Context: an optimization exercise on an open-source flow, tuned for small area, a short achievable clock period and few clock cycles. The choices shown serve that exercise and are no tape-out recipe. Only simulation tests tie the RTL to the original design; equivalence was not proved. Some runs may be left out. An edit can pass the tests and still lose a function that they never use.

==> flow/run.sh <==
#!/bin/bash
# synth_recipe.tcl (not shown) runs the flow's synth.tcl, then flattens the netlist and writes it again
# the make line also repeats each setting of config.mk as NAME=value (left out here)
make -C /OpenROAD-flow-scripts/flow DESIGN_CONFIG=/design/flow/config.mk WORK_HOME=/design/flow/orfs CLKGATE_MAP_FILE= SYNTH_SCRIPT=/design/flow/synth_recipe.tcl finish
==> flow/constraint.sdc <==
create_clock -name core_clock -period 7.0 [get_ports {clock}]
set_input_delay 1.4000 -clock core_clock [delete_from_list [all_inputs] [get_ports {clock}]]
set_output_delay 1.4000 -clock core_clock [all_outputs]
set_load 0.01 [all_outputs]
==> flow/design.v <==
`timescale 1ns / 1ps
module alu(res, opra, oprb, cin, cout, zout, sout, parity, auxcar, sel);
   input  [7:0] opra;    
   input  [7:0] oprb;    
   input        cin;     
   output       cout;    
   output       zout;    
   output       sout;    
   output       parity;  
   output       auxcar;  
   input  [2:0] sel;     
   output [7:0] res;     
   reg       cout;    
   reg       zout;    
   reg       sout;    
   reg       parity;  
   reg       auxcar;  
   reg [7:0] resi;    
   reg [7:0] res;     
   always @(opra, oprb, cin, sel, res, resi) begin
      case (sel)
         3'b000: begin  
            { cout, resi } = opra+oprb;  
            auxcar = (((opra[3:0]+oprb[3:0]) >> 4) & 1'b1) ? 1'b1 : 1'b0 ;  
         end
         3'b001: begin  
            { cout, resi } = opra+oprb+cin;  
            auxcar = (((opra[3:0]+oprb[3:0]+cin) >> 4) & 1'b1) ? 1'b1 : 1'b0;  
         end
         3'b010, 3'b111: begin  
            { cout, resi } = opra-oprb;  
            auxcar = (((opra[3:0]-oprb[3:0]) >> 4) & 1'b1) ? 1'b1 : 1'b0;  
         end
         3'b011: begin  
            { cout, resi } = opra-oprb-cin;  
            auxcar = (((opra[3:0]-oprb[3:0]-cin >> 4)) & 1'b1) ? 1'b1 : 1'b0;  
         end
         3'b100: begin  
            { cout, resi } = {1'b0, opra&oprb};  
            auxcar = 1'b0;  
          end
         3'b101: begin  
            { cout, resi } = {1'b0, opra^oprb};  
            auxcar = 1'b0;  
         end
         3'b110:  begin  
            { cout, resi } = {1'b0, opra|oprb};  
            auxcar = 1'b0;  
         end
      endcase
      if (sel != 3'b111) res = resi; else res = opra;
      zout <= ~|resi;  
      sout <= resi[7];  
      parity <= ~^resi;  
   end
endmodule
`timescale 1ns / 1ps
module cpu8080(addr,      
               din,       
               dout,      
               readmem,   
               writemem,  
               readio,    
               writeio,   
               intr,      
               inta,      
               waitr,     
               reset,     
               clock);    
   output [15:0] addr;
   input  [7:0] din;
   output [7:0] dout;
   output readmem;
   output writemem;
   output readio;
   output writeio;
   input  intr;
   output inta;
   input  waitr;
   input  reset;
   input  clock;
   reg           readmem;
   reg           writemem;
   reg    [15:0] pc;
   reg    [15:0] addr;
   reg           readio;
   reg           writeio;
   reg           inta;
   reg    [15:0] sp;
   reg    [5:0]  state;        
   reg    [2:0]  regd;         
   reg    [7:0]  datao;        
   reg           dataeno;      
   reg    [15:0] waddrhold;    
   reg    [15:0] raddrhold;    
   reg    [7:0]  wdatahold;    
   reg    [7:0]  wdatahold2;   
   reg    [7:0]  rdatahold;    
   reg    [7:0]  rdatahold2;   
   reg    [1:0]  popdes;       
   reg    [5:0]  statesel;     
   reg    [5:0]  nextstate;    
   reg           eienb;        
   reg    [7:0]  opcode;       
   reg    [7:0]  regfil[0:7];
   reg           carry;  
   reg           auxcar;  
   reg           sign;  
   reg           zero;  
   reg           parity;  
   reg           ei;  
   reg           intcyc;  
   wire   [7:0]  alures;   
   reg    [7:0]  aluopra;  
   reg    [7:0]  aluoprb;  
   reg           alucin;   
   wire          alucout;  
   wire          alupar;   
   wire          aluaxc;   
   reg    [2:0]  alusel;   
   alu alu(alures, aluopra, aluoprb, alucin, alucout, aluzout, alusout, alupar,
           aluaxc, alusel);
   always @(posedge clock)
      if (reset) begin  
      state    <= 6'h01;  
      pc       <= 0;  
      dataeno  <= 0;  
      readmem  <= 0;  
      writemem <= 0;
      readio   <= 0;
      writeio  <= 0;
      inta     <= 0;
      intcyc   <= 0;
      ei       <= 1;  
      eienb    <= 0;
   end else case (state)
      6'h01: begin  
         if (intr&&ei) begin
            intcyc <= 1;  
            inta   <= 1;  
            ei     <= 0;  
         end else begin
            intcyc  <= 0;  
            readmem <= 1;  
         end
         addr <= pc;  
         if (eienb) ei <=1;  
         eienb <=0;  
         state <= 6'h02;  
      end
      6'h02: begin  
         state <= 6'h03;  
       end
      6'h03: begin  
         if (!waitr) 
            begin  
            opcode <= din;  
            readmem <= 0;  
            inta <= 0;  
            state <= 6'h04;  
         end
      end
      6'h04: begin  
         case (opcode[7:6])  
            2'b00: begin  
               case (opcode[5:0])  
                  6'b000000: begin  
                     state <= 6'h01;  
                     pc <= pc+16'h1;  
                  end
                  6'b110111: begin  
                     carry <= 1;  
                     state <= 6'h01;  
                     pc <= pc+16'h1;  
                  end
                  6'b111111: begin  
                     carry <= ~carry;  
                     state <= 6'h01;  
                     pc <= pc+16'h1;  
                  end
                  6'b101111: begin  
                     regfil[3'b111] <= ~regfil[3'b111];  
                     state <= 6'h01;  
                     pc <= pc+16'h1;  
                  end
                  6'b100111: begin  
                     if (regfil[3'b111][3:0] > 9 || auxcar)
                        { auxcar, regfil[3'b111] } <= regfil[3'b111]+8'h06;
                     state <= 6'h22;  
                     pc <= pc+16'h1;  
                  end
                  6'b000100, 6'b001100, 6'b010100, 6'b011100, 6'b100100, 
                  6'b101100, 6'b110100, 6'b111100, 6'b000101, 6'b001101, 
                  6'b010101, 6'b011101, 6'b100101, 6'b101101, 6'b110101, 
                  6'b111101: begin  
                     regd <= opcode[5:3];  
                     aluopra <= regfil[opcode[5:3]];  
                     aluoprb <= 1;  
                     if (opcode[0]) alusel <= 3'b010;  
                     else alusel <= 3'b000;  
                     if (opcode[5:3] == 3'b110) begin
                        raddrhold <= regfil[3'b100]<<8|regfil[3'b101];
                        statesel <= 60;  
                        state <= 6'h12;  
                     end else state <= 6'h07;  
                     pc <= pc+16'h1;  
                  end
                  6'b000010, 6'b010010: begin  
                     wdatahold <= regfil[3'b111];  
                     if (opcode[4])  
                        waddrhold <= regfil[3'b010]<<8|regfil[3'b011];
                     else  
                        waddrhold <= regfil[3'b000] << 8|regfil[3'b001];
                     statesel <= 1;  
                     state <= 6'h0e;
                     pc <= pc+16'h1;  
                  end
                  6'b001010, 6'b011010: begin  
                     regd <= 3'b111;  
                     if (opcode[4])  
                        raddrhold <= regfil[3'b010]<<8|regfil[3'b011];
                     else  
                        raddrhold <= regfil[3'b000]<<8|regfil[3'b001];
                     statesel <= 2;  
                     state <= 6'h12;
                     pc <= pc+16'h1;  
                  end
                  6'b000111: begin  
                     { carry, regfil[3'b111] } <= 
                        (regfil[3'b111] << 1)+regfil[3'b111][7];
                     state <= 6'h01;  
                     pc <= pc+16'h1;  
                  end
                  6'b010111: begin  
                     { carry, regfil[3'b111] } <= (regfil[3'b111] << 1)+carry;
                     state <= 6'h01;  
                     pc <= pc+16'h1;  
                  end
                  6'b001111: begin  
                     regfil[3'b111] <= 
                        (regfil[3'b111] >> 1)+(regfil[3'b111][0] << 7);
                     carry <= regfil[3'b111][0];
                     state <= 6'h01;  
                     pc <= pc+16'h1;  
                  end
                  6'b011111: begin  
                     regfil[3'b111] <= (regfil[3'b111] >> 1)+(carry << 7);
                     carry <= regfil[3'b111][0];
                     state <= 6'h01;  
                     pc <= pc+16'h1;  
                  end
                  6'b001001: begin  
                     { carry, regfil[3'b100], regfil[3'b101] } <= 
                        (regfil[3'b100] << 8)+regfil[3'b101]+
                        (regfil[3'b000] << 8)+regfil[3'b001];
                     state <= 6'h01;  
                     pc <= pc+16'h1;  
                  end
                  6'b011001: begin  
                     { carry, regfil[3'b100], regfil[3'b101] } <= 
                        (regfil[3'b100] << 8)+regfil[3'b101]+
                        (regfil[3'b010] << 8)+regfil[3'b011];
                     state <= 6'h01;  
                     pc <= pc+16'h1;  
                  end
                  6'b101001: begin  
                     { carry, regfil[3'b100], regfil[3'b101] } <= 
                        (regfil[3'b100] << 8)+regfil[3'b101]+
                        (regfil[3'b100] << 8)+regfil[3'b101];
                     state <= 6'h01;  
                     pc <= pc+16'h1;  
                  end
                  6'b111001: begin  
                     { carry, regfil[3'b100], regfil[3'b101] } <= 
                        (regfil[3'b100] << 8)+regfil[3'b101]+sp;
                     state <= 6'h01;  
                     pc <= pc+16'h1;  
                  end
                  6'b000011: begin  
                     regfil[3'b000] <= 
                        (((regfil[3'b000] << 8)+regfil[3'b001])+16'h1)>>8;
                     regfil[3'b001] <= 
                        ((regfil[3'b000] << 8)+regfil[3'b001])+16'h1;
                     state <= 6'h01;  
                     pc <= pc+16'h1;  
                  end
                  6'b010011: begin  
                     regfil[3'b010] <= 
                        (((regfil[3'b010] << 8)+regfil[3'b011])+16'h1)>>8;
                     regfil[3'b011] <= 
                        ((regfil[3'b010] << 8)+regfil[3'b011])+16'h1;
                     state <= 6'h01;  
                     pc <= pc+16'h1;  
                  end
                  6'b100011: begin  
                     regfil[3'b100] <= 
                        (((regfil[3'b100] << 8)+regfil[3'b101])+16'h1)>>8;
                     regfil[3'b101] <= 
                        ((regfil[3'b100] << 8)+regfil[3'b101])+16'h1;
                     state <= 6'h01;  
                     pc <= pc+16'h1;  
                  end
                  6'b110011: begin  
                     sp <= sp + 16'b1;
                     state <= 6'h01;  
                     pc <= pc+16'h1;  
                  end
                  6'b001011: begin  
                     regfil[3'b000] <= 
                        (((regfil[3'b000] << 8)+regfil[3'b001])-16'h1)>>8;
                     regfil[3'b001] <= 
                        ((regfil[3'b000] << 8)+regfil[3'b001])-16'h1;
                     state <= 6'h01;  
                     pc <= pc+16'h1;  
                  end
                  6'b011011: begin  
                     regfil[3'b010] <= 
                        (((regfil[3'b010] << 8)+regfil[3'b011])-16'h1)>>8;
                     regfil[3'b011] <= 
                        ((regfil[3'b010] << 8)+regfil[3'b011])-16'h1;
                     state <= 6'h01;  
                     pc <= pc+16'h1;  
                  end
                  6'b101011: begin  
                     regfil[3'b100] <= 
                        (((regfil[3'b100] << 8)+regfil[3'b101])-16'h1)>>8;
                     regfil[3'b101] <= 
                        ((regfil[3'b100] << 8)+regfil[3'b101])-16'h1;
                     state <= 6'h01;  
                     pc <= pc+1'h1;  
                  end
                  6'b111011: begin  
                     sp <= sp-16'b1;
                     state <= 6'h01;  
                     pc <= pc+16'h1;  
                  end
                  6'b000001: begin  
                     raddrhold <= pc+16'h1;  
                     statesel <= 4;  
                     state <= 6'h12;
                     pc <= pc+16'h3;  
                  end
                  6'b010001: begin  
                     raddrhold <= pc+16'h1;  
                     statesel <= 6;  
                     state <= 6'h12;
                     pc <= pc+16'h3;  
                  end
                  6'b100001: begin  
                     raddrhold <= pc+16'h1;  
                     statesel <= 8;  
                     state <= 6'h12;
                     pc <= pc+16'h3;  
                  end
                  6'b110001: begin  
                     raddrhold <= pc+16'h1;  
                     statesel <= 10;  
                     state <= 6'h12;
                     pc <= pc+16'h3;  
                  end
                  6'b000110, 6'b001110, 6'b010110, 6'b011110, 6'b100110, 
                  6'b101110, 6'b110110, 6'b111110: begin  
                     regd <= opcode[5:3];  
                     raddrhold <= pc+16'h1;  
                     if (opcode[5:3] == 3'b110) begin  
                        regd <= opcode[5:3];  
                        waddrhold <= { regfil[3'b100], regfil[3'b101] };
                        statesel <= 12;  
                     end else 
                        statesel <= 15;  
                     state <= 6'h12;
                     pc <= pc+16'h2;  
                  end
                  6'b110010: begin  
                     wdatahold <= regfil[3'b111];  
                     raddrhold <= pc+16'h1;  
                     statesel <= 17;  
                     state <= 6'h12;
                     pc <= pc + 16'h3;  
                  end
                  6'b111010: begin  
                     raddrhold <= pc+16'h1;  
                     regd <= 3'b111;  
                     statesel <= 21;  
                     state <= 6'h12;
                     pc <= pc+16'h3;  
                  end
                  6'b100010: begin  
                     wdatahold <= regfil[3'b101];  
                     wdatahold2 <= regfil[3'b100];
                     raddrhold <= pc+16'h1;  
                     statesel <= 26;  
                     state <= 6'h12;
                     pc <= pc+16'h3;  
                  end
                  6'b101010: begin  
                     raddrhold <= pc+16'h1;  
                     statesel <= 31;  
                     state <= 6'h12;
                     pc <= pc+16'h3;  
                  end
                  6'b001000, 6'b010000, 6'b011000, 6'b100000, 6'b101000, 
                  6'b110000, 6'b110000: begin 
                     state <= 6'h01;  
                     pc <= pc+16'h1;  
                  end
               endcase
            end
            2'b01: begin  
               if (opcode == 8'b01110110) state <= 6'h05;
               else begin
                  if (opcode[2:0] == 3'b110) begin
                     raddrhold <= regfil[3'b100]<<8|regfil[3'b101];
                     regd <= opcode[5:3];  
                     statesel <= 2;  
                     state <= 6'h12;
                  end else if (opcode[5:3] == 3'b110) begin
                     waddrhold <= regfil[3'b100]<<8|regfil[3'b101];
                     wdatahold <= regfil[opcode[2:0]];  
                     statesel <= 1;  
                     state <= 6'h0e;
                  end else begin
                     regfil[opcode[5:3]] <= regfil[opcode[2:0]];
                     state <= 6'h01;  
                  end
               end
               pc <= pc+16'h1;  
            end
            2'b10: begin  
               aluopra <= regfil[3'b111];  
               aluoprb <= regfil[opcode[2:0]];  
               alusel <= opcode[5:3];  
               alucin <= carry;  
               if (opcode[2:0] == 3'b110) begin
                  raddrhold <= regfil[3'b100]<<8|regfil[3'b101];
                  statesel <= 58;  
                  state <= 6'h12;  
               end else
                  state <= 6'h06;  
               pc <= pc+16'h1;  
            end
            2'b11: begin  
               case (opcode[5:0])  
                  6'b000101, 6'b010101, 6'b100101, 6'b110101: begin  
                     waddrhold <= sp-16'h2;  
                     sp <= sp-16'h2;  
                     case (opcode[5:4])  
                        2'b00: { wdatahold2, wdatahold } <= 
                                  { regfil[3'b000], regfil[3'b001] };
                        2'b01: { wdatahold2, wdatahold } <= 
                                  { regfil[3'b010], regfil[3'b011] };
                        2'b10: { wdatahold2, wdatahold } <= 
                                  { regfil[3'b100], regfil[3'b101] };
                        2'b11: { wdatahold2, wdatahold } <= 
                                  { regfil[3'b111], sign, zero, 1'b0, auxcar, 
                                    1'b0, parity, 1'b1, carry };
                     endcase
                     statesel <= 37;  
                     state <= 6'h0e;
                     pc <= pc+16'h1;  
                  end
                  6'b000001, 6'b010001, 6'b100001, 6'b110001: begin  
                     popdes <= opcode[5:4];  
                     raddrhold <= sp;  
                     sp <= sp+16'h2;  
                     statesel <= 39;  
                     state <= 6'h12;
                     pc <= pc+16'h1;  
                  end
                  6'b101011: begin  
                     regfil[3'b010] <= regfil[3'b100];
                     regfil[3'b011] <= regfil[3'b101];
                     regfil[3'b100] <= regfil[3'b010];
                     regfil[3'b101] <= regfil[3'b011];
                     state <= 6'h01;  
                     pc <= pc+16'h1;  
                  end
                  6'b100011: begin  
                     raddrhold <= sp;  
                     waddrhold <= sp;  
                     wdatahold <= regfil[3'b101];  
                     wdatahold2 <= regfil[3'b100];
                     statesel <= 41;  
                     state <= 6'h12;
                     pc <= pc+16'h1;  
                  end
                  6'b111001: begin  
                     sp <= { regfil[3'b100], regfil[3'b101] };
                     state <= 6'h01;  
                     pc <= pc+16'h1;  
                  end
                  6'b000110, 6'b001110, 6'b010110, 6'b011110, 6'b100110, 
                  6'b101110, 6'b110110, 
                  6'b111110: begin  
                     aluopra <= regfil[3'b111];  
                     alusel <= opcode[5:3];  
                     alucin <= carry;  
                     raddrhold <= pc+16'h1;  
                     statesel <= 45;  
                     state <= 6'h12;
                     pc <= pc+16'h2;  
                  end
                  6'b101001: begin  
                     state <= 6'h01;  
                     pc <= { regfil[3'b100], regfil[3'b101] };
                  end
                  6'b000011: begin  
                     raddrhold <= pc+16'h1;  
                     statesel <= 46;  
                     state <= 6'h12;
                  end
                  6'b000010, 6'b001010, 6'b010010, 6'b011010, 6'b100010, 
                  6'b101010, 6'b110010, 6'b111010: begin  
                     raddrhold <= pc+16'h1;  
                     statesel <= 46;  
                     case (opcode[5:3])  
                        3'b000: if (zero) state <= 6'h01;
                                else state <= 6'h12;
                        3'b001: if (!zero) state <= 6'h01;
                                else state <= 6'h12;
                        3'b010: if (carry) state <= 6'h01;
                                else state <= 6'h12;
                        3'b011: if (!carry) state <= 6'h01;
                                else state <= 6'h12;
                        3'b100: if (parity) state <= 6'h01;
                                else state <= 6'h12;
                        3'b101: if (!parity) state <= 6'h01;
                                else state <= 6'h12;
                        3'b110: if (sign) state <= 6'h01;
                                else state <= 6'h12;
                        3'b111: if (!sign) state <= 6'h01;
                                else state <= 6'h12;
                     endcase
                     pc <= pc+16'h3;  
                  end
                  6'b001101: begin  
                     raddrhold <= pc+16'h1;  
                     waddrhold <= sp-16'h2;  
                     if (intcyc) { wdatahold2, wdatahold } <= pc;
                     else { wdatahold2, wdatahold } <= pc+16'h3;
                     statesel <= 48;  
                     state <= 6'h12;
                  end
                  6'b000100, 6'b001100, 6'b010100, 6'b011100, 6'b100100, 
                  6'b101100, 6'b110100, 6'b111100: begin  
                     raddrhold <= pc+16'h1;  
                     waddrhold <= sp-16'h2;  
                     { wdatahold2, wdatahold } <= pc + 16'h3;
                     statesel <= 48;  
                     case (opcode[5:3])  
                        3'b000: if (zero) state <= 6'h01; 
                                else state <= 6'h12;
                        3'b001: if (!zero) state <= 6'h01;
                                else state <= 6'h12;
                        3'b010: if (carry) state <= 6'h01;
                                else state <= 6'h12;
                        3'b011: if (!carry) state <= 6'h01;
                                else state <= 6'h12;
                        3'b100: if (parity) state <= 6'h01;
                                else state <= 6'h12;
                        3'b101: if (!parity) state <= 6'h01;
                                else state <= 6'h12;
                        3'b110: if (sign) state <= 6'h01;
                                else state <= 6'h12;
                        3'b111: if (!sign) state <= 6'h01;
                                else state <= 6'h12;
                     endcase
                     pc <= pc+16'h3;  
                  end
                  6'b001001: begin  
                     raddrhold <= sp;  
                     statesel <= 56;  
                     state <= 6'h12;
                  end
                  6'b000000, 6'b001000, 6'b010000, 6'b011000, 6'b100000, 
                  6'b101000, 6'b110000, 6'b111000: begin  
                     raddrhold <= sp;  
                     statesel <= 56;  
                     case (opcode[5:3])  
                        3'b000: if (zero) state <= 6'h01; 
                                else state <= 6'h12;
                        3'b001: if (!zero) state <= 6'h01;
                                else state <= 6'h12;
                        3'b010: if (carry) state <= 6'h01;
                                else state <= 6'h12;
                        3'b011: if (!carry) state <= 6'h01;
                                else state <= 6'h12;
                        3'b100: if (parity) state <= 6'h01;
                                else state <= 6'h12;
                        3'b101: if (!parity) state <= 6'h01;
                                else state <= 6'h12;
                        3'b110: if (sign) state <= 6'h01;
                                else state <= 6'h12;
                        3'b111: if (!sign) state <= 6'h01;
                                else state <= 6'h12;
                     endcase
                     pc <= pc+16'h1;  
                  end
                  6'b000111, 6'b001111, 6'b010111, 6'b011111, 6'b100111, 
                  6'b101111, 6'b110111, 6'b111111: begin  
                     pc <= opcode & 8'b00111000;  
                     waddrhold <= sp-16'h2;  
                     if (intcyc) { wdatahold2, wdatahold } <= pc;
                     else { wdatahold2, wdatahold } <= pc+16'h1;  
                     sp <= sp-16'h2;  
                     statesel <= 37;  
                     state <= 6'h0e;  
                  end
                  6'b111011: begin  
                     eienb <= 1'b1;  
                     state <= 6'h01;  
                     pc <= pc+16'h1;  
                  end
                  6'b110011: begin  
                     ei <= 1'b0;
                     state <= 6'h01;  
                     pc <= pc+16'h1;  
                  end
                  6'b011011: begin  
                     raddrhold <= pc+1;  
                     statesel <= 52;  
                     state <= 6'h12;
                     pc <= pc+16'h2;  
                  end
                  6'b010011: begin  
                     raddrhold <= pc+1;  
                     statesel <= 53;  
                     state <= 6'h12;
                     pc <= pc+16'h2;  
                  end
                  6'b001011, 6'b011001, 6'b011101, 6'b101101, 
                  6'b111101: begin
                     state <= 6'h01;  
                     pc <= pc+16'h1;  
                  end
               endcase
            end
         endcase
      end
      6'h0e: begin
         addr <= waddrhold;  
         waddrhold <= waddrhold + 1'b1;  
         datao <= wdatahold;  
         wdatahold <= wdatahold2;  
         dataeno <= 1;  
         state <= 6'h0f;  
      end
      6'h0f: begin  
         writemem <= 1;  
         state <= 6'h10;  
      end
      6'h10: begin  
         if (!waitr) 
            begin  
            writemem <= 0;  
            state <= 6'h11;  
         end
      end
      6'h11: begin  
         dataeno <= 0;  
         state <= nextstate;  
         statesel <= statesel+6'b1;  
      end
      6'h12: begin
         addr <= raddrhold;  
         raddrhold <= raddrhold + 16'h1;  
         if (intcyc) inta <= 1;  
         else readmem <= 1;  
         state <= 6'h13;  
      end
      6'h13: begin  
         state <= 6'h14;  
      end
      6'h14: begin  
         if (!waitr) 
            begin  
            rdatahold2 <= rdatahold;  
            rdatahold <= din;  
            readmem <= 0;  
            inta <= 0;  
            state <= nextstate;  
            statesel <= statesel+6'b1;  
         end
      end
      6'h15: begin  
         case (popdes)  
            2'b00: { regfil[3'b000], regfil[3'b001] } <= 
                      { rdatahold, rdatahold2 };
            2'b01: { regfil[3'b010], regfil[3'b011] } <= 
                      { rdatahold, rdatahold2 };
            2'b10: { regfil[3'b100], regfil[3'b101] } <= 
                      { rdatahold, rdatahold2 };
            2'b11: begin
               regfil[3'b111] <= rdatahold;
               sign   <= ((rdatahold2 >> 7)& 1'b1) ? 1'b1:1'b0;
               zero   <= ((rdatahold2 >> 6)& 1'b1) ? 1'b1:1'b0;
               auxcar <= ((rdatahold2 >> 4)& 1'b1) ? 1'b1:1'b0;
               parity <= ((rdatahold2 >> 2)& 1'b1) ? 1'b1:1'b0;
               carry  <= ((rdatahold2 >> 0)& 1'b1) ? 1'b1:1'b0;
            end
         endcase
         state <= 6'h01;  
      end
      6'h0d: begin  
         state <= 6'h01;  
         pc <= { rdatahold, rdatahold2 };
      end
      6'h23: begin  
         sp <= sp-16'h2;  
         state <= 6'h01;  
         pc <= { rdatahold, rdatahold2 };
      end
      6'h24: begin  
         sp <= sp+16'h2;  
         state <= 6'h01;  
         pc <= { rdatahold, rdatahold2 };
      end
      6'h16: begin  
         addr <= rdatahold;  
         readio <= 1;  
         state <= 6'h17;  
      end
      6'h17: begin  
         state <= 6'h18;  
      end
      6'h18: begin  
         if (!waitr) 
            begin  
            regfil[3'b111] <= din;  
            readio <= 0;  
            state <= 6'h01;  
         end
      end
      6'h19: begin  
         addr <= rdatahold;  
         datao <= regfil[3'b111];  
         dataeno <= 1;  
         state <= 6'h1a;  
      end
      6'h1a: begin  
         writeio <= 1;  
         state <= 6'h1b;  
      end
      6'h1b: begin  
         if (!waitr) 
            begin  
            writeio <= 0;  
            state <= 6'h1c;  
         end
      end
      6'h1c: begin  
         dataeno <= 0;  
         state <= 6'h01;  
      end
      6'h05: begin  
         if (intr&&ei) state <= 6'h01;  
         else state <= 6'h05;
      end
      6'h1d: begin  
         regfil[regd] <= rdatahold;  
         state <= nextstate;  
         statesel <= statesel+6'b1;  
      end
      6'h25: begin  
         aluopra <= rdatahold;  
         state <= nextstate;  
         statesel <= statesel+6'b1;  
      end
      6'h26: begin  
         aluoprb <= rdatahold;  
         state <= nextstate;  
         statesel <= statesel+6'b1;  
      end
      6'h06: begin  
         regfil[3'b111] <= alures;  
         carry <= alucout;  
         sign <= alusout;  
         zero <= aluzout;  
         parity <= alupar;  
         auxcar <= aluaxc;  
         state <= 6'h01;  
      end
      6'h07: begin  
         regfil[regd] <= alures;  
         sign <= alures[7];  
         zero <= aluzout;  
         parity <= alupar;  
         auxcar <= aluaxc;  
         state <= 6'h01;  
      end
      6'h27: begin  
         waddrhold <= regfil[3'b100]<<8|regfil[3'b101];  
         wdatahold <= alures;  
         sign <= alures[7];  
         zero <= aluzout;  
         parity <= alupar;  
         auxcar <= aluaxc;  
         state <= nextstate;  
         statesel <= statesel+6'b1;  
      end
      6'h08: begin  
         regfil[3'b000] <= rdatahold;  
         regfil[3'b001] <= rdatahold2;  
         state <= 6'h01;  
      end
      6'h09: begin  
         regfil[3'b010] <= rdatahold;  
         regfil[3'b011] <= rdatahold2;  
         state <= 6'h01;  
      end
      6'h0a: begin  
         regfil[3'b100] <= rdatahold;  
         regfil[3'b101] <= rdatahold2;  
         state <= 6'h01;  
      end
      6'h0b: begin  
         sp <= { rdatahold, rdatahold2 };  
         state <= 6'h01;  
      end
      6'h1e: begin  
         wdatahold <= rdatahold;  
         state <= nextstate;  
         statesel <= statesel+6'b1;  
      end
      6'h1f: begin  
         waddrhold <= { rdatahold, rdatahold2 };
         state <= nextstate;  
         statesel <= statesel+6'b1;  
      end
      6'h20: begin  
         raddrhold <= { rdatahold, rdatahold2 };
         state <= nextstate;  
         statesel <= statesel+6'b1;  
      end
      6'h0c: begin  
         regfil[3'b101] <= rdatahold2;  
         regfil[3'b100] <= rdatahold;  
         state <= nextstate;  
         statesel <= statesel+6'b1;  
      end
      6'h21: begin
         aluoprb <= rdatahold;  
         state <= 6'h06;  
      end
      6'h22: begin
         if (regfil[3'b111][7:4] > 9 || carry)
            { carry, regfil[3'b111] } <= regfil[3'b111]+8'h60;
         state <= 6'h01;  
      end
      default: state <= 5'bx;
   endcase
   assign dout = datao;
   always @(statesel) case (statesel)
       1: nextstate = 6'h01;  
       2: nextstate = 6'h1d;  
       3: nextstate = 6'h01;  
       4: nextstate = 6'h12;  
       5: nextstate = 6'h08;  
       6: nextstate = 6'h12;  
       7: nextstate = 6'h09;  
       8: nextstate = 6'h12;  
       9: nextstate = 6'h0a;  
      10: nextstate = 6'h12;  
      11: nextstate = 6'h0b;  
      12: nextstate = 6'h1e;  
      13: nextstate = 6'h0e;  
      14: nextstate = 6'h01;  
      15: nextstate = 6'h1d;  
      16: nextstate = 6'h01;  
      17: nextstate = 6'h12;  
      18: nextstate = 6'h1f;  
      19: nextstate = 6'h0e;  
      20: nextstate = 6'h01;  
      21: nextstate = 6'h12;  
      22: nextstate = 6'h20;  
      23: nextstate = 6'h12;  
      24: nextstate = 6'h1d;  
      25: nextstate = 6'h01;  
      26: nextstate = 6'h12;  
      27: nextstate = 6'h1f;  
      28: nextstate = 6'h0e;  
      29: nextstate = 6'h0e;  
      30: nextstate = 6'h01;  
      31: nextstate = 6'h12;  
      32: nextstate = 6'h20;  
      33: nextstate = 6'h12;  
      34: nextstate = 6'h12;  
      35: nextstate = 6'h0c;  
      36: nextstate = 6'h01;  
      37: nextstate = 6'h0e;  
      38: nextstate = 6'h01;  
      39: nextstate = 6'h12;  
      40: nextstate = 6'h15;  
      41: nextstate = 6'h12;  
      42: nextstate = 6'h0e;  
      43: nextstate = 6'h0e;  
      44: nextstate = 6'h0a;  
      45: nextstate = 6'h21;  
      46: nextstate = 6'h12;  
      47: nextstate = 6'h0d;  
      48: nextstate = 6'h12;  
      49: nextstate = 6'h0e;  
      50: nextstate = 6'h0e;  
      51: nextstate = 6'h23;  
      52: nextstate = 6'h16;  
      53: nextstate = 6'h19;  
      54: nextstate = 6'h0e;  
      55: nextstate = 6'h0d;  
      56: nextstate = 6'h12;  
      57: nextstate = 6'h24;  
      58: nextstate = 6'h26;  
      59: nextstate = 6'h06;  
      60: nextstate = 6'h25;  
      61: nextstate = 6'h27;  
      62: nextstate = 6'h0e;  
      63: nextstate = 6'h01;  
      default nextstate = 6'bx;  
   endcase
endmodule
==> flow/config.mk <==
export PLATFORM = sky130hd
export DESIGN_NAME = cpu8080
export DESIGN_NICKNAME = cpu8080
export VERILOG_FILES = /design/flow/design.v
export SDC_FILE = /design/flow/constraint.sdc
export NUM_CORES = 4
export LEC_CHECK = 0
export CAP_MARGIN = 20
export CORE_MARGIN = 2
export CORE_UTILIZATION = 40
export SLEW_MARGIN = 20
Figure 1. Metal 4 (run 1).
(1.5 px per um) Supply wires on this layer in gray. Cells faint in the background.
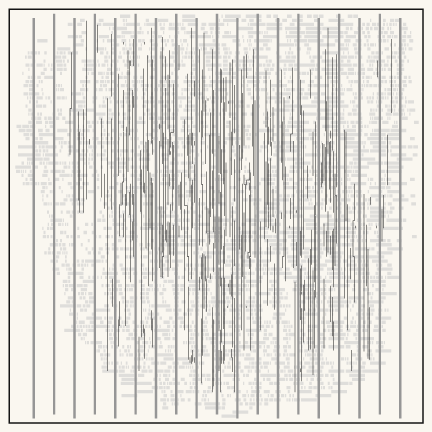
nets with wire on the layer: 200
share of all routed wire: 7.5%
main direction: vertical

Figure 2. Signal wires by layer (run 1).
(1.5 px per um) Two of the layers only.
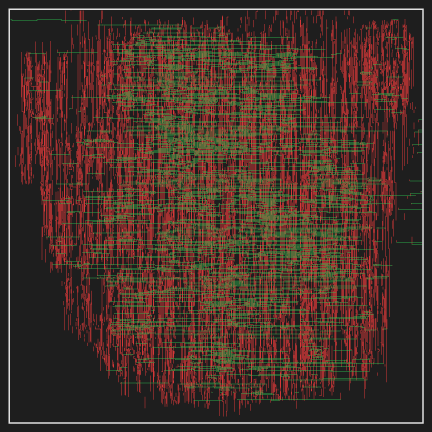
legend:
  metal 3:
    color: green
    wire_length: 21.2 mm
  metal 2:
    color: red
    wire_length: 60.0 mm

Figure 3. Cell outlines without signal wires (run 1).
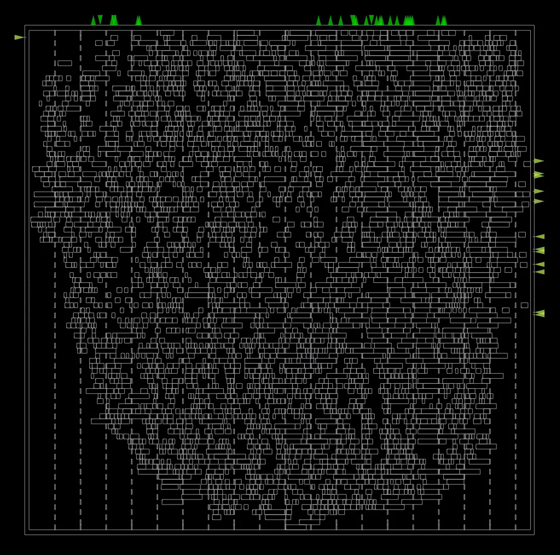
count of sequential standard cells: 254
# Taps: 959

==> metrics list, run 1 <==
* Most area-consuming cells after synthesis: edfxtp_1 22%, ha_1 5.2%, nand2_1 4.7%
* Clock latency on the worst-skew pair: 0.58 ns
- Measured along the x axis, the die boundary spans 275 um.
- Die Ht: 275 um
- On the worst path, the slowest cell contributes a delay of 0.70 ns.
- Timing analysis after detailed placement gives a worst setup slack of 1.93 ns.
- Detailed routing placed a total of 60000 um of wire on met2.
- Input/output buffers: 40
- Largest buffer count on any clock path: 3
- In this run the number of cells on the critical path is 16.
- Resized cells post-CTS: 0
- Nets in the synthesized netlist: 3857
- The run finished with no timing, DRC or antenna violations.
* CTS sink count: 254
- Routability-driven placement finished with a final weighted congestion of 1.11.
- The largest individual stage delay along the critical path comes from the cell mux2i_1.
- Clock-pin slew was measured on the worst setup and hold paths at 0.07 ns.
- Ports: 41
- Most frequent cells in the layout: 371 x nand2_1, 340 x nor2_1, 269 x o21ai_0
* Layer with the highest usage: met2
- Global route total overflow: 0
- In the final layout, the share of cells above drive strength 1 is 0.0945.
* Detail Route met3 WL: 21200 um
- The worst setup path is of the reg -> reg kind.
* Row cnt: 99
- Signal arrival time at the worst endpoint: 5.65 ns
- Yosys warning total: 4
* Fraction of met1 tracks used by global routing: 0.489
- Drt first-iter violations: 5704
* Post-route core utilization: 0.436
- For this run, the number of standard cells in the final layout without fillers is 4561.
- Counting the buffers created by CTS gives 36.
- Total Die Area: 75500 um2
- Largest net degree at the start of global routing: 60
- Final max-slew violation count: 0
- At the pin with the least slew margin, the transition time is 1.26 ns.
- In the synthesized netlist the async set-or-reset flop fraction comes to 0.
* Cell count after synthesis: 3717
- Reg2reg end: nextstate[4]$_DFF_P_
- Final-report setup violation count: 0
* Share of the clock period used by the worst path after layout: 0.732
- Placed cell count: 4490
- Family with the most delay on the worst path: simple AND/OR/NAND/NOR gates
- The number of endpoints with negative hold slack in the final report was 0.
* TritonCTS clock tree: done
- Netlist area before placement: 29300 um2
* Initial antenna violation count: 7
- Once routing completed, OpenROAD measured the worst setup slack at 1.88 ns.
- Subtracting the final worst setup slack from the clock period gives 5.12 ns.
- Skew final: 0.0133 ns
- Final total negative setup slack: 0 ns
- The startpoint identified for the worst hold timing path is inta$_SDFFE_PP0P_.
- The first global-routing pass estimated 211000 um of wire.
* List of most frequent post-synthesis cells: 371 x nand2_1, 344 x nor2_1, 275 x clkbuf_1
* M1 wire length: 55100 um
- In the routed design, unresolved DRC markers number 0.
- In this run the critical register-to-register path is launched from opcode[7]$_DFFE_PP_.
- Via density per instance: 7.14
- Core box area: 72800 um2
- Average cell area after synthesis: 7.89 um2
* R2R Setup Slk: 1.88 ns
- In the final routed layout, each cell accounts on average for 32.3 um.
- Across all layers, the routed design uses 32.6k vias.
==> run 1: registers in the layout (all words and copies together), names as in the netlist, 16 cells and up, named ones only <==
| signal | cells |
|---|---|
| raddrhold | 16 |
| addr | 16 |
| sp | 16 |
| pc | 16 |
| regfil | 64 |
| waddrhold | 16 |
==> run 1: stage by stage <==
stage	hold slack, ns	area, um2
floorplan	0.447	29300
global placement	0.454	30600
detailed placement	0.464	30600
CTS	0.478	31700
global route	0.497	31700
finish	0.469	31800
==> run 1: logic make-up after synthesis <==
group | share of synthesized area
fa+ha+maj | 0.0561
xor+xnor | 0.0630
flops | 0.246
compound gates | 0.294
simple gates | 0.202
buf+inv | 0.0615
mux | 0.0775
==> run 1: cell type report <==
| type | count | area, um2 |
|---|---|---|
| Antenna cell | 5 | 12.5 |
| Clock buffer | 47 | 942 |
| Clock inverter | 19 | 204 |
| Fill cell | 7399 | 41100 |
| Inverter | 115 | 439 |
| Multi-Input combinational cell | 3003 | 20500 |
| Sequential cell | 254 | 7210 |
| Tap cell | 959 | 1200 |
| Timing Repair Buffer | 159 | 1290 |
Figure 4. Cells colored by class (run 1).
(3 px per um)
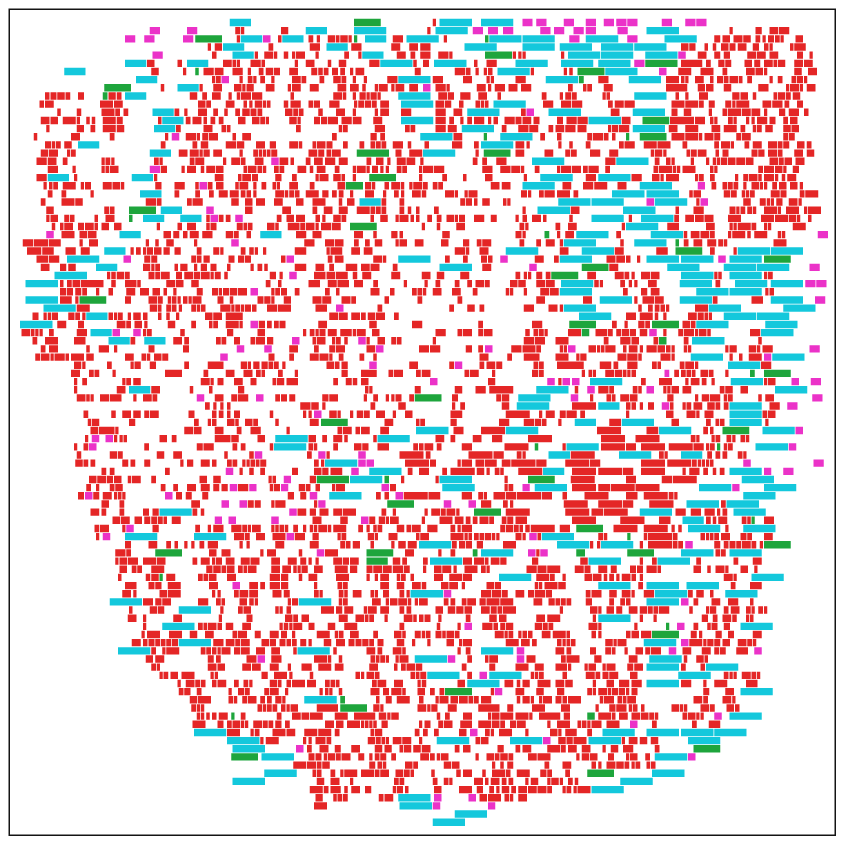

--- run 2 (changed files replaced; the others as in run 1) ---
==> flow/design.v <==
`timescale 1ns / 1ps
module alu(x, y, cin, op, res, cout);
   input  [7:0] x;
   input  [7:0] y;
   input        cin;
   input  [2:0] op;
   output [7:0] res;
   output       cout;
   reg    [7:0] res;
   wire         sub = (op == 3'd1);
   wire   [8:0] sum = {1'b0, x} + {1'b0, y ^ {8{sub}}} + {8'b0, cin ^ sub};
   assign cout = sum[8] ^ sub;
   always @(*)
      case (op)
         3'd0, 3'd1: res = sum[7:0];
         3'd2:       res = x & y;
         3'd3:       res = x ^ y;
         3'd4:       res = x | y;
         default:    res = y;
      endcase
endmodule
`timescale 1ns / 1ps
module cpu8080(addr, din, dout, readmem, writemem, readio, writeio, intr, inta,
               waitr, reset, clock);
   output [15:0] addr;
   input  [7:0]  din;
   output [7:0]  dout;
   output        readmem;
   output        writemem;
   output        readio;
   output        writeio;
   input         intr;
   output        inta;
   input         waitr;
   input         reset;
   input         clock;
   localparam B_NONE = 3'd0, B_MR = 3'd1, B_MW = 3'd2, B_IOR = 3'd3,
              B_IOW = 3'd4, B_F = 3'd5;
   localparam A_PC = 3'd0, A_SP = 3'd1, A_BC = 3'd2, A_DE = 3'd3, A_HL = 3'd4,
              A_WZ = 3'd5;
   localparam Y_REG = 3'd0, Y_Z = 3'd1, Y_W = 3'd2, Y_SPL = 3'd3, Y_SPH = 3'd4,
              Y_K = 3'd5;
   localparam D_REG = 3'd0, D_Z = 3'd1, D_FLAGS = 3'd2, D_PCL = 3'd3,
              D_PCH = 3'd4;
   localparam OP_ADD = 3'd0, OP_SUB = 3'd1, OP_AND = 3'd2, OP_XOR = 3'd3,
              OP_OR = 3'd4, OP_PASS = 3'd5;
   reg    [7:0]  ir;
   reg    [2:0]  step;       
   reg           intcyc;     
   reg           gap;        
   reg           take_q;     
   reg           ei;
   reg           eienb;
   reg           xs;         
   reg    [15:0] pc;
   reg    [15:0] sp;
   reg    [7:0]  W, Z;
   reg    [7:0]  rB, rC, rD, rE, rH, rL, rA;
   reg           fS, fZ, fAC, fP, fCY;
   function [2:0] rmap;
      input [2:0] i;
      input       s;
      rmap = (s && (i[2] ^ i[1])) ? {~i[2], ~i[1], i[0]} : i;
   endfunction
   function [7:0] rsel;
      input [2:0] p;
      case (p)
         3'd0: rsel = rB;
         3'd1: rsel = rC;
         3'd2: rsel = rD;
         3'd3: rsel = rE;
         3'd4: rsel = rH;
         3'd5: rsel = rL;
         default: rsel = rA;
      endcase
   endfunction
   wire [2:0] ddd = ir[5:3];
   wire [2:0] sss = ir[2:0];
   wire [1:0] rp  = ir[5:4];
   wire [15:0] bc = {rB, rC};
   wire [15:0] de = xs ? {rH, rL} : {rD, rE};
   wire [15:0] hl = xs ? {rD, rE} : {rH, rL};
   wire [7:0] flagbyte = {fS, fZ, 1'b0, fAC, 1'b0, fP, 1'b1, fCY};
   reg cond;
   always @(*)
      case (ddd)
         3'd0: cond = !fZ;
         3'd1: cond = fZ;
         3'd2: cond = !fCY;
         3'd3: cond = fCY;
         3'd4: cond = !fP;
         3'd5: cond = fP;
         3'd6: cond = !fS;
         default: cond = fS;
      endcase
   reg    [2:0]  bus;
   reg    [2:0]  asel;
   reg           idec;       
   reg    [2:0]  dsrc;
   reg    [2:0]  didx;
   reg           xz;         
   reg    [2:0]  xidx;
   reg    [2:0]  ysrc;
   reg    [2:0]  yidx;
   reg    [7:0]  ykon;
   reg    [2:0]  aop;
   reg           acin;
   reg           last;
   reg    [15:0] pc_n, sp_n;
   reg    [7:0]  W_n, Z_n;
   reg    [2:0]  step_n;
   reg           xs_n;
   reg           fS_n, fZ_n, fAC_n, fP_n, fCY_n;
   reg           we;         
   reg    [2:0]  widx;
   reg    [1:0]  wsrc;       
   reg           pwe;        
   reg    [1:0]  pidx;
   reg    [15:0] abus;
   always @(*)
      case (asel)
         A_SP:    abus = sp;
         A_BC:    abus = bc;
         A_DE:    abus = de;
         A_HL:    abus = hl;
         A_WZ:    abus = {W, Z};
         default: abus = pc;
      endcase
   wire [15:0] idu  = abus + (idec ? 16'hffff : 16'h0001);
   wire [15:0] spm2 = {sp[15:1] - 15'd1, sp[0]};
   wire [7:0] rX = rsel(rmap(xidx, xs));
   wire [7:0] rY = rsel(rmap(yidx, xs));
   wire [7:0] rD_ = rsel(rmap(didx, xs));
   reg  [7:0] aY;
   always @(*)
      case (ysrc)
         Y_Z:     aY = Z;
         Y_W:     aY = W;
         Y_SPL:   aY = sp[7:0];
         Y_SPH:   aY = sp[15:8];
         Y_K:     aY = ykon;
         default: aY = rY;
      endcase
   wire [7:0] aX = xz ? Z : rX;
   wire [7:0] ares;
   wire       acout;
   alu alu(.x(aX), .y(aY), .cin(acin), .op(aop), .res(ares), .cout(acout));
   wire aS = ares[7];
   wire aZ = ~|ares;
   wire aP = ~^ares;
   reg  [7:0] dbus;
   always @(*)
      case (dsrc)
         D_Z:     dbus = Z;
         D_FLAGS: dbus = flagbyte;
         D_PCL:   dbus = pc[7:0];
         D_PCH:   dbus = pc[15:8];
         default: dbus = rD_;
      endcase
   wire ackwait = intcyc && (bus == B_MR) && !gap;
   wire rdop = (bus == B_MR) || (bus == B_F);
   assign readmem  = (rdop && !(bus == B_F ? take_q : intcyc));
   assign inta     = rdop && (bus == B_F ? take_q : intcyc) && !ackwait;
   assign writemem = (bus == B_MW);
   assign readio   = (bus == B_IOR);
   assign writeio  = (bus == B_IOW);
   assign addr     = abus;
   assign dout     = dbus;
   wire busy  = readmem || writemem || readio || writeio || inta;
   wire stall = waitr && busy;
   wire [2:0] grpop = ir[5:3];
   wire din_push = (din[7:6] == 2'b11) && (din[3:0] == 4'b0101);
   wire din_rst  = (din[7:6] == 2'b11) && (din[2:0] == 3'b111);
   wire din_di   = (din == 8'hf3);
   wire din_ei   = (din == 8'hfb);
   reg  [7:0] ir_n;
   reg        intcyc_n, ei_n, eienb_n;
   always @(*) begin
      bus = B_NONE; asel = A_PC; idec = 1'b0;
      dsrc = D_REG; didx = 3'd7;
      xz = 1'b0; xidx = 3'd7; ysrc = Y_REG; yidx = sss; ykon = 8'h00;
      aop = OP_PASS; acin = 1'b0;
      last = 1'b0;
      pc_n = pc; sp_n = sp; W_n = W; Z_n = Z;
      step_n = step + 3'd1;
      xs_n = xs;
      fS_n = fS; fZ_n = fZ; fAC_n = fAC; fP_n = fP; fCY_n = fCY;
      we = 1'b0; widx = ddd; wsrc = 2'd0;
      pwe = 1'b0; pidx = rp;
      ir_n = ir; intcyc_n = intcyc; ei_n = ei; eienb_n = eienb;
      if (step == 3'd0) begin
         step_n = 3'd1;
      end else case (ir[7:6])
      2'b00: case (sss)
         3'b000: last = 1'b1;  
         3'b001: if (!ir[3]) begin  
            case (step)
               3'd1, 3'd2: begin
                  bus = B_MR; asel = A_PC;
                  if (!intcyc) pc_n = idu;
                  if (rp == 2'b11) begin
                     if (step == 3'd1) sp_n[7:0] = din;
                     else sp_n[15:8] = din;
                  end else begin
                     we = 1'b1; wsrc = 2'd1;
                     widx = {rp, (step == 3'd1)};
                  end
               end
               default: last = 1'b1;
            endcase
         end else begin  
            xidx = (step == 3'd1) ? 3'd5 : 3'd4;
            aop = OP_ADD;
            acin = (step == 3'd1) ? 1'b0 : fCY;
            if (rp == 2'b11) ysrc = (step == 3'd1) ? Y_SPL : Y_SPH;
            else yidx = {rp, (step == 3'd1)};
            we = 1'b1; widx = xidx;
            fCY_n = acout;
            if (step != 3'd1) last = 1'b1;
         end
         3'b010: case (ddd)
            3'd0, 3'd2:  
               if (step == 3'd1) begin
                  bus = B_MW; asel = ddd[1] ? A_DE : A_BC;
                  dsrc = D_REG; didx = 3'd7;
               end else last = 1'b1;
            3'd1, 3'd3:  
               if (step == 3'd1) begin
                  bus = B_MR; asel = ddd[1] ? A_DE : A_BC;
                  we = 1'b1; widx = 3'd7; wsrc = 2'd1;
               end else last = 1'b1;
            default:  
               case (step)
                  3'd1: begin
                     bus = B_MR; asel = A_PC;
                     if (!intcyc) pc_n = idu;
                     Z_n = din;
                  end
                  3'd2: begin
                     bus = B_MR; asel = A_PC;
                     if (!intcyc) pc_n = idu;
                     W_n = din;
                  end
                  3'd3: begin
                     asel = A_WZ;
                     {W_n, Z_n} = idu;
                     if (ddd[0]) begin  
                        bus = B_MR;
                        we = 1'b1; wsrc = 2'd1;
                        widx = ddd[1] ? 3'd7 : 3'd5;
                     end else begin
                        bus = B_MW;
                        dsrc = D_REG; didx = ddd[1] ? 3'd7 : 3'd5;
                     end
                     if (ddd[1]) step_n = 3'd5;
                  end
                  3'd4: begin
                     asel = A_WZ;
                     if (ddd[0]) begin
                        bus = B_MR;
                        we = 1'b1; wsrc = 2'd1; widx = 3'd4;
                     end else begin
                        bus = B_MW;
                        dsrc = D_REG; didx = 3'd4;
                     end
                  end
                  default: last = 1'b1;
               endcase
         endcase
         3'b011:  
            if (step == 3'd1) begin
               idec = ir[3];
               case (rp)
                  2'd0: asel = A_BC;
                  2'd1: asel = A_DE;
                  2'd2: asel = A_HL;
                  default: asel = A_SP;
               endcase
               if (rp == 2'b11) sp_n = idu;
               else pwe = 1'b1;
            end else last = 1'b1;
         3'b100, 3'b101:  
            if (ddd != 3'd6) begin
               xidx = ddd; ysrc = Y_K; ykon = 8'h00; acin = 1'b1;
               aop = ir[0] ? OP_SUB : OP_ADD;
               we = 1'b1; widx = ddd;
               fS_n = aS; fZ_n = aZ; fP_n = aP; fAC_n = 1'b0;
               last = 1'b1;
            end else case (step)
               3'd1: begin
                  bus = B_MR; asel = A_HL;
                  Z_n = din;
               end
               3'd2: begin
                  xz = 1'b1; ysrc = Y_K; ykon = 8'h00; acin = 1'b1;
                  aop = ir[0] ? OP_SUB : OP_ADD;
                  Z_n = ares;
                  fS_n = aS; fZ_n = aZ; fP_n = aP; fAC_n = 1'b0;
               end
               3'd3: begin
                  bus = B_MW; asel = A_HL; dsrc = D_Z;
               end
               default: last = 1'b1;
            endcase
         3'b110:  
            if (ddd != 3'd6) begin
               if (step == 3'd1) begin
                  bus = B_MR; asel = A_PC;
                  if (!intcyc) pc_n = idu;
                  we = 1'b1; wsrc = 2'd1; widx = ddd;
               end else last = 1'b1;
            end else case (step)
               3'd1: begin
                  bus = B_MR; asel = A_PC;
                  if (!intcyc) pc_n = idu;
                  Z_n = din;
               end
               3'd2: begin
                  bus = B_MW; asel = A_HL; dsrc = D_Z;
               end
               default: last = 1'b1;
            endcase
         default: case (ddd)  
            3'd0: begin  
               fCY_n = rA[7]; xidx = 3'd7; ysrc = Y_K; ykon = {rA[6:0], rA[7]};
               we = 1'b1; widx = 3'd7; last = 1'b1;
            end
            3'd1: begin  
               fCY_n = rA[0]; ysrc = Y_K; ykon = {rA[0], rA[7:1]};
               we = 1'b1; widx = 3'd7; last = 1'b1;
            end
            3'd2: begin  
               fCY_n = rA[7]; ysrc = Y_K; ykon = {rA[6:0], fCY};
               we = 1'b1; widx = 3'd7; last = 1'b1;
            end
            3'd3: begin  
               fCY_n = rA[0]; ysrc = Y_K; ykon = {fCY, rA[7:1]};
               we = 1'b1; widx = 3'd7; last = 1'b1;
            end
            3'd4: begin  
               xidx = 3'd7; ysrc = Y_K; aop = OP_ADD; acin = 1'b0;
               widx = 3'd7;
               if (step == 3'd1) begin
                  ykon = 8'h06;
                  if (rA[3:0] > 4'd9 || fAC) begin
                     we = 1'b1; fAC_n = acout;
                  end
               end else begin
                  ykon = 8'h60;
                  if (rA[7:4] > 4'd9 || fCY) begin
                     we = 1'b1; fCY_n = acout;
                  end
                  last = 1'b1;
               end
            end
            3'd5: begin  
               ysrc = Y_K; ykon = ~rA;
               we = 1'b1; widx = 3'd7; last = 1'b1;
            end
            3'd6: begin  
               fCY_n = 1'b1; last = 1'b1;
            end
            default: begin  
               fCY_n = !fCY; last = 1'b1;
            end
         endcase
      endcase
      2'b01:
         if (ir[5:0] == 6'b110110) begin  
            if (step == 3'd1) begin
               if (!(intr && ei)) step_n = 3'd1;
            end else last = 1'b1;
         end else if (sss == 3'd6) begin  
            if (step == 3'd1) begin
               bus = B_MR; asel = A_HL;
               we = 1'b1; wsrc = 2'd1; widx = ddd;
            end else last = 1'b1;
         end else if (ddd == 3'd6) begin  
            if (step == 3'd1) begin
               bus = B_MW; asel = A_HL; dsrc = D_REG; didx = sss;
            end else last = 1'b1;
         end else begin  
            yidx = sss; aop = OP_PASS;
            we = 1'b1; widx = ddd;
            last = 1'b1;
         end
      2'b10:  
         if (sss == 3'd6 && step == 3'd1) begin
            bus = B_MR; asel = A_HL;
            Z_n = din;
         end else begin
            xidx = 3'd7;
            ysrc = (sss == 3'd6) ? Y_Z : Y_REG; yidx = sss;
            case (grpop)
               3'd0: begin aop = OP_ADD; acin = 1'b0; end
               3'd1: begin aop = OP_ADD; acin = fCY; end
               3'd2: begin aop = OP_SUB; acin = 1'b0; end
               3'd3: begin aop = OP_SUB; acin = fCY; end
               3'd4: aop = OP_AND;
               3'd5: aop = OP_XOR;
               3'd6: aop = OP_OR;
               default: begin aop = OP_SUB; acin = 1'b0; end
            endcase
            we = (grpop != 3'd7); widx = 3'd7;
            fS_n = aS; fZ_n = aZ; fP_n = aP; fAC_n = 1'b0;
            fCY_n = (grpop[2] && grpop != 3'd7) ? 1'b0 : acout;
            last = 1'b1;
         end
      default: case (sss)  
         3'b000, 3'b001:  
            if (sss == 3'b001 && ir[3] && rp[1]) begin  
               if (step == 3'd1) begin
                  if (rp[0]) sp_n = hl;
                  else pc_n = hl;
               end else last = 1'b1;
            end else if (sss == 3'b001 && !ir[3]) begin  
               case (step)
                  3'd1: begin
                     bus = B_MR; asel = A_SP; sp_n = idu;
                     if (rp == 2'b11) begin
                        fS_n = din[7]; fZ_n = din[6]; fAC_n = din[4];
                        fP_n = din[2]; fCY_n = din[0];
                     end else begin
                        we = 1'b1; wsrc = 2'd1; widx = {rp, 1'b1};
                     end
                  end
                  3'd2: begin
                     bus = B_MR; asel = A_SP; sp_n = idu;
                     we = 1'b1; wsrc = 2'd1;
                     widx = (rp == 2'b11) ? 3'd7 : {rp, 1'b0};
                  end
                  default: last = 1'b1;
               endcase
            end else begin  
               case (step)
                  3'd1: if (sss == 3'b001 || cond) begin
                     bus = B_MR; asel = A_SP; sp_n = idu;
                     Z_n = din;
                  end else last = 1'b1;
                  3'd2: begin
                     bus = B_MR; asel = A_SP; sp_n = idu;
                     pc_n = {din, Z};
                  end
                  default: last = 1'b1;
               endcase
            end
         3'b010:  
            case (step)
               3'd1: begin
                  bus = B_MR; asel = A_PC;
                  if (!intcyc) pc_n = idu;
                  Z_n = din;
               end
               3'd2: begin
                  bus = B_MR; asel = A_PC;
                  if (cond) pc_n = {din, Z};
                  else if (!intcyc) pc_n = idu;
               end
               default: last = 1'b1;
            endcase
         3'b011: case (ddd)
            3'd0, 3'd1:  
               case (step)
                  3'd1: begin
                     bus = B_MR; asel = A_PC;
                     if (!intcyc) pc_n = idu;
                     Z_n = din;
                  end
                  3'd2: begin
                     bus = B_MR; asel = A_PC;
                     pc_n = {din, Z};
                  end
                  default: last = 1'b1;
               endcase
            3'd2, 3'd3:  
               case (step)
                  3'd1: begin
                     bus = B_MR; asel = A_PC;
                     if (!intcyc) pc_n = idu;
                     Z_n = din;
                  end
                  3'd2: begin
                     asel = A_WZ;
                     if (ddd[0]) begin
                        bus = B_IOR;
                        we = 1'b1; wsrc = 2'd1; widx = 3'd7;
                     end else begin
                        bus = B_IOW; dsrc = D_REG; didx = 3'd7;
                     end
                  end
                  default: last = 1'b1;
               endcase
            3'd4:  
               case (step)
                  3'd1: begin
                     bus = B_MR; asel = A_SP; sp_n = idu;
                     Z_n = din;
                  end
                  3'd2: begin
                     bus = B_MR; asel = A_SP; idec = 1'b1; sp_n = idu;
                     W_n = din;
                  end
                  3'd3: begin
                     bus = B_MW; asel = A_SP; sp_n = idu;
                     dsrc = D_REG; didx = 3'd5;
                     ysrc = Y_Z; aop = OP_PASS;
                     we = 1'b1; widx = 3'd5;
                  end
                  3'd4: begin
                     bus = B_MW; asel = A_SP; idec = 1'b1; sp_n = idu;
                     dsrc = D_REG; didx = 3'd4;
                     ysrc = Y_W; aop = OP_PASS;
                     we = 1'b1; widx = 3'd4;
                  end
                  default: last = 1'b1;
               endcase
            3'd5: begin  
               xs_n = !xs; last = 1'b1;
            end
            default: last = 1'b1;  
         endcase
         3'b100, 3'b101:  
            if (sss == 3'b101 && !ir[3]) begin  
               case (step)
                  3'd1: begin
                     bus = B_MW; asel = A_SP; sp_n = idu;
                     if (rp == 2'b11) dsrc = D_FLAGS;
                     else begin dsrc = D_REG; didx = {rp, 1'b1}; end
                  end
                  3'd2: begin
                     bus = B_MW; asel = A_SP; idec = 1'b1; sp_n = idu;
                     dsrc = D_REG;
                     didx = (rp == 2'b11) ? 3'd7 : {rp, 1'b0};
                  end
                  default: last = 1'b1;
               endcase
            end else begin  
               case (step)
                  3'd1: begin
                     bus = B_MR; asel = A_PC;
                     if (!intcyc) pc_n = idu;
                     Z_n = din;
                  end
                  3'd2: begin
                     bus = B_MR; asel = A_PC;
                     if (!intcyc) pc_n = idu;
                     W_n = din;
                     if (sss == 3'b101 || cond) sp_n = spm2;
                     else step_n = 3'd5;
                  end
                  3'd3: begin
                     bus = B_MW; asel = A_SP; sp_n = idu;
                     dsrc = D_PCL;
                  end
                  3'd4: begin
                     bus = B_MW; asel = A_SP; idec = 1'b1; sp_n = idu;
                     dsrc = D_PCH;
                     pc_n = {W, Z};
                  end
                  default: last = 1'b1;
               endcase
            end
         3'b110:  
            if (step == 3'd1) begin
               bus = B_MR; asel = A_PC;
               if (!intcyc) pc_n = idu;
               Z_n = din;
            end else begin
               xidx = 3'd7; ysrc = Y_Z;
               case (grpop)
                  3'd0: begin aop = OP_ADD; acin = 1'b0; end
                  3'd1: begin aop = OP_ADD; acin = fCY; end
                  3'd2: begin aop = OP_SUB; acin = 1'b0; end
                  3'd3: begin aop = OP_SUB; acin = fCY; end
                  3'd4: aop = OP_AND;
                  3'd5: aop = OP_XOR;
                  3'd6: aop = OP_OR;
                  default: begin aop = OP_SUB; acin = 1'b0; end
               endcase
               we = (grpop != 3'd7); widx = 3'd7;
               fS_n = aS; fZ_n = aZ; fP_n = aP; fAC_n = 1'b0;
               fCY_n = (grpop[2] && grpop != 3'd7) ? 1'b0 : acout;
               last = 1'b1;
            end
         default:  
            case (step)
               3'd1: begin
                  bus = B_MW; asel = A_SP; sp_n = idu;
                  dsrc = D_PCL;
               end
               3'd2: begin
                  bus = B_MW; asel = A_SP; idec = 1'b1; sp_n = idu;
                  dsrc = D_PCH;
                  pc_n = {10'b0, ddd, 3'b000};
               end
               default: last = 1'b1;
            endcase
      endcase
      endcase
      if (last) begin
         bus = B_F; asel = A_PC; idec = 1'b0;
         ir_n = din; step_n = 3'd1; intcyc_n = take_q;
         if (!take_q) pc_n = idu;
         if (din_push || din_rst) sp_n = spm2;
         ei_n = (eienb || (ei && !take_q)) && !din_di;
         eienb_n = din_ei;
      end
   end
   wire [2:0] wphys = rmap(widx, xs);
   wire [7:0] wdata = wsrc[0] ? din : ares;
   wire [1:0] pphys = (xs && (pidx == 2'd1 || pidx == 2'd2)) ? ~pidx : pidx;
   always @(posedge clock) begin
      if (reset) begin
         step   <= 3'd0;
         ir     <= 8'h00;
         pc     <= 16'h0000;
         intcyc <= 1'b0;
         gap    <= 1'b0;
         take_q <= 1'b0;
         ei     <= 1'b1;
         eienb  <= 1'b0;
         xs     <= 1'b0;
      end else if (!stall) begin
         if (ackwait) gap <= 1'b1;
         else begin
            gap    <= 1'b0;
            take_q <= intr && ei_n;
            ir     <= ir_n;
            step   <= step_n;
            intcyc <= intcyc_n;
            ei     <= ei_n;
            eienb  <= eienb_n;
            xs     <= xs_n;
            pc     <= pc_n;
            sp     <= sp_n;
            W      <= W_n;
            Z      <= Z_n;
            fS     <= fS_n;
            fZ     <= fZ_n;
            fAC    <= fAC_n;
            fP     <= fP_n;
            fCY    <= fCY_n;
            if (we)
               case (wphys)
                  3'd0: rB <= wdata;
                  3'd1: rC <= wdata;
                  3'd2: rD <= wdata;
                  3'd3: rE <= wdata;
                  3'd4: rH <= wdata;
                  3'd5: rL <= wdata;
                  3'd7: rA <= wdata;
                  default: ;
               endcase
            if (pwe)
               case (pphys)
                  2'd0: {rB, rC} <= idu;
                  2'd1: {rD, rE} <= idu;
                  default: {rH, rL} <= idu;
               endcase
         end
      end
   end
endmodule
Figure 5. Cells colored by class (run 2).
(3 px per um)
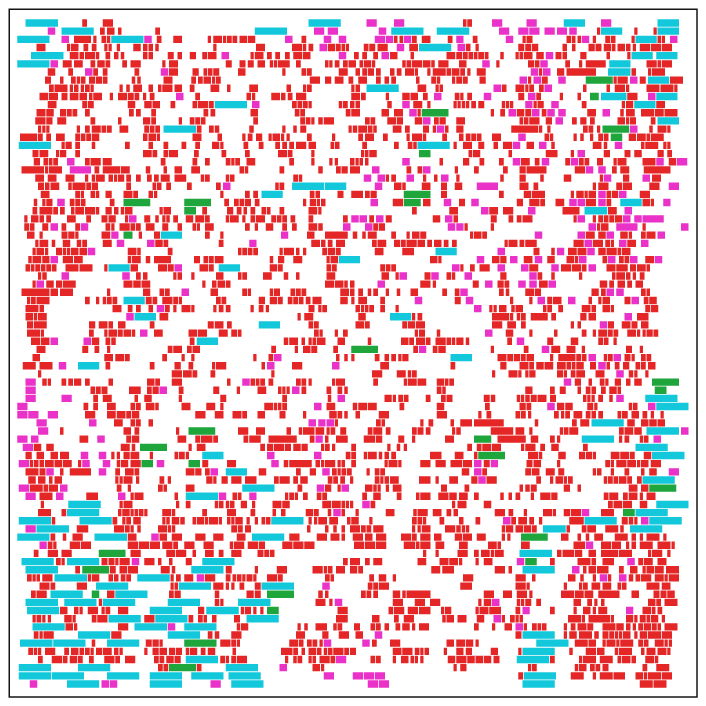
legend:
  sequential cells:
    color: cyan
    cells: 126
    share_of_their_area: 16%
  clock drivers and dummy loads:
    color: green
    cells: 32
    share_of_their_area: 2.8%
  combinational and other logic:
    color: red
    cells: 2533
    share_of_their_area: 71%
  remaining buffers and delay cells:
    color: magenta
    cells: 291
    share_of_their_area: 11%

Figure 6. Metal 4 (run 2).
(2 px per um) Supply wires on this layer in gray. Cells faint in the background.
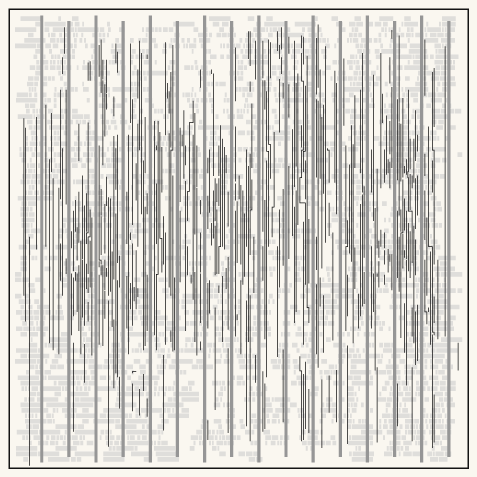
nets with wire on the layer: 238
main direction: vertical

==> metrics list, run 2 <==
- Dividing the final minimum period by the clock period gives 0.977.
- Global-route wire length before repair: 195000 um
* Cell count after synthesis: 2951
- The initial antenna violation count was 9.
* Largest registers: pc (16), sp (16)
- On the worst path, the slowest cell contributes a delay of 0.66 ns.
- Core box area: 50000 um2
* Clock latency on the worst-skew pair: 0.52 ns
- Wirelength per Cell: 38.4 um
- Die Span X: 229 um
- TritonCTS clock tree: done
- The max-slew violation count is 0.
* Largest family of logic cells by synthesized area: compound AO/OA/AOI/OAI gates
- Tracing the worst setup path back leads to its startpoint at ir[0]$_SDFFE_PP0P_.
- Of the total synthesized cell area, the portion taken by full adders, half adders and majority gates is 0.0352.
* Synthesized-area fraction occupied by ao, oa, aoi and oai cells: 0.423
- For met2 alone, demand over resource in global routing was 0.709.
- Yosys warning total: 2
- The clock passes through at most 2 buffers.
* Share of flip-flops with an asynchronous set or reset after synthesis: 0
- TritonCTS created 17 clock buffers.
- After clock tree synthesis, the clock-pin slew on the worst setup and hold paths is 0.07 ns.
- Result of the run: finished clean
* Mux contribution to synthesized area: 0.0720
- Total Die Area: 52300 um2
- Placement-stage cell area: 22300 um2
* Family with the most delay on the worst path: simple AND/OR/NAND/NOR gates
* CTS sink count: 126
- The slowest stage of the critical path is the clkdlybuf4s50_1 cell.
- Setup violations remaining at the end of the flow were counted as 0.
* Filler cells: 5219
- Via count of the routed design: 28.4k
- Clock period minus final worst setup slack: 6.84 ns
- Setup slack on the worst reg-to-reg path comes out at 0.17 ns.
- The worst path meets setup with 0.161 ns of slack.
- Drt first-iter violations: 6017
- Number of cells in the finished layout apart from fillers: 3665
- By area the synthesized netlist is led by edfxtp_1 14%, o21ai_0 8.1%, a21oi_1 7.1%.
- Largest net degree at the start of global routing: 49
- Placed cell count: 3617
* Die Ht: 229 um
- The layer flagged by global routing as most heavily used is met2.
* Detail Route met3 WL: 23600 um
- Source of the worst register-to-register timing path: ir[2]$_SDFFE_PP0P_
* Average cell area after synthesis: 6.85 um2
* Layout cells sized above 1: 0.129
- Worst Max-Slew Pin Slew: 1.23 ns
- Hold path start: eienb$_SDFFE_PP0P_
- M1 wire length: 50600 um
- Category of the critical setup timing path: reg -> out
* Min Hold Slack: 0.479 ns
* Fraction of met1 tracks used by global routing: 0.643
- Data arrives at the worst endpoint at 5.44 ns.
- Ports: 41
* Nets in the synthesized netlist: 3018
- Resized cells post-CTS: 0
- The synthesized netlist occupies a cell area of 20200 um2.
* Input/output buffers: 40
- Post-route design area: 23100 um2
- Final hold viol count: 0
- After global routing the overflow that remains totals 0.
- Routed wire length on met2: 54400 um
- Area share of and/or/nand/nor cells after synthesis: 0.211
- Final weighted congestion in routability-driven placement: 1.17
- Via density per instance: 7.75
* Skew final: 0.0168 ns
- Of the total synthesized cell area, the portion taken by XOR and XNOR cells is 0.0163.
- At the placement stage, the worst setup path has a slack of 0.191 ns.
- Most frequent cells in the layout: 325 x o21ai_0, 317 x nand2_1, 297 x nor2_1
- Final total negative setup slack: 0 ns
Testbench counts for the RTL of run 2, summed over its fixed seeds: cycles 198,545.
Figure 7. Cell outlines without signal wires (run 2).
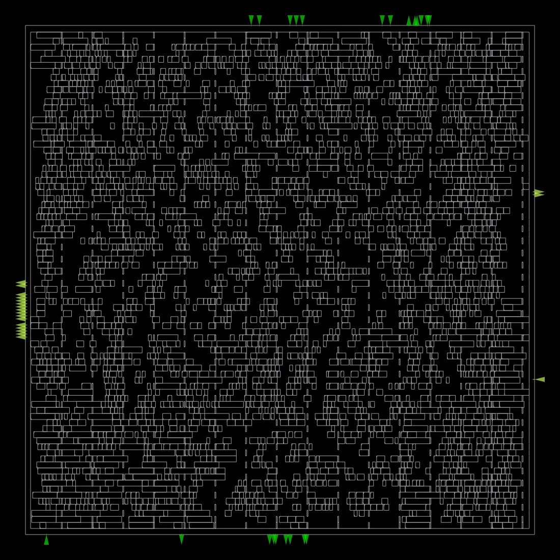
count of sequential standard cells: 126
post-route core utilization: 0.461
row cnt: 82
# Taps: 672

Figure 8. Metal 3 (run 2).
(2 px per um) Cells faint in the background.
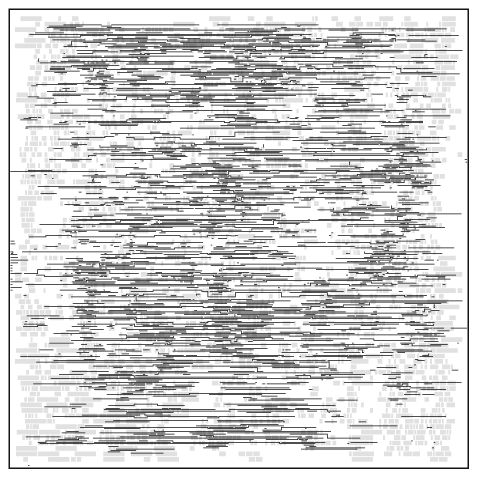
nets with wire on the layer: 682
longest straight run: 141 um

run 2: cell count changes after synthesis, moves of 39 or more:
cell and change:
mux2i_1 +40, mux4_2 -46, nand2_1 -54, xnor2_1 -102, xor2_1 -75, a221oi_1 -40
ha_1 -70, a21oi_1 +39, clkbuf_1 -58, edfxtp_1 -119, o21ai_0 +56, nor2_1 -46
run 2: how the worst max path moves through the flow:
stage / to / cells past startpoint
after floorplan: sp[10]$_DFFE_PP_ / 29
after global placement: sp[14]$_DFFE_PP_ / 27
after detailed placement: sp[14]$_DFFE_PP_ / 27
after CTS: sp[12]$_DFFE_PP_ / 25
after global routing: fP$_DFFE_PP_ / 30
final: dout[5] / 14
run 2: final cells by class:
type	instances	area, um2	share of cell area
antenna	11	27.5	0.00119
clock buffer	17	425	0.0184
clock inverter	15	189	0.00819
inverter	76	285	0.0124
multi-input combinational	2457	15500	0.672
sequential	126	3460	0.150
tap	672	841	0.0365
timing repair buffer	291	2330	0.101
run 2: worst min-delay path, stage by stage, from the launching register on:
cell	delay (ns)
dfxtp_1	0.31
o21ai_0	0.07
a21oi_1	0.06
Figure 9. Signal wires by layer (run 2).
(2 px per um) Two of the layers only.
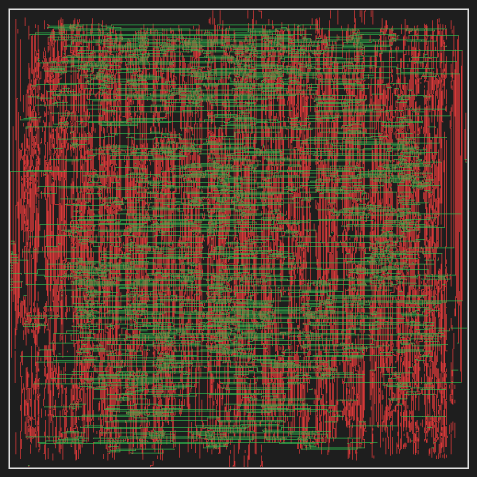

==> run 3: a larger rewrite; changed files in full <==
==> flow/design.v <==
`timescale 1ns / 1ps
module alu(x, y, cin, op, res, cout);
   input  [7:0] x;
   input  [7:0] y;
   input        cin;
   input  [2:0] op;
   output [7:0] res;
   output       cout;
   reg    [7:0] res;
   wire         sub = (op == 3'd1);
   wire   [7:0] yy  = y ^ {8{sub}};
   wire   [7:0] g   = x & yy;
   wire   [7:0] p   = x ^ yy;
   wire         c0  = cin ^ sub;
   wire gl = g[3] | p[3] & g[2] | p[3] & p[2] & g[1] | p[3] & p[2] & p[1] & g[0];
   wire pl = &p[3:0];
   wire gh = g[7] | p[7] & g[6] | p[7] & p[6] & g[5] | p[7] & p[6] & p[5] & g[4];
   wire ph = &p[7:4];
   wire c4 = gl | pl & c0;
   wire [8:0] c;
   assign c[0] = c0;
   assign c[1] = g[0] | p[0] & c0;
   assign c[2] = g[1] | p[1] & g[0] | p[1] & p[0] & c0;
   assign c[3] = g[2] | p[2] & g[1] | p[2] & p[1] & g[0] | p[2] & p[1] & p[0] & c0;
   assign c[4] = c4;
   assign c[5] = g[4] | p[4] & c4;
   assign c[6] = g[5] | p[5] & g[4] | p[5] & p[4] & c4;
   assign c[7] = g[6] | p[6] & g[5] | p[6] & p[5] & g[4] | p[6] & p[5] & p[4] & c4;
   assign c[8] = gh | ph & gl | ph & pl & c0;
   assign cout = c[8] ^ sub;
   always @(*)
      case (op)
         3'd0, 3'd1: res = p ^ c[7:0];
         3'd2:       res = g;
         3'd3:       res = p;
         3'd4:       res = p | g;
         default:    res = y;
      endcase
endmodule
`timescale 1ns / 1ps
module cpu8080(addr, din, dout, readmem, writemem, readio, writeio, intr, inta,
               waitr, reset, clock);
   output [15:0] addr;
   input  [7:0]  din;
   output [7:0]  dout;
   output        readmem;
   output        writemem;
   output        readio;
   output        writeio;
   input         intr;
   output        inta;
   input         waitr;
   input         reset;
   input         clock;
   reg    [7:0]  ir;
   reg    [2:0]  step;       
   reg           intcyc;     
   reg           gap;        
   reg           take_q;     
   reg           ei;
   reg           eienb;
   reg           xs;         
   reg    [15:0] pc;
   reg    [15:0] sp;
   reg    [7:0]  W, Z;
   reg    [7:0]  rB, rC, rD, rE, rH, rL, rA;
   reg           fS, fAC, fCY;
   reg    [7:0]  fr;
   reg           fm, pZ, pP;
   wire          fZ = fm ? pZ : ~|fr;
   wire          fP = fm ? pP : ~^fr;
   reg           tc;         
   function [2:0] rmap;
      input [2:0] i;
      input       s;
      rmap = (s && (i[2] ^ i[1])) ? {~i[2], ~i[1], i[0]} : i;
   endfunction
   function [7:0] rsel;
      input [2:0] p;
      case (p)
         3'd0: rsel = rB;
         3'd1: rsel = rC;
         3'd2: rsel = rD;
         3'd3: rsel = rE;
         3'd4: rsel = rH;
         3'd5: rsel = rL;
         default: rsel = rA;
      endcase
   endfunction
   wire [2:0] ddd = ir[5:3];
   wire [7:0] flagbyte = {fS, fZ, 1'b0, fAC, 1'b0, fP, 1'b1, fCY};
   reg cond;
   always @(*)
      case (ddd)
         3'd0: cond = !fZ;
         3'd1: cond = fZ;
         3'd2: cond = !fCY;
         3'd3: cond = fCY;
         3'd4: cond = !fP;
         3'd5: cond = fP;
         3'd6: cond = !fS;
         default: cond = fS;
      endcase
   wire [2:0] nxt, alt;
   wire       usecond, hlt, pc_we, sp_we, sp_we_c, sp_m2, z_we, w_we, w_src;
   wire [1:0] z_src;
   wire       we, wdin, tc_we, daa, szp_alu, szp_din, xs_t;
   wire [2:0] widx, cy_sel;
   wire [1:0] ac_sel;
   cpu8080_ctl cur(.ir(ir), .step(step),
      .bus(), .asel(), .isel(), .dsrc(), .xz(), .xidx(), .ysrc(), .yidx(),
      .ksel(), .aop(), .acin(), .last(),
      .nxt(nxt), .alt(alt), .usecond(usecond), .hlt(hlt),
      .pc_we(pc_we), .sp_we(sp_we), .sp_we_c(sp_we_c), .sp_m2(sp_m2),
      .z_we(z_we), .w_we(w_we), .z_src(z_src), .w_src(w_src),
      .we(we), .widx(widx), .wdin(wdin), .tc_we(tc_we), .daa(daa),
      .szp_alu(szp_alu), .szp_din(szp_din), .ac_sel(ac_sel), .cy_sel(cy_sel),
      .xs_t(xs_t));
   reg    [2:0]  bus;
   reg    [2:0]  asel;       
   reg    [1:0]  isel;
   reg    [2:0]  dsrc;
   reg           xz;
   reg    [2:0]  xphys, yphys;
   reg    [2:0]  ysrc;
   reg    [2:0]  ksel;
   reg    [2:0]  aop;
   reg    [1:0]  acin;
   reg           last;
   wire ackwait = intcyc && (bus == 3'd1) && !gap;
   wire rdop = (bus == 3'd1) || (bus == 3'd5);
   wire ack  = (bus == 3'd5) ? take_q : intcyc;
   assign readmem  = rdop && !ack;
   assign inta     = rdop && ack && !ackwait;
   assign writemem = (bus == 3'd2);
   assign readio   = (bus == 3'd3);
   assign writeio  = (bus == 3'd4);
   wire busy  = readmem || writemem || readio || writeio || inta;
   wire stall = waitr && busy;
   wire hold  = stall || ackwait;
   wire [7:0] ir_n   = last ? din : ir;
   wire [2:0] step_n = last ? 3'd1 :
                       (hlt && !(intr && ei)) ? step :
                       (usecond && !cond) ? alt : nxt;
   wire       xs_n   = xs ^ xs_t;
   wire [7:0] nir   = reset ? 8'h00 : ir_n;
   wire [2:0] nstep = reset ? 3'd0 : step_n;
   wire       nxs   = reset ? 1'b0 : xs_n;
   wire [2:0] n_bus, n_asel, n_dsrc, n_xidx, n_ysrc, n_yidx, n_ksel, n_aop;
   wire [1:0] n_isel, n_acin;
   wire       n_xz, n_last;
   cpu8080_ctl nx(.ir(nir), .step(nstep),
      .bus(n_bus), .asel(n_asel), .isel(n_isel), .dsrc(n_dsrc), .xz(n_xz),
      .xidx(n_xidx), .ysrc(n_ysrc), .yidx(n_yidx), .ksel(n_ksel), .aop(n_aop),
      .acin(n_acin), .last(n_last),
      .nxt(), .alt(), .usecond(), .hlt(), .pc_we(), .sp_we(), .sp_we_c(),
      .sp_m2(), .z_we(), .w_we(), .z_src(), .w_src(), .we(), .widx(),
      .wdin(), .tc_we(), .daa(), .szp_alu(), .szp_din(), .ac_sel(),
      .cy_sel(), .xs_t());
   always @(posedge clock)
      if (reset || !hold) begin
         bus   <= n_bus;
         asel  <= (nxs && n_asel == 3'd3) ? 3'd4 :
                  (nxs && n_asel == 3'd4) ? 3'd3 : n_asel;
         isel  <= n_isel;
         dsrc  <= n_dsrc;
         xz    <= n_xz;
         xphys <= rmap(n_xidx, nxs);
         yphys <= rmap(n_yidx, nxs);
         ysrc  <= n_ysrc;
         ksel  <= n_ksel;
         aop   <= n_aop;
         acin  <= n_acin;
         last  <= n_last;
      end
   reg    [15:0] abus;
   always @(*)
      case (asel)
         3'd1:   abus = sp;
         3'd2:   abus = {rB, rC};
         3'd3:   abus = {rD, rE};
         3'd4:   abus = {rH, rL};
         3'd5:   abus = {W, Z};
         3'd6:  abus = {10'b0, ddd, 3'b000};
         default: abus = pc;
      endcase
   wire [1:0] iop = (last && take_q) ? 2'd2 : isel;
   reg  [15:0] idu;
   reg  [14:0] spd;
   integer k;
   always @(*) begin
      for (k = 0; k < 16; k = k + 1)
         idu[k] = abus[k] ^ ((iop == 2'd0) ? &(abus | ({16{1'b1}} << k)) :
                             (iop == 2'd1) ? ~|(abus & ~({16{1'b1}} << k)) :
                                               1'b0);
      for (k = 0; k < 15; k = k + 1)
         spd[k] = sp[k+1] ^ ~|(sp[15:1] & ~({15{1'b1}} << k));
   end
   wire [15:0] spm2 = {spd, sp[0]};
   wire [7:0] rX = rsel(xphys);
   wire [7:0] rY = rsel(yphys);
   reg  [7:0] kon;
   always @(*)
      case (ksel)
         3'd1:   kon = 8'h06;
         3'd2:   kon = 8'h60;
         3'd3:   kon = 8'hff;
         3'd4:   kon = {ddd[1] ? fCY : rA[0], rA[7:1]};
         default: kon = 8'h00;
      endcase
   reg  [7:0] aY;
   always @(*)
      case (ysrc)
         3'd1:    aY = Z;
         3'd2:    aY = W;
         3'd3:  aY = sp[7:0];
         3'd4:  aY = sp[15:8];
         3'd5:    aY = kon;
         default: aY = rY;
      endcase
   wire [7:0] aX = xz ? Z : rX;
   reg        aci;
   always @(*)
      case (acin)
         2'd1:   aci = 1'b1;
         2'd2:  aci = (ir[7:6] == 2'b00 && ir[2:0] == 3'b011) ? tc : fCY;
         2'd3:  aci = rA[7];
         default: aci = 1'b0;
      endcase
   wire [7:0] ares;
   wire       acout;
   alu alu(.x(aX), .y(aY), .cin(aci), .op(aop), .res(ares), .cout(acout));
   reg  [7:0] dbus;
   always @(*)
      case (dsrc)
         3'd1:     dbus = Z;
         3'd2: dbus = flagbyte;
         3'd3:   dbus = pc[7:0];
         3'd4:   dbus = pc[15:8];
         default:  dbus = rX;
      endcase
   assign addr = abus;
   assign dout = dbus;
   wire din_push = (din[7:6] == 2'b11) && (din[3:0] == 4'b0101);
   wire din_rst  = (din[7:6] == 2'b11) && (din[2:0] == 3'b111);
   wire din_di   = (din == 8'hf3);
   wire din_ei   = (din == 8'hfb);
   wire ei_n = last ? ((eienb || (ei && !take_q)) && !din_di) : ei;
   wire daa_ok = (step == 3'd1) ? (rA[3:0] > 4'd9 || fAC) :
                                  (rA[7:4] > 4'd9 || fCY);
   wire daa_en = !daa || daa_ok;
   reg        cy_n;
   always @(*)
      case (cy_sel)
         3'd1:  cy_n = acout;
         3'd2: cy_n = 1'b0;
         3'd3:  cy_n = 1'b1;
         3'd4:  cy_n = !fCY;
         3'd6:   cy_n = rA[0];
         3'd7:  cy_n = din[0];
         default: cy_n = fCY;
      endcase
   wire [2:0] wphys = rmap(widx, xs);
   wire [7:0] wdata = wdin ? din : ares;
   wire       pc_en = pc_we && (last || !intcyc);
   wire       sp_en = sp_we || (sp_we_c && cond);
   always @(posedge clock) begin
      if (reset) begin
         step   <= 3'd0;
         ir     <= 8'h00;
         pc     <= 16'h0000;
         intcyc <= 1'b0;
         gap    <= 1'b0;
         take_q <= 1'b0;
         ei     <= 1'b1;
         eienb  <= 1'b0;
         xs     <= 1'b0;
      end else if (!stall) begin
         if (ackwait) gap <= 1'b1;
         else begin
            gap    <= 1'b0;
            take_q <= intr && ei_n;
            step   <= step_n;
            ei     <= ei_n;
            xs     <= xs_n;
            if (last) begin
               ir     <= din;
               intcyc <= take_q;
               eienb  <= din_ei;
            end
            if (pc_en) pc <= idu;
            if (last && (din_push || din_rst)) sp <= spm2;
            else if (sp_en) sp <= sp_m2 ? spm2 : idu;
            if (z_we)
               Z <= (z_src == 2'd1) ? idu[7:0] : (z_src == 2'd2) ? ares : din;
            if (w_we) W <= w_src ? idu[15:8] : din;
            if (szp_alu) begin
               fS <= ares[7]; fr <= ares; fm <= 1'b0;
            end else if (szp_din) begin
               fS <= din[7]; pZ <= din[6]; pP <= din[2]; fm <= 1'b1;
            end
            if (daa_en)
               case (ac_sel)
                  2'd1: fAC <= 1'b0;
                  2'd2: fAC <= acout;
                  2'd3: fAC <= din[4];
                  default: ;
               endcase
            if (daa_en) fCY <= cy_n;
            if (we && daa_en)
               case (wphys)
                  3'd0: rB <= wdata;
                  3'd1: rC <= wdata;
                  3'd2: rD <= wdata;
                  3'd3: rE <= wdata;
                  3'd4: rH <= wdata;
                  3'd5: rL <= wdata;
                  3'd7: rA <= wdata;
                  default: ;
               endcase
            if (tc_we) tc <= acout;
         end
      end
   end
endmodule
module cpu8080_ctl(ir, step, bus, asel, isel, dsrc, xz, xidx, ysrc, yidx, ksel,
                   aop, acin, last, nxt, alt, usecond, hlt, pc_we, sp_we,
                   sp_we_c, sp_m2, z_we, w_we, z_src, w_src, we, widx, wdin,
                   tc_we, daa, szp_alu, szp_din, ac_sel, cy_sel, xs_t);
   input  [7:0]  ir;
   input  [2:0]  step;
   output [2:0]  bus;        
   output [2:0]  asel;       
   output [1:0]  isel;       
   output [2:0]  dsrc;       
   output        xz;         
   output [2:0]  xidx;       
   output [2:0]  ysrc;       
   output [2:0]  yidx;       
   output [2:0]  ksel;       
   output [2:0]  aop;
   output [1:0]  acin;
   output        last;       
   output [2:0]  nxt;        
   output [2:0]  alt;        
   output        usecond;
   output        hlt;        
   output        pc_we;
   output        sp_we;
   output        sp_we_c;    
   output        sp_m2;      
   output        z_we, w_we;
   output [1:0]  z_src;      
   output        w_src;      
   output        we;         
   output [2:0]  widx;
   output        wdin;       
   output        tc_we;
   output        daa;        
   output        szp_alu, szp_din;
   output [1:0]  ac_sel;     
   output [2:0]  cy_sel;
   output        xs_t;       
   reg    [2:0]  bus, asel, dsrc, xidx, ysrc, yidx, ksel, aop, nxt, alt, widx;
   reg    [2:0]  cy_sel;
   reg    [1:0]  isel, acin, z_src, ac_sel;
   reg           xz, last, usecond, hlt, pc_we, sp_we, sp_we_c, sp_m2;
   reg           z_we, w_we, w_src, we, wdin, tc_we, daa, szp_alu, szp_din;
   reg           xs_t;
   wire [2:0] ddd = ir[5:3];
   wire [2:0] sss = ir[2:0];
   wire [1:0] rp  = ir[5:4];
   task fetch;
      input [2:0] a;
      begin
         last = 1'b1; bus = 3'd5; asel = a; isel = 2'd0; pc_we = 1'b1;
         nxt = 3'd1;
      end
   endtask
   task rdpc;
      begin
         bus = 3'd1; asel = 3'd0; pc_we = 1'b1;
      end
   endtask
   task aluop;
      begin
         xidx = 3'd7;
         case (ddd)
            3'd0: begin aop = 3'd0; acin = 2'd0; end
            3'd1: begin aop = 3'd0; acin = 2'd2; end
            3'd2: begin aop = 3'd1; acin = 2'd0; end
            3'd3: begin aop = 3'd1; acin = 2'd2; end
            3'd4: aop = 3'd2;
            3'd5: aop = 3'd3;
            3'd6: aop = 3'd4;
            default: begin aop = 3'd1; acin = 2'd0; end
         endcase
         we = (ddd != 3'd7); widx = 3'd7;
         szp_alu = 1'b1; ac_sel = 2'd1;
         cy_sel = (ddd[2] && ddd != 3'd7) ? 3'd2 : 3'd1;
      end
   endtask
   always @(*) begin
      bus = 3'd0; asel = 3'd0; isel = 2'd0;
      dsrc = 3'd0;
      xz = 1'b0; xidx = 3'd7; ysrc = 3'd0; yidx = sss; ksel = 3'd0;
      aop = 3'd5; acin = 2'd0;
      last = 1'b0;
      nxt = step + 3'd1; alt = 3'd0; usecond = 1'b0; hlt = 1'b0;
      pc_we = 1'b0; sp_we = 1'b0; sp_we_c = 1'b0; sp_m2 = 1'b0;
      z_we = 1'b0; w_we = 1'b0; z_src = 2'd0; w_src = 1'b0;
      we = 1'b0; widx = ddd; wdin = 1'b0; tc_we = 1'b0; daa = 1'b0;
      szp_alu = 1'b0; szp_din = 1'b0; ac_sel = 2'd0; cy_sel = 3'd0;
      xs_t = 1'b0;
      if (step == 3'd0) begin
         nxt = 3'd1;
      end else case (ir[7:6])
      2'b00: case (sss)
         3'b000: fetch(3'd0);  
         3'b001: if (!ir[3]) begin  
            case (step)
               3'd1, 3'd2: begin
                  rdpc;
                  if (rp == 2'b11) begin
                     if (step == 3'd1) z_we = 1'b1;
                     else w_we = 1'b1;
                  end else begin
                     we = 1'b1; wdin = 1'b1;
                     widx = {rp, (step == 3'd1)};
                  end
                  if (step == 3'd2 && rp != 2'b11) nxt = 3'd4;
               end
               3'd3: begin  
                  asel = 3'd5; isel = 2'd2; sp_we = 1'b1;
               end
               default: fetch(3'd0);
            endcase
         end else begin  
            xidx = (step == 3'd1) ? 3'd5 : 3'd4;
            aop = 3'd0;
            acin = (step == 3'd1) ? 2'd0 : 2'd2;
            if (rp == 2'b11) ysrc = (step == 3'd1) ? 3'd3 : 3'd4;
            else yidx = {rp, (step == 3'd1)};
            we = 1'b1; widx = xidx;
            cy_sel = 3'd1;
            if (step != 3'd1) fetch(3'd0);
         end
         3'b010: case (ddd)
            3'd0, 3'd2:  
               if (step == 3'd1) begin
                  bus = 3'd2; asel = ddd[1] ? 3'd3 : 3'd2;
                  xidx = 3'd7; dsrc = 3'd0;
               end else fetch(3'd0);
            3'd1, 3'd3:  
               if (step == 3'd1) begin
                  bus = 3'd1; asel = ddd[1] ? 3'd3 : 3'd2;
                  we = 1'b1; widx = 3'd7; wdin = 1'b1;
               end else fetch(3'd0);
            default:  
               case (step)
                  3'd1: begin rdpc; z_we = 1'b1; end
                  3'd2: begin rdpc; w_we = 1'b1; end
                  3'd3: begin
                     asel = 3'd5;
                     z_we = 1'b1; w_we = 1'b1; z_src = 2'd1; w_src = 1'b1;
                     if (ddd[0]) begin  
                        bus = 3'd1;
                        we = 1'b1; wdin = 1'b1;
                        widx = ddd[1] ? 3'd7 : 3'd5;
                     end else begin
                        bus = 3'd2;
                        xidx = ddd[1] ? 3'd7 : 3'd5; dsrc = 3'd0;
                     end
                     if (ddd[1]) nxt = 3'd5;
                  end
                  3'd4: begin
                     asel = 3'd5;
                     if (ddd[0]) begin
                        bus = 3'd1;
                        we = 1'b1; wdin = 1'b1; widx = 3'd4;
                     end else begin
                        bus = 3'd2;
                        xidx = 3'd4; dsrc = 3'd0;
                     end
                  end
                  default: fetch(3'd0);
               endcase
         endcase
         3'b011:  
            if (rp == 2'b11) begin
               if (step == 3'd1) begin
                  isel = ir[3] ? 2'd1 : 2'd0;
                  asel = 3'd1; sp_we = 1'b1;
               end else fetch(3'd0);
            end else begin
               xidx = {rp, (step == 3'd1)}; widx = xidx; we = 1'b1;
               ysrc = 3'd5; ksel = ir[3] ? 3'd3 : 3'd0; aop = 3'd0;
               if (step == 3'd1) begin
                  acin = ir[3] ? 2'd0 : 2'd1; tc_we = 1'b1;
               end else begin
                  acin = 2'd2; fetch(3'd0);
               end
            end
         3'b100, 3'b101:  
            if (ddd != 3'd6) begin
               xidx = ddd; ysrc = 3'd5; ksel = 3'd0; acin = 2'd1;
               aop = ir[0] ? 3'd1 : 3'd0;
               we = 1'b1; widx = ddd;
               szp_alu = 1'b1; ac_sel = 2'd1;
               fetch(3'd0);
            end else case (step)
               3'd1: begin
                  bus = 3'd1; asel = 3'd4;
                  z_we = 1'b1;
               end
               3'd2: begin
                  xz = 1'b1; ysrc = 3'd5; ksel = 3'd0; acin = 2'd1;
                  aop = ir[0] ? 3'd1 : 3'd0;
                  z_we = 1'b1; z_src = 2'd2;
                  szp_alu = 1'b1; ac_sel = 2'd1;
               end
               3'd3: begin
                  bus = 3'd2; asel = 3'd4; dsrc = 3'd1;
               end
               default: fetch(3'd0);
            endcase
         3'b110:  
            if (ddd != 3'd6) begin
               if (step == 3'd1) begin
                  rdpc;
                  we = 1'b1; wdin = 1'b1; widx = ddd;
               end else fetch(3'd0);
            end else case (step)
               3'd1: begin rdpc; z_we = 1'b1; end
               3'd2: begin
                  bus = 3'd2; asel = 3'd4; dsrc = 3'd1;
               end
               default: fetch(3'd0);
            endcase
         default: case (ddd)  
            3'd0, 3'd2: begin  
               xidx = 3'd7; yidx = 3'd7; aop = 3'd0;
               acin = ddd[1] ? 2'd2 : 2'd3; cy_sel = 3'd1;
               we = 1'b1; widx = 3'd7; fetch(3'd0);
            end
            3'd1, 3'd3: begin  
               cy_sel = 3'd6; ysrc = 3'd5; ksel = 3'd4;
               we = 1'b1; widx = 3'd7; fetch(3'd0);
            end
            3'd4: begin  
               xidx = 3'd7; ysrc = 3'd5; aop = 3'd0; acin = 2'd0;
               widx = 3'd7; we = 1'b1; daa = 1'b1;
               if (step == 3'd1) begin
                  ksel = 3'd1; ac_sel = 2'd2;
               end else begin
                  ksel = 3'd2; cy_sel = 3'd1;
                  fetch(3'd0);
               end
            end
            3'd5: begin  
               xidx = 3'd7; ysrc = 3'd5; ksel = 3'd3; aop = 3'd3;
               we = 1'b1; widx = 3'd7; fetch(3'd0);
            end
            3'd6: begin  
               cy_sel = 3'd3; fetch(3'd0);
            end
            default: begin  
               cy_sel = 3'd4; fetch(3'd0);
            end
         endcase
      endcase
      2'b01:
         if (ir[5:0] == 6'b110110) begin  
            if (step == 3'd1) hlt = 1'b1;
            else fetch(3'd0);
         end else if (sss == 3'd6) begin  
            if (step == 3'd1) begin
               bus = 3'd1; asel = 3'd4;
               we = 1'b1; wdin = 1'b1; widx = ddd;
            end else fetch(3'd0);
         end else if (ddd == 3'd6) begin  
            if (step == 3'd1) begin
               bus = 3'd2; asel = 3'd4; xidx = sss; dsrc = 3'd0;
            end else fetch(3'd0);
         end else begin  
            yidx = sss; aop = 3'd5;
            we = 1'b1; widx = ddd;
            fetch(3'd0);
         end
      2'b10:  
         if (sss == 3'd6 && step == 3'd1) begin
            bus = 3'd1; asel = 3'd4;
            z_we = 1'b1;
         end else begin
            ysrc = (sss == 3'd6) ? 3'd1 : 3'd0; yidx = sss;
            aluop;
            fetch(3'd0);
         end
      default: case (sss)  
         3'b000, 3'b001:  
            if (sss == 3'b001 && ir[3] && rp[1]) begin  
               if (rp[0]) begin  
                  if (step == 3'd1) begin
                     asel = 3'd4; isel = 2'd2; sp_we = 1'b1;
                  end else fetch(3'd0);
               end else  
                  fetch(3'd4);
            end else if (sss == 3'b001 && !ir[3]) begin  
               case (step)
                  3'd1: begin
                     bus = 3'd1; asel = 3'd1; sp_we = 1'b1;
                     if (rp == 2'b11) begin
                        szp_din = 1'b1; ac_sel = 2'd3; cy_sel = 3'd7;
                     end else begin
                        we = 1'b1; wdin = 1'b1; widx = {rp, 1'b1};
                     end
                  end
                  3'd2: begin
                     bus = 3'd1; asel = 3'd1; sp_we = 1'b1;
                     we = 1'b1; wdin = 1'b1;
                     widx = (rp == 2'b11) ? 3'd7 : {rp, 1'b0};
                  end
                  default: fetch(3'd0);
               endcase
            end else begin  
               case (step)
                  3'd1: begin
                     bus = 3'd1; asel = 3'd1; z_we = 1'b1;
                     if (sss == 3'b001) sp_we = 1'b1;
                     else begin
                        sp_we_c = 1'b1; usecond = 1'b1; alt = 3'd4;
                     end
                  end
                  3'd2: begin
                     bus = 3'd1; asel = 3'd1; sp_we = 1'b1;
                     w_we = 1'b1;
                  end
                  3'd3: fetch(3'd5);
                  default: fetch(3'd0);
               endcase
            end
         3'b010:  
            case (step)
               3'd1: begin rdpc; z_we = 1'b1; end
               3'd2: begin
                  rdpc; w_we = 1'b1;
                  usecond = 1'b1; alt = 3'd4;
               end
               3'd3: fetch(3'd5);
               default: fetch(3'd0);
            endcase
         3'b011: case (ddd)
            3'd0, 3'd1:  
               case (step)
                  3'd1: begin rdpc; z_we = 1'b1; end
                  3'd2: begin rdpc; w_we = 1'b1; end
                  default: fetch(3'd5);
               endcase
            3'd2, 3'd3:  
               case (step)
                  3'd1: begin rdpc; z_we = 1'b1; end
                  3'd2: begin
                     asel = 3'd5;
                     if (ddd[0]) begin
                        bus = 3'd3;
                        we = 1'b1; wdin = 1'b1; widx = 3'd7;
                     end else begin
                        bus = 3'd4; xidx = 3'd7; dsrc = 3'd0;
                     end
                  end
                  default: fetch(3'd0);
               endcase
            3'd4:  
               case (step)
                  3'd1: begin
                     bus = 3'd1; asel = 3'd1; sp_we = 1'b1;
                     z_we = 1'b1;
                  end
                  3'd2: begin
                     bus = 3'd1; asel = 3'd1; isel = 2'd1; sp_we = 1'b1;
                     w_we = 1'b1;
                  end
                  3'd3: begin
                     bus = 3'd2; asel = 3'd1; sp_we = 1'b1;
                     xidx = 3'd5; dsrc = 3'd0;
                     ysrc = 3'd1; aop = 3'd5;
                     we = 1'b1; widx = 3'd5;
                  end
                  3'd4: begin
                     bus = 3'd2; asel = 3'd1; isel = 2'd1; sp_we = 1'b1;
                     xidx = 3'd4; dsrc = 3'd0;
                     ysrc = 3'd2; aop = 3'd5;
                     we = 1'b1; widx = 3'd4;
                  end
                  default: fetch(3'd0);
               endcase
            3'd5: begin  
               xs_t = 1'b1; fetch(3'd0);
            end
            default: fetch(3'd0);  
         endcase
         3'b100, 3'b101:  
            if (sss == 3'b101 && !ir[3]) begin  
               case (step)
                  3'd1: begin
                     bus = 3'd2; asel = 3'd1; sp_we = 1'b1;
                     if (rp == 2'b11) dsrc = 3'd2;
                     else begin dsrc = 3'd0; xidx = {rp, 1'b1}; end
                  end
                  3'd2: begin
                     bus = 3'd2; asel = 3'd1; isel = 2'd1; sp_we = 1'b1;
                     dsrc = 3'd0;
                     xidx = (rp == 2'b11) ? 3'd7 : {rp, 1'b0};
                  end
                  default: fetch(3'd0);
               endcase
            end else begin  
               case (step)
                  3'd1: begin rdpc; z_we = 1'b1; end
                  3'd2: begin
                     rdpc; w_we = 1'b1; sp_m2 = 1'b1;
                     if (sss == 3'b101) sp_we = 1'b1;
                     else begin
                        sp_we_c = 1'b1; usecond = 1'b1; alt = 3'd5;
                     end
                  end
                  3'd3: begin
                     bus = 3'd2; asel = 3'd1; sp_we = 1'b1;
                     dsrc = 3'd3;
                  end
                  3'd4: begin
                     bus = 3'd2; asel = 3'd1; isel = 2'd1; sp_we = 1'b1;
                     dsrc = 3'd4;
                     nxt = 3'd6;
                  end
                  3'd5: fetch(3'd0);           
                  default: fetch(3'd5);
               endcase
            end
         3'b110:  
            if (step == 3'd1) begin
               rdpc; z_we = 1'b1;
            end else begin
               ysrc = 3'd1;
               aluop;
               fetch(3'd0);
            end
         default:  
            case (step)
               3'd1: begin
                  bus = 3'd2; asel = 3'd1; sp_we = 1'b1;
                  dsrc = 3'd3;
               end
               3'd2: begin
                  bus = 3'd2; asel = 3'd1; isel = 2'd1; sp_we = 1'b1;
                  dsrc = 3'd4;
               end
               default: fetch(3'd6);
            endcase
      endcase
      endcase
   end
endmodule
==> flow/config.mk <==
export PLATFORM = sky130hd
export DESIGN_NAME = cpu8080
export DESIGN_NICKNAME = cpu8080
export VERILOG_FILES = /design/flow/design.v
export SDC_FILE = /design/flow/constraint.sdc
export NUM_CORES = 4
export LEC_CHECK = 0
export ABC_AREA = 1
export CAP_MARGIN = 20
export CORE_MARGIN = 2
export CORE_UTILIZATION = 50
export SLEW_MARGIN = 20
Figure 10. Signal wires by layer (run 3).
(3 px per um) Two of the layers only.
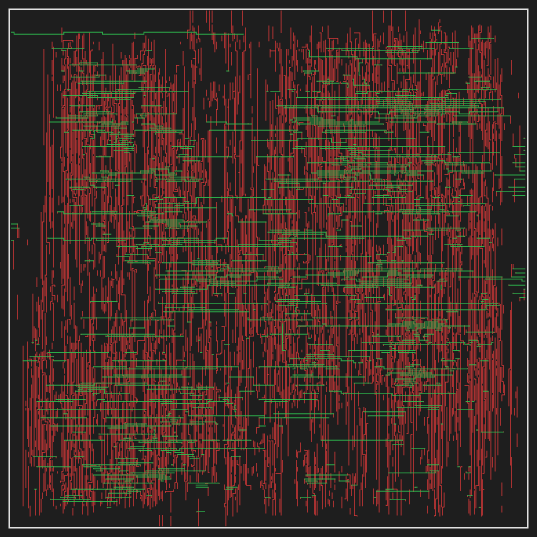
legend:
  metal 3:
    color: green
    wire_length: 6420 um
  metal 2:
    color: red
    wire_length: 26.2 mm

Figure 11. Cells colored by class (run 3).
(4 px per um)
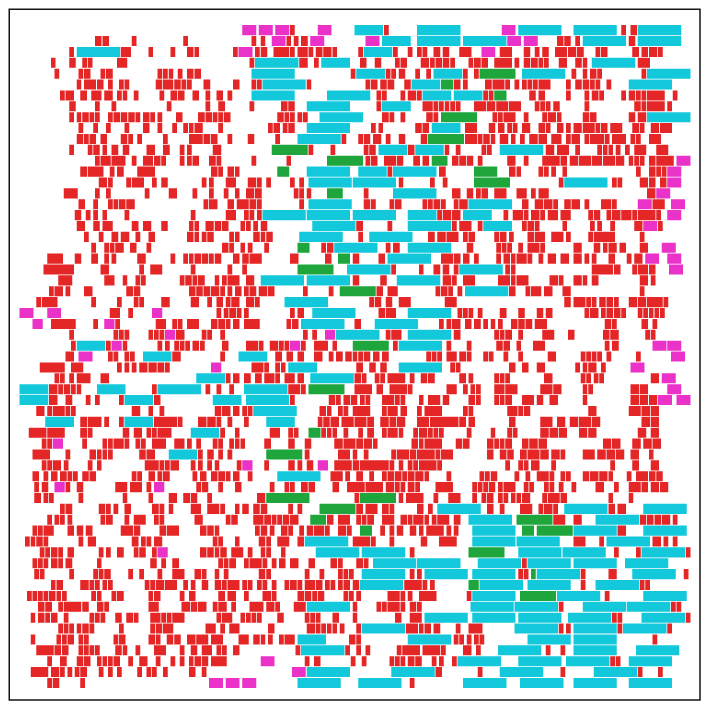
legend:
  combinational and other logic:
    color: red
    cells: 1845
    share_of_their_area: 62%
  clock drivers and dummy loads:
    color: green
    cells: 32
    share_of_their_area: 3.9%
  remaining buffers and delay cells:
    color: magenta
    cells: 54
    share_of_their_area: 3.4%
  sequential cells:
    color: cyan
    cells: 166
    share_of_their_area: 31%

Figure 12. Cell outlines without signal wires (run 3).
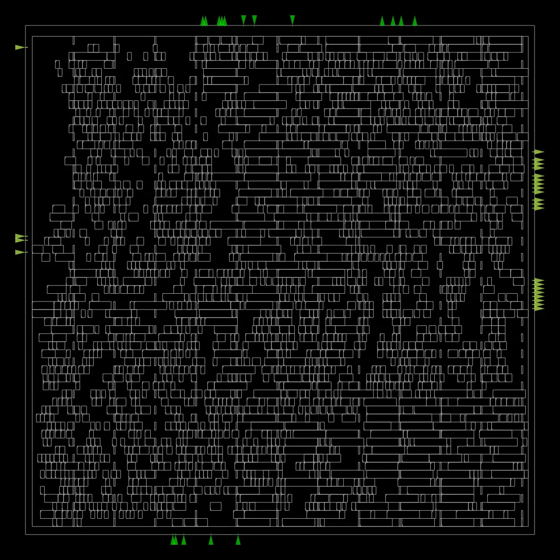
count of sequential standard cells: 166
row cnt: 61
post-route core utilization: 0.554
number of cells in the finished layout apart from fillers: 2475

Figure 13. Metal 4 (run 3).
(3 px per um) Supply wires on this layer in gray. Cells faint in the background.
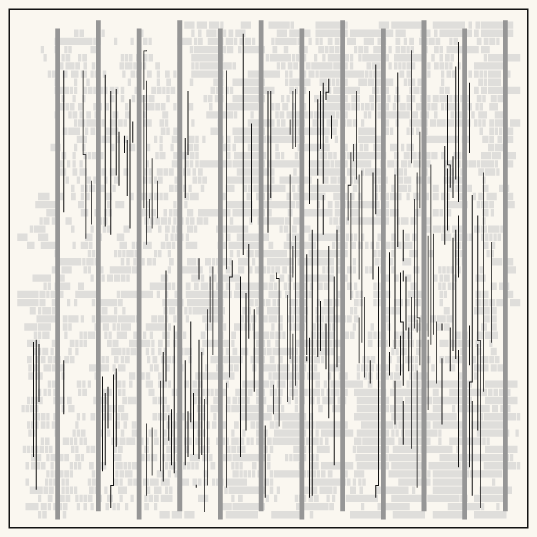
share of all routed wire: 7.7%
nets with wire on the layer: 124

==> metrics list, run 3 <==
- Total detailed-routing wirelength: 59600 um
- Registers take 4650 um2.
- Via density per instance: 6.49
- Gates resized during post-CTS repair numbered 0.
* Filler cells: 2774
- The number of antenna diodes in the final layout is 0.
- Yosys mapped the design onto 67 distinct sky130hd cell types.
- The portion of synthesized area spent on multiplexers is 0.
- After the first detailed-routing iteration, the DRC count stood at 2700.
- Wirelength per Cell: 24.1 um
- Final max-slew violation count: 0
* Reg2reg end: rL[5]$_DFFE_PP_
- Clock Network Area Fraction: 0.0380
* Average cell area after synthesis: 6.87 um2
* Result of the run: finished clean
* Routed wire length on met2: 26200 um
- The via count of the first global-routing pass was 14.9k.
- Of the total standard cell area in the layout, the multi-input combinational portion is 0.502.
- Across every metal layer, demand over resource in global routing totals 0.406.
- In the final layout, the share of cells above drive strength 1 is 0.0587.
- Skew final: 0.0133 ns
- Category of the critical setup timing path: in -> reg
- Leaving out the clock tree, the finished layout contains an inverter count of 391.
- Largest cell class: multi-input combinational cells
* Most area-consuming cells after synthesis: edfxtp_1 28%, nand2_1 11%, inv_1 9.8%
* Global Route met2 Usage: 0.639
- Synthesis produced a netlist with a net count of 2107.
- Post-CTS Hold Fix Bufs: 0
- Entering global routing, the biggest net connects 46 pins.
* Most frequent cells in the layout: 396 x nand2_1, 368 x inv_1, 195 x nor2_1
- In the routed design, unresolved DRC markers number 0.
- R2R Setup Slk: 1.85 ns
- Number of buffers added for setup after CTS: 0
- Synthesized-area fraction occupied by ao, oa, aoi and oai cells: 0.241
- Summing all multi-input logic gate instances after layout gives 7750 um2.
- The initial antenna violation count came to 0.
- The layout has 18 clock buffers.
- Setup violations remaining at the end of the flow were counted as 0.
- The tree built by TritonCTS fans out to 166 sinks.
- Clock latency on the worst-skew pair, taken at its later pin, is 0.44 ns.
- Following the worst setup path forward leads to its endpoint at asel[1]$_SDFFCE_PP0P_.
* Number of buffers other than clock buffers in the final layout: 54
* TritonCTS clock tree: done
- Die Span X: 172 um
* Via count of the routed design: 16.1k
- Total Die Area: 29700 um2
- Global-route wire length before repair: 89600 um
* # Taps: 378
* Worst setup path start: din[2]
- Of the total synthesized cell area, the portion taken by full adders, half adders and majority gates is 0.0293.
- The number of endpoints with negative hold slack in the final report was 0.
- Final weighted congestion in routability-driven placement: 1.08
- Summed over all failing endpoints, the final setup total negative slack is 0 ns.
- M1 wire length: 22400 um
- Wire segments on met3 add up to 6420 um in the final route.
- At the worst endpoint, the arrival time is 5.37 ns.
* Netlist area before placement: 14200 um2
* Area share of and/or/nand/nor cells after synthesis: 0.254
- Counting flops with an async set or reset pin after synthesis yields a share of 0.
* Source of the worst register-to-register timing path: yphys[2]$_DFFE_PP_
- Measured in cells, the most critical reg-to-reg path has a length of 24.
- In this run the tool buffered the top-level ports with 40 buffer cells.
- Multi-input combinational cell count: 1454
- Number of nets still failing antenna checks after routing: 0
- Clock transition at path regs: 0.07 ns
- Synth Area in XOR/XNOR: 0.0223
- The global routing stage identified its most utilized layer as met2.
* Crit start category: input port
- Area share of the leading cell type in the synthesized netlist: 0.282
- Ports: 41
* Fraction of met1 tracks used by global routing: 0.501
- Fraction of cell area in non-clock buffers: 0.0327
* Largest registers: pc (16), sp (16)
* Global route total overflow: 0
- Yosys warning total: 3
- Share of the final layout cell area in sequential cells: 0.301
* Cell count after synthesis: 2063
- Counting along the longest clock path gives a buffer depth of 2.
- By area, the combinational part of the netlist is dominated by simple AND/OR/NAND/NOR gates.
- The die is 172 um tall.
* Number of clock buffers inserted by TritonCTS: 17
- In this run, synthesis produced a sequential element count of 166.
* HP Class: reg -> reg
* List of most frequent post-synthesis cells: 397 x nand2_1, 368 x inv_1, 195 x nor2_1
- Worst Hold End: eienb$_SDFFE_PP0P_
* Worst Max-Slew Pin Slew: 1.10 ns
* Clock period minus final worst setup slack: 5.18 ns
- The startpoint identified for the worst hold timing path is eienb$_SDFFE_PP0P_.
- Core box area: 27900 um2
* Share of the clock period used by the worst path after layout: 0.740
Testbench counts for the RTL of run 3, summed over its fixed seeds: cycles 198,606.
## run 3: through the flow
stage	hold WS [ns]	instance area [um2]	utilization	cells	worst slack (ns)
final	0.466	15400	0.554	2475	1.82
after global routing	0.494	15400	0.554	2475	1.50
after CTS	0.465	15400	0.554	2475	2.00
after detailed placement	0.453	14900	0.533	2443	1.55
after global placement	0.446	14900	0.533	2443	1.57
after floorplan	0.431	14200	-	2063	3.05
## run 3: critical path: stages
cell             delay [ns]
clkdlybuf4s50_1        0.71
nand2_1                0.18
o21ai_1                0.19
inv_1                  0.10
nor2_2                 0.28
inv_1                  0.21
nor2_1                 0.12
buf_4                  0.22
inv_1                  0.26
nor2_1                 0.25
inv_1                  0.09
nor2_1                 0.41
nor2_1                 0.12
nand3_1                0.11
nor2_1                 0.05
a21oi_1                0.13
nand3_1                0.12
nand3_1                0.17
nor2_1                 0.09
nor2_1                 0.09
nor2_1                 0.05
Figure 14. Metal 3 (run 3).
(3 px per um) Cells faint in the background.
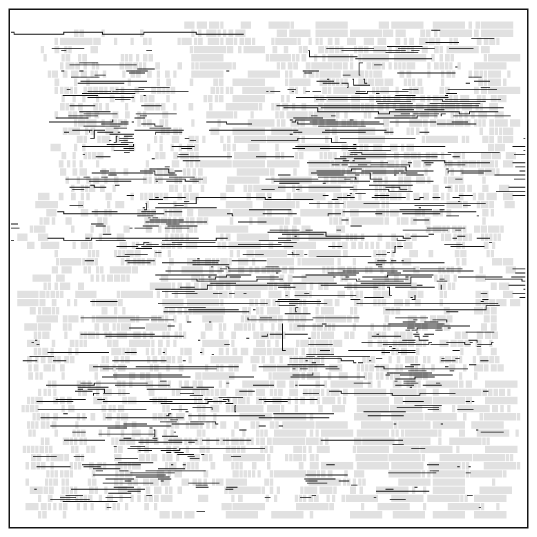

==> run 3 -> run 4 <==
--- a/flow/design.v
+++ b/flow/design.v
@@ -1,13 +1,12 @@
 `timescale 1ns / 1ps
-module alu(x, y, cin, op, res, cout);
+module alu(x, y, cin, sub, osum, oand, oxor, oor, opass, res, cout);
    input  [7:0] x;
    input  [7:0] y;
    input        cin;
-   input  [2:0] op;
+   input        sub;
+   input        osum, oand, oxor, oor, opass;
    output [7:0] res;
    output       cout;
-   reg    [7:0] res;
-   wire         sub = (op == 3'd1);
    wire   [7:0] yy  = y ^ {8{sub}};
    wire   [7:0] g   = x & yy;
    wire   [7:0] p   = x ^ yy;
@@ -28,14 +27,11 @@
    assign c[7] = g[6] | p[6] & g[5] | p[6] & p[5] & g[4] | p[6] & p[5] & p[4] & c4;
    assign c[8] = gh | ph & gl | ph & pl & c0;
    assign cout = c[8] ^ sub;
-   always @(*)
-      case (op)
-         3'd0, 3'd1: res = p ^ c[7:0];
-         3'd2:       res = g;
-         3'd3:       res = p;
-         3'd4:       res = p | g;
-         default:    res = y;
-      endcase
+   assign res = ({8{osum}}  & (p ^ c[7:0])) |
+                ({8{oand}}  & g) |
+                ({8{oxor}}  & p) |
+                ({8{oor}}   & (p | g)) |
+                ({8{opass}} & y);
 endmodule
 `timescale 1ns / 1ps
 module cpu8080(addr, din, dout, readmem, writemem, readio, writeio, intr, inta,
@@ -122,9 +118,9 @@
    reg    [2:0]  dsrc;
    reg           xz;
    reg    [2:0]  xphys, yphys;
-   reg    [2:0]  ysrc;
-   reg    [2:0]  ksel;
-   reg    [2:0]  aop;
+   reg           y_reg, y_z, y_w, y_k;             
+   reg           k_06, k_60, k_ff, k_rr;           
+   reg           a_sub, a_sum, a_and, a_xor, a_or, a_pass;
    reg    [1:0]  acin;
    reg           last;
    wire ackwait = intcyc && (bus == 3'd1) && !gap;
@@ -167,9 +163,20 @@
          xz    <= n_xz;
          xphys <= rmap(n_xidx, nxs);
          yphys <= rmap(n_yidx, nxs);
-         ysrc  <= n_ysrc;
-         ksel  <= n_ksel;
-         aop   <= n_aop;
+         y_reg <= (n_ysrc == 3'd0);
+         y_z   <= (n_ysrc == 3'd1);
+         y_w   <= (n_ysrc == 3'd2);
+         y_k   <= (n_ysrc == 3'd5);
+         k_06  <= (n_ksel == 3'd1);
+         k_60  <= (n_ksel == 3'd2);
+         k_ff  <= (n_ksel == 3'd3);
+         k_rr  <= (n_ksel == 3'd4);
+         a_sub <= (n_aop == 3'd1);
+         a_sum <= (n_aop == 3'd0 || n_aop == 3'd1);
+         a_and <= (n_aop == 3'd2);
+         a_xor <= (n_aop == 3'd3);
+         a_or  <= (n_aop == 3'd4);
+         a_pass <= (n_aop == 3'd5);
          acin  <= n_acin;
          last  <= n_last;
       end
@@ -199,25 +206,11 @@
    wire [15:0] spm2 = {spd, sp[0]};
    wire [7:0] rX = rsel(xphys);
    wire [7:0] rY = rsel(yphys);
-   reg  [7:0] kon;
-   always @(*)
-      case (ksel)
-         3'd1:   kon = 8'h06;
-         3'd2:   kon = 8'h60;
-         3'd3:   kon = 8'hff;
-         3'd4:   kon = {ddd[1] ? fCY : rA[0], rA[7:1]};
-         default: kon = 8'h00;
-      endcase
-   reg  [7:0] aY;
-   always @(*)
-      case (ysrc)
-         3'd1:    aY = Z;
-         3'd2:    aY = W;
-         3'd3:  aY = sp[7:0];
-         3'd4:  aY = sp[15:8];
-         3'd5:    aY = kon;
-         default: aY = rY;
-      endcase
+   wire [7:0] kon = ({8{k_06}} & 8'h06) | ({8{k_60}} & 8'h60) |
+                    ({8{k_ff}} & 8'hff) |
+                    ({8{k_rr}} & {ddd[1] ? fCY : rA[0], rA[7:1]});
+   wire [7:0] aY = ({8{y_reg}} & rY) | ({8{y_z}} & Z) | ({8{y_w}} & W) |
+                   ({8{y_k}} & kon);
    wire [7:0] aX = xz ? Z : rX;
    reg        aci;
    always @(*)
@@ -229,7 +222,8 @@
       endcase
    wire [7:0] ares;
    wire       acout;
-   alu alu(.x(aX), .y(aY), .cin(aci), .op(aop), .res(ares), .cout(acout));
+   alu alu(.x(aX), .y(aY), .cin(aci), .sub(a_sub), .osum(a_sum), .oand(a_and),
+           .oxor(a_xor), .oor(a_or), .opass(a_pass), .res(ares), .cout(acout));
    reg  [7:0] dbus;
    always @(*)
       case (dsrc)
@@ -435,15 +429,18 @@
                end
                default: fetch(3'd0);
             endcase
+         end else if (rp == 2'b11 && step == 3'd1) begin  
+            asel = 3'd1; isel = 2'd2;
+            z_we = 1'b1; w_we = 1'b1; z_src = 2'd1; w_src = 1'b1;
          end else begin  
-            xidx = (step == 3'd1) ? 3'd5 : 3'd4;
+            xidx = (step == 3'd1 || (rp == 2'b11 && step == 3'd2)) ? 3'd5 : 3'd4;
             aop = 3'd0;
-            acin = (step == 3'd1) ? 2'd0 : 2'd2;
-            if (rp == 2'b11) ysrc = (step == 3'd1) ? 3'd3 : 3'd4;
+            acin = (xidx == 3'd5) ? 2'd0 : 2'd2;
+            if (rp == 2'b11) ysrc = (step == 3'd2) ? 3'd1 : 3'd2;
             else yidx = {rp, (step == 3'd1)};
             we = 1'b1; widx = xidx;
             cy_sel = 3'd1;
-            if (step != 3'd1) fetch(3'd0);
+            if (xidx == 3'd4) fetch(3'd0);
          end
          3'b010: case (ddd)
             3'd0, 3'd2:  
Figure 15. Metal 3 (run 4).
(3 px per um) Cells faint in the background.
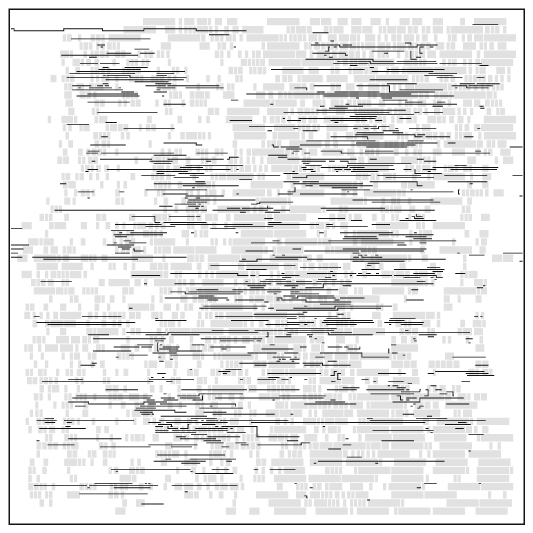
share of all routed wire: 11%
nets with wire on the layer: 436
main direction: horizontal
wire length on this layer: 6430 um
longest straight run: 57.7 um

Figure 16. Cells colored by class (run 4).
(4 px per um)
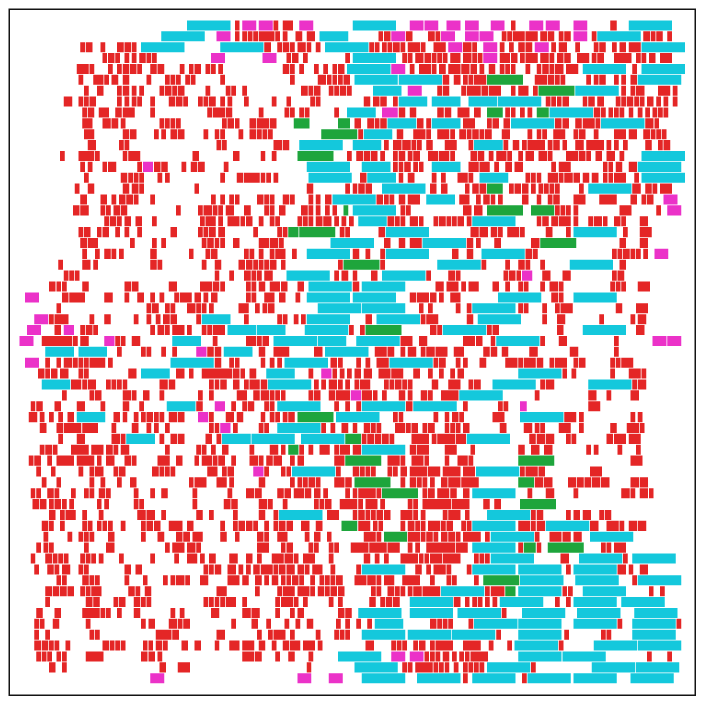
legend:
  remaining buffers and delay cells:
    color: magenta
    cells: 53
    share_of_their_area: 3.4%
  combinational and other logic:
    color: red
    cells: 1827
    share_of_their_area: 60%
  clock drivers and dummy loads:
    color: green
    cells: 32
    share_of_their_area: 3.9%
  sequential cells:
    color: cyan
    cells: 171
    share_of_their_area: 32%

==> metrics list, run 4 <==
- The synthesized netlist occupies a cell area of 14000 um2.
* Final total negative setup slack: 0 ns
* Most frequent cells in the layout: 447 x nand2_1, 328 x inv_1, 217 x nor2_1
- A synthesized cell averages 6.81 um2.
- Layout cells sized above 1: 0.0499
* Wirelength per Cell: 24.9 um
* Total Die Area: 29300 um2
- The first routing iteration left 2322 violations.
- Combined area of the multi-input logic cells: 7630 um2
- The clock passes through at most 2 buffers.
* Crit-path max cell delay: 0.69 ns
- Across all hold checks on the routed design, the worst slack comes to 0.478 ns.
- The routed layout has 16.0k vias.
- Port buffering added 40 buffers.
* Global Route met2 Usage: 0.675
- TritonCTS clock tree: done
- Of the total synthesized cell area, the portion taken by AND, OR, NAND and NOR gates is 0.260.
- Final-report setup violation count: 0
* Via density per instance: 6.48
- Clock transition at path regs: 0.08 ns
- HP Class: reg -> reg
- CP Buf/Inv Count: 2
- Synthesis handed over a netlist of 2051 instances.
- Clock latency on the worst-skew pair: 0.46 ns
- Ranked by total cell area, the synthesized netlist is headed by edfxtp_1 30%, nand2_1 12%, inv_1 8.8%.
* Final hold viol count: 0
- The complex-gate fraction of the synthesized area came to 0.234.
- Number of clock buffers inserted by TritonCTS: 17
- Area share of the leading cell type in the synthesized netlist: 0.297
- Entering global routing, the biggest net connects 50 pins.
* Die Ht: 171 um
* Arithmetic-cell share of the synthesized area counting full adders, half adders and majority gates: 0.0297
- Timing analysis after detailed placement gives a worst setup slack of 1.64 ns.
- Synthesis instantiated 57 different standard cells from the library.
- Crit start category: flip-flop
- Layer with the highest usage: met2
- In this run the count of I/O pins placed on the die edge is 41.
- Placed cell count: 2428
- Once the clock tree was built, the resizer swapped 0 gates to a different size.
* DRC violation count after routing: 0
- Worst path cell trace: inv_1, nor2_1, nand2_1, o221ai_1, o311ai_0, nand2_1, xor2_1, ha_1, nand2_1, o21ai_1, nand2_1, nand2_1, nand2_1, nand2_1, inv_1, fa_1, nor2_1, a221oi_1, o211ai_1, nand2_1, o21ai_0
- The initial antenna violation count was 1.
* Family with the most delay on the worst path: compound AO/OA/AOI/OAI gates
- Across every metal layer, demand over resource in global routing totals 0.416.
- After global routing the overflow that remains totals 0.
* Mux contribution to synthesized area: 0.000717
- Post-CTS Hold Fix Bufs: 0
- Largest registers: pc (16), sp (16)
* Number of buffers added for setup after CTS: 0
- Clock period minus final worst setup slack: 5.19 ns
- The run finished with no timing, DRC or antenna violations.
- CTS sink count: 171
* Share of the clock period used by the worst path after layout: 0.741
* List of most frequent post-synthesis cells: 448 x nand2_1, 328 x inv_1, 217 x nor2_1
* FF+latch area: 4800 um2
- Worst-path cell with the longest stage delay: o311ai_0
- Vias in the first global route: 14.7k
* Final max-slew violation count: 0
* Total detailed-routing wirelength: 61200 um
Testbench counts for the RTL of run 4, summed over its fixed seeds: cycles 198,819.
Figure 17. Signal wires by layer (run 4).
(3 px per um) Two of the layers only.
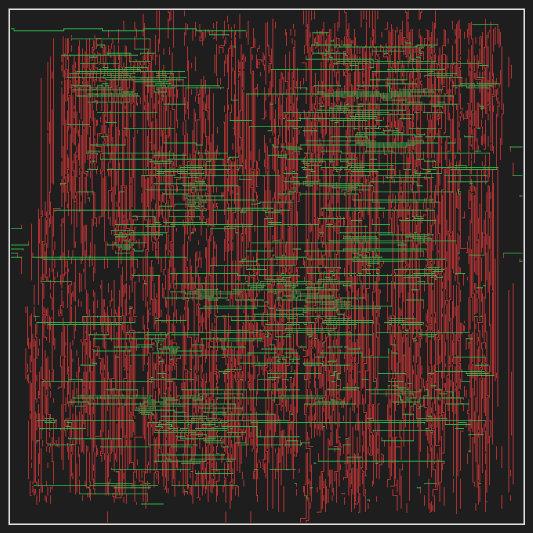
legend:
  metal 3:
    color: green
    wire_length: 6430 um
  metal 2:
    color: red
    wire_length: 27.4 mm

Figure 18. Cell outlines without signal wires (run 4).
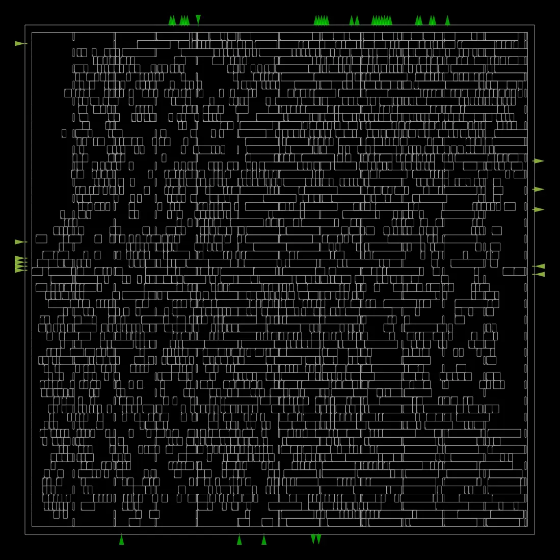
number of cells in the finished layout apart from fillers: 2462
core box area: 27600 um2
# Taps: 378

run 4: final timing paths:
path                            depth (start not counted)  slack [ns]          endpoint                from
worst min register to register                          2        0.48  gap$_SDFFE_PP0N_    gap$_SDFFE_PP0N_
worst max-delay path                                   21        1.81   rE[4]$_DFFE_PP_  yphys[0]$_DFFE_PP_
worst min-delay path                                    2        0.48  gap$_SDFFE_PP0N_    gap$_SDFFE_PP0N_
worst max register to register                         21        1.81   rE[4]$_DFFE_PP_  yphys[0]$_DFFE_PP_
run 4: metrics by stage:
step	util	instance area, um2
after floorplan	-	14000
after global placement	0.533	14700
after detailed placement	0.533	14700
after CTS	0.554	15300
after global routing	0.555	15300
final	0.555	15300
run 4: layer usage:
layer	share of wire	vias up
li1	-	7066
met1	0.37	7367
met2	0.45	1217
met3	0.11	314
met4	0.076	2
met5	0.00026	-
run 4: cell type report:
| class | instances | area share |
|---|---|---|
| diodes | 1 | 0.000163 |
| clock buffers | 17 | 0.0278 |
| clock inverters | 15 | 0.00996 |
| inverters | 356 | 0.0872 |
| multi-input cells | 1471 | 0.498 |
| flip-flops and latches | 171 | 0.313 |
| well taps | 378 | 0.0309 |
| repair buffers | 53 | 0.0326 |

## afterwards: timing with drivers on the ports
The flow's constraints put no driver on any port. The routed layouts listed below were extracted and timed again, unchanged, in two steps. Step 1 sets driving cells, clkbuf_16 on the clock port and buf_2 on the other inputs (assumed; they add their load-dependent delay and slew). Step 2 adds t to the input delays and takes it off the output delays; t is the mean of the earliest and latest rising clock arrival at the registers after step 1. Input paths then give back, and output paths get back, about the clock's delay inside the block. Three values: ideal, step 1, step 2; two values: the first two.
run	t (ns)	setup WS [ns]	worst data-port slew with drivers (ns)
run 1	0.643	1.877 / 1.877 / 1.764	0.07
run 2	0.577	0.161 / 0.094 / 0.167	0.04
run 3	0.483	1.821 / 1.848 / 1.364	0.04
run 4	0.499	1.811 / 1.776 / 1.528	0.04
After both steps setup and hold are still met in every run listed. The setup slack of run 3, which loses most, moves by +0.027 ns with the drivers and by -0.457 ns with both steps.
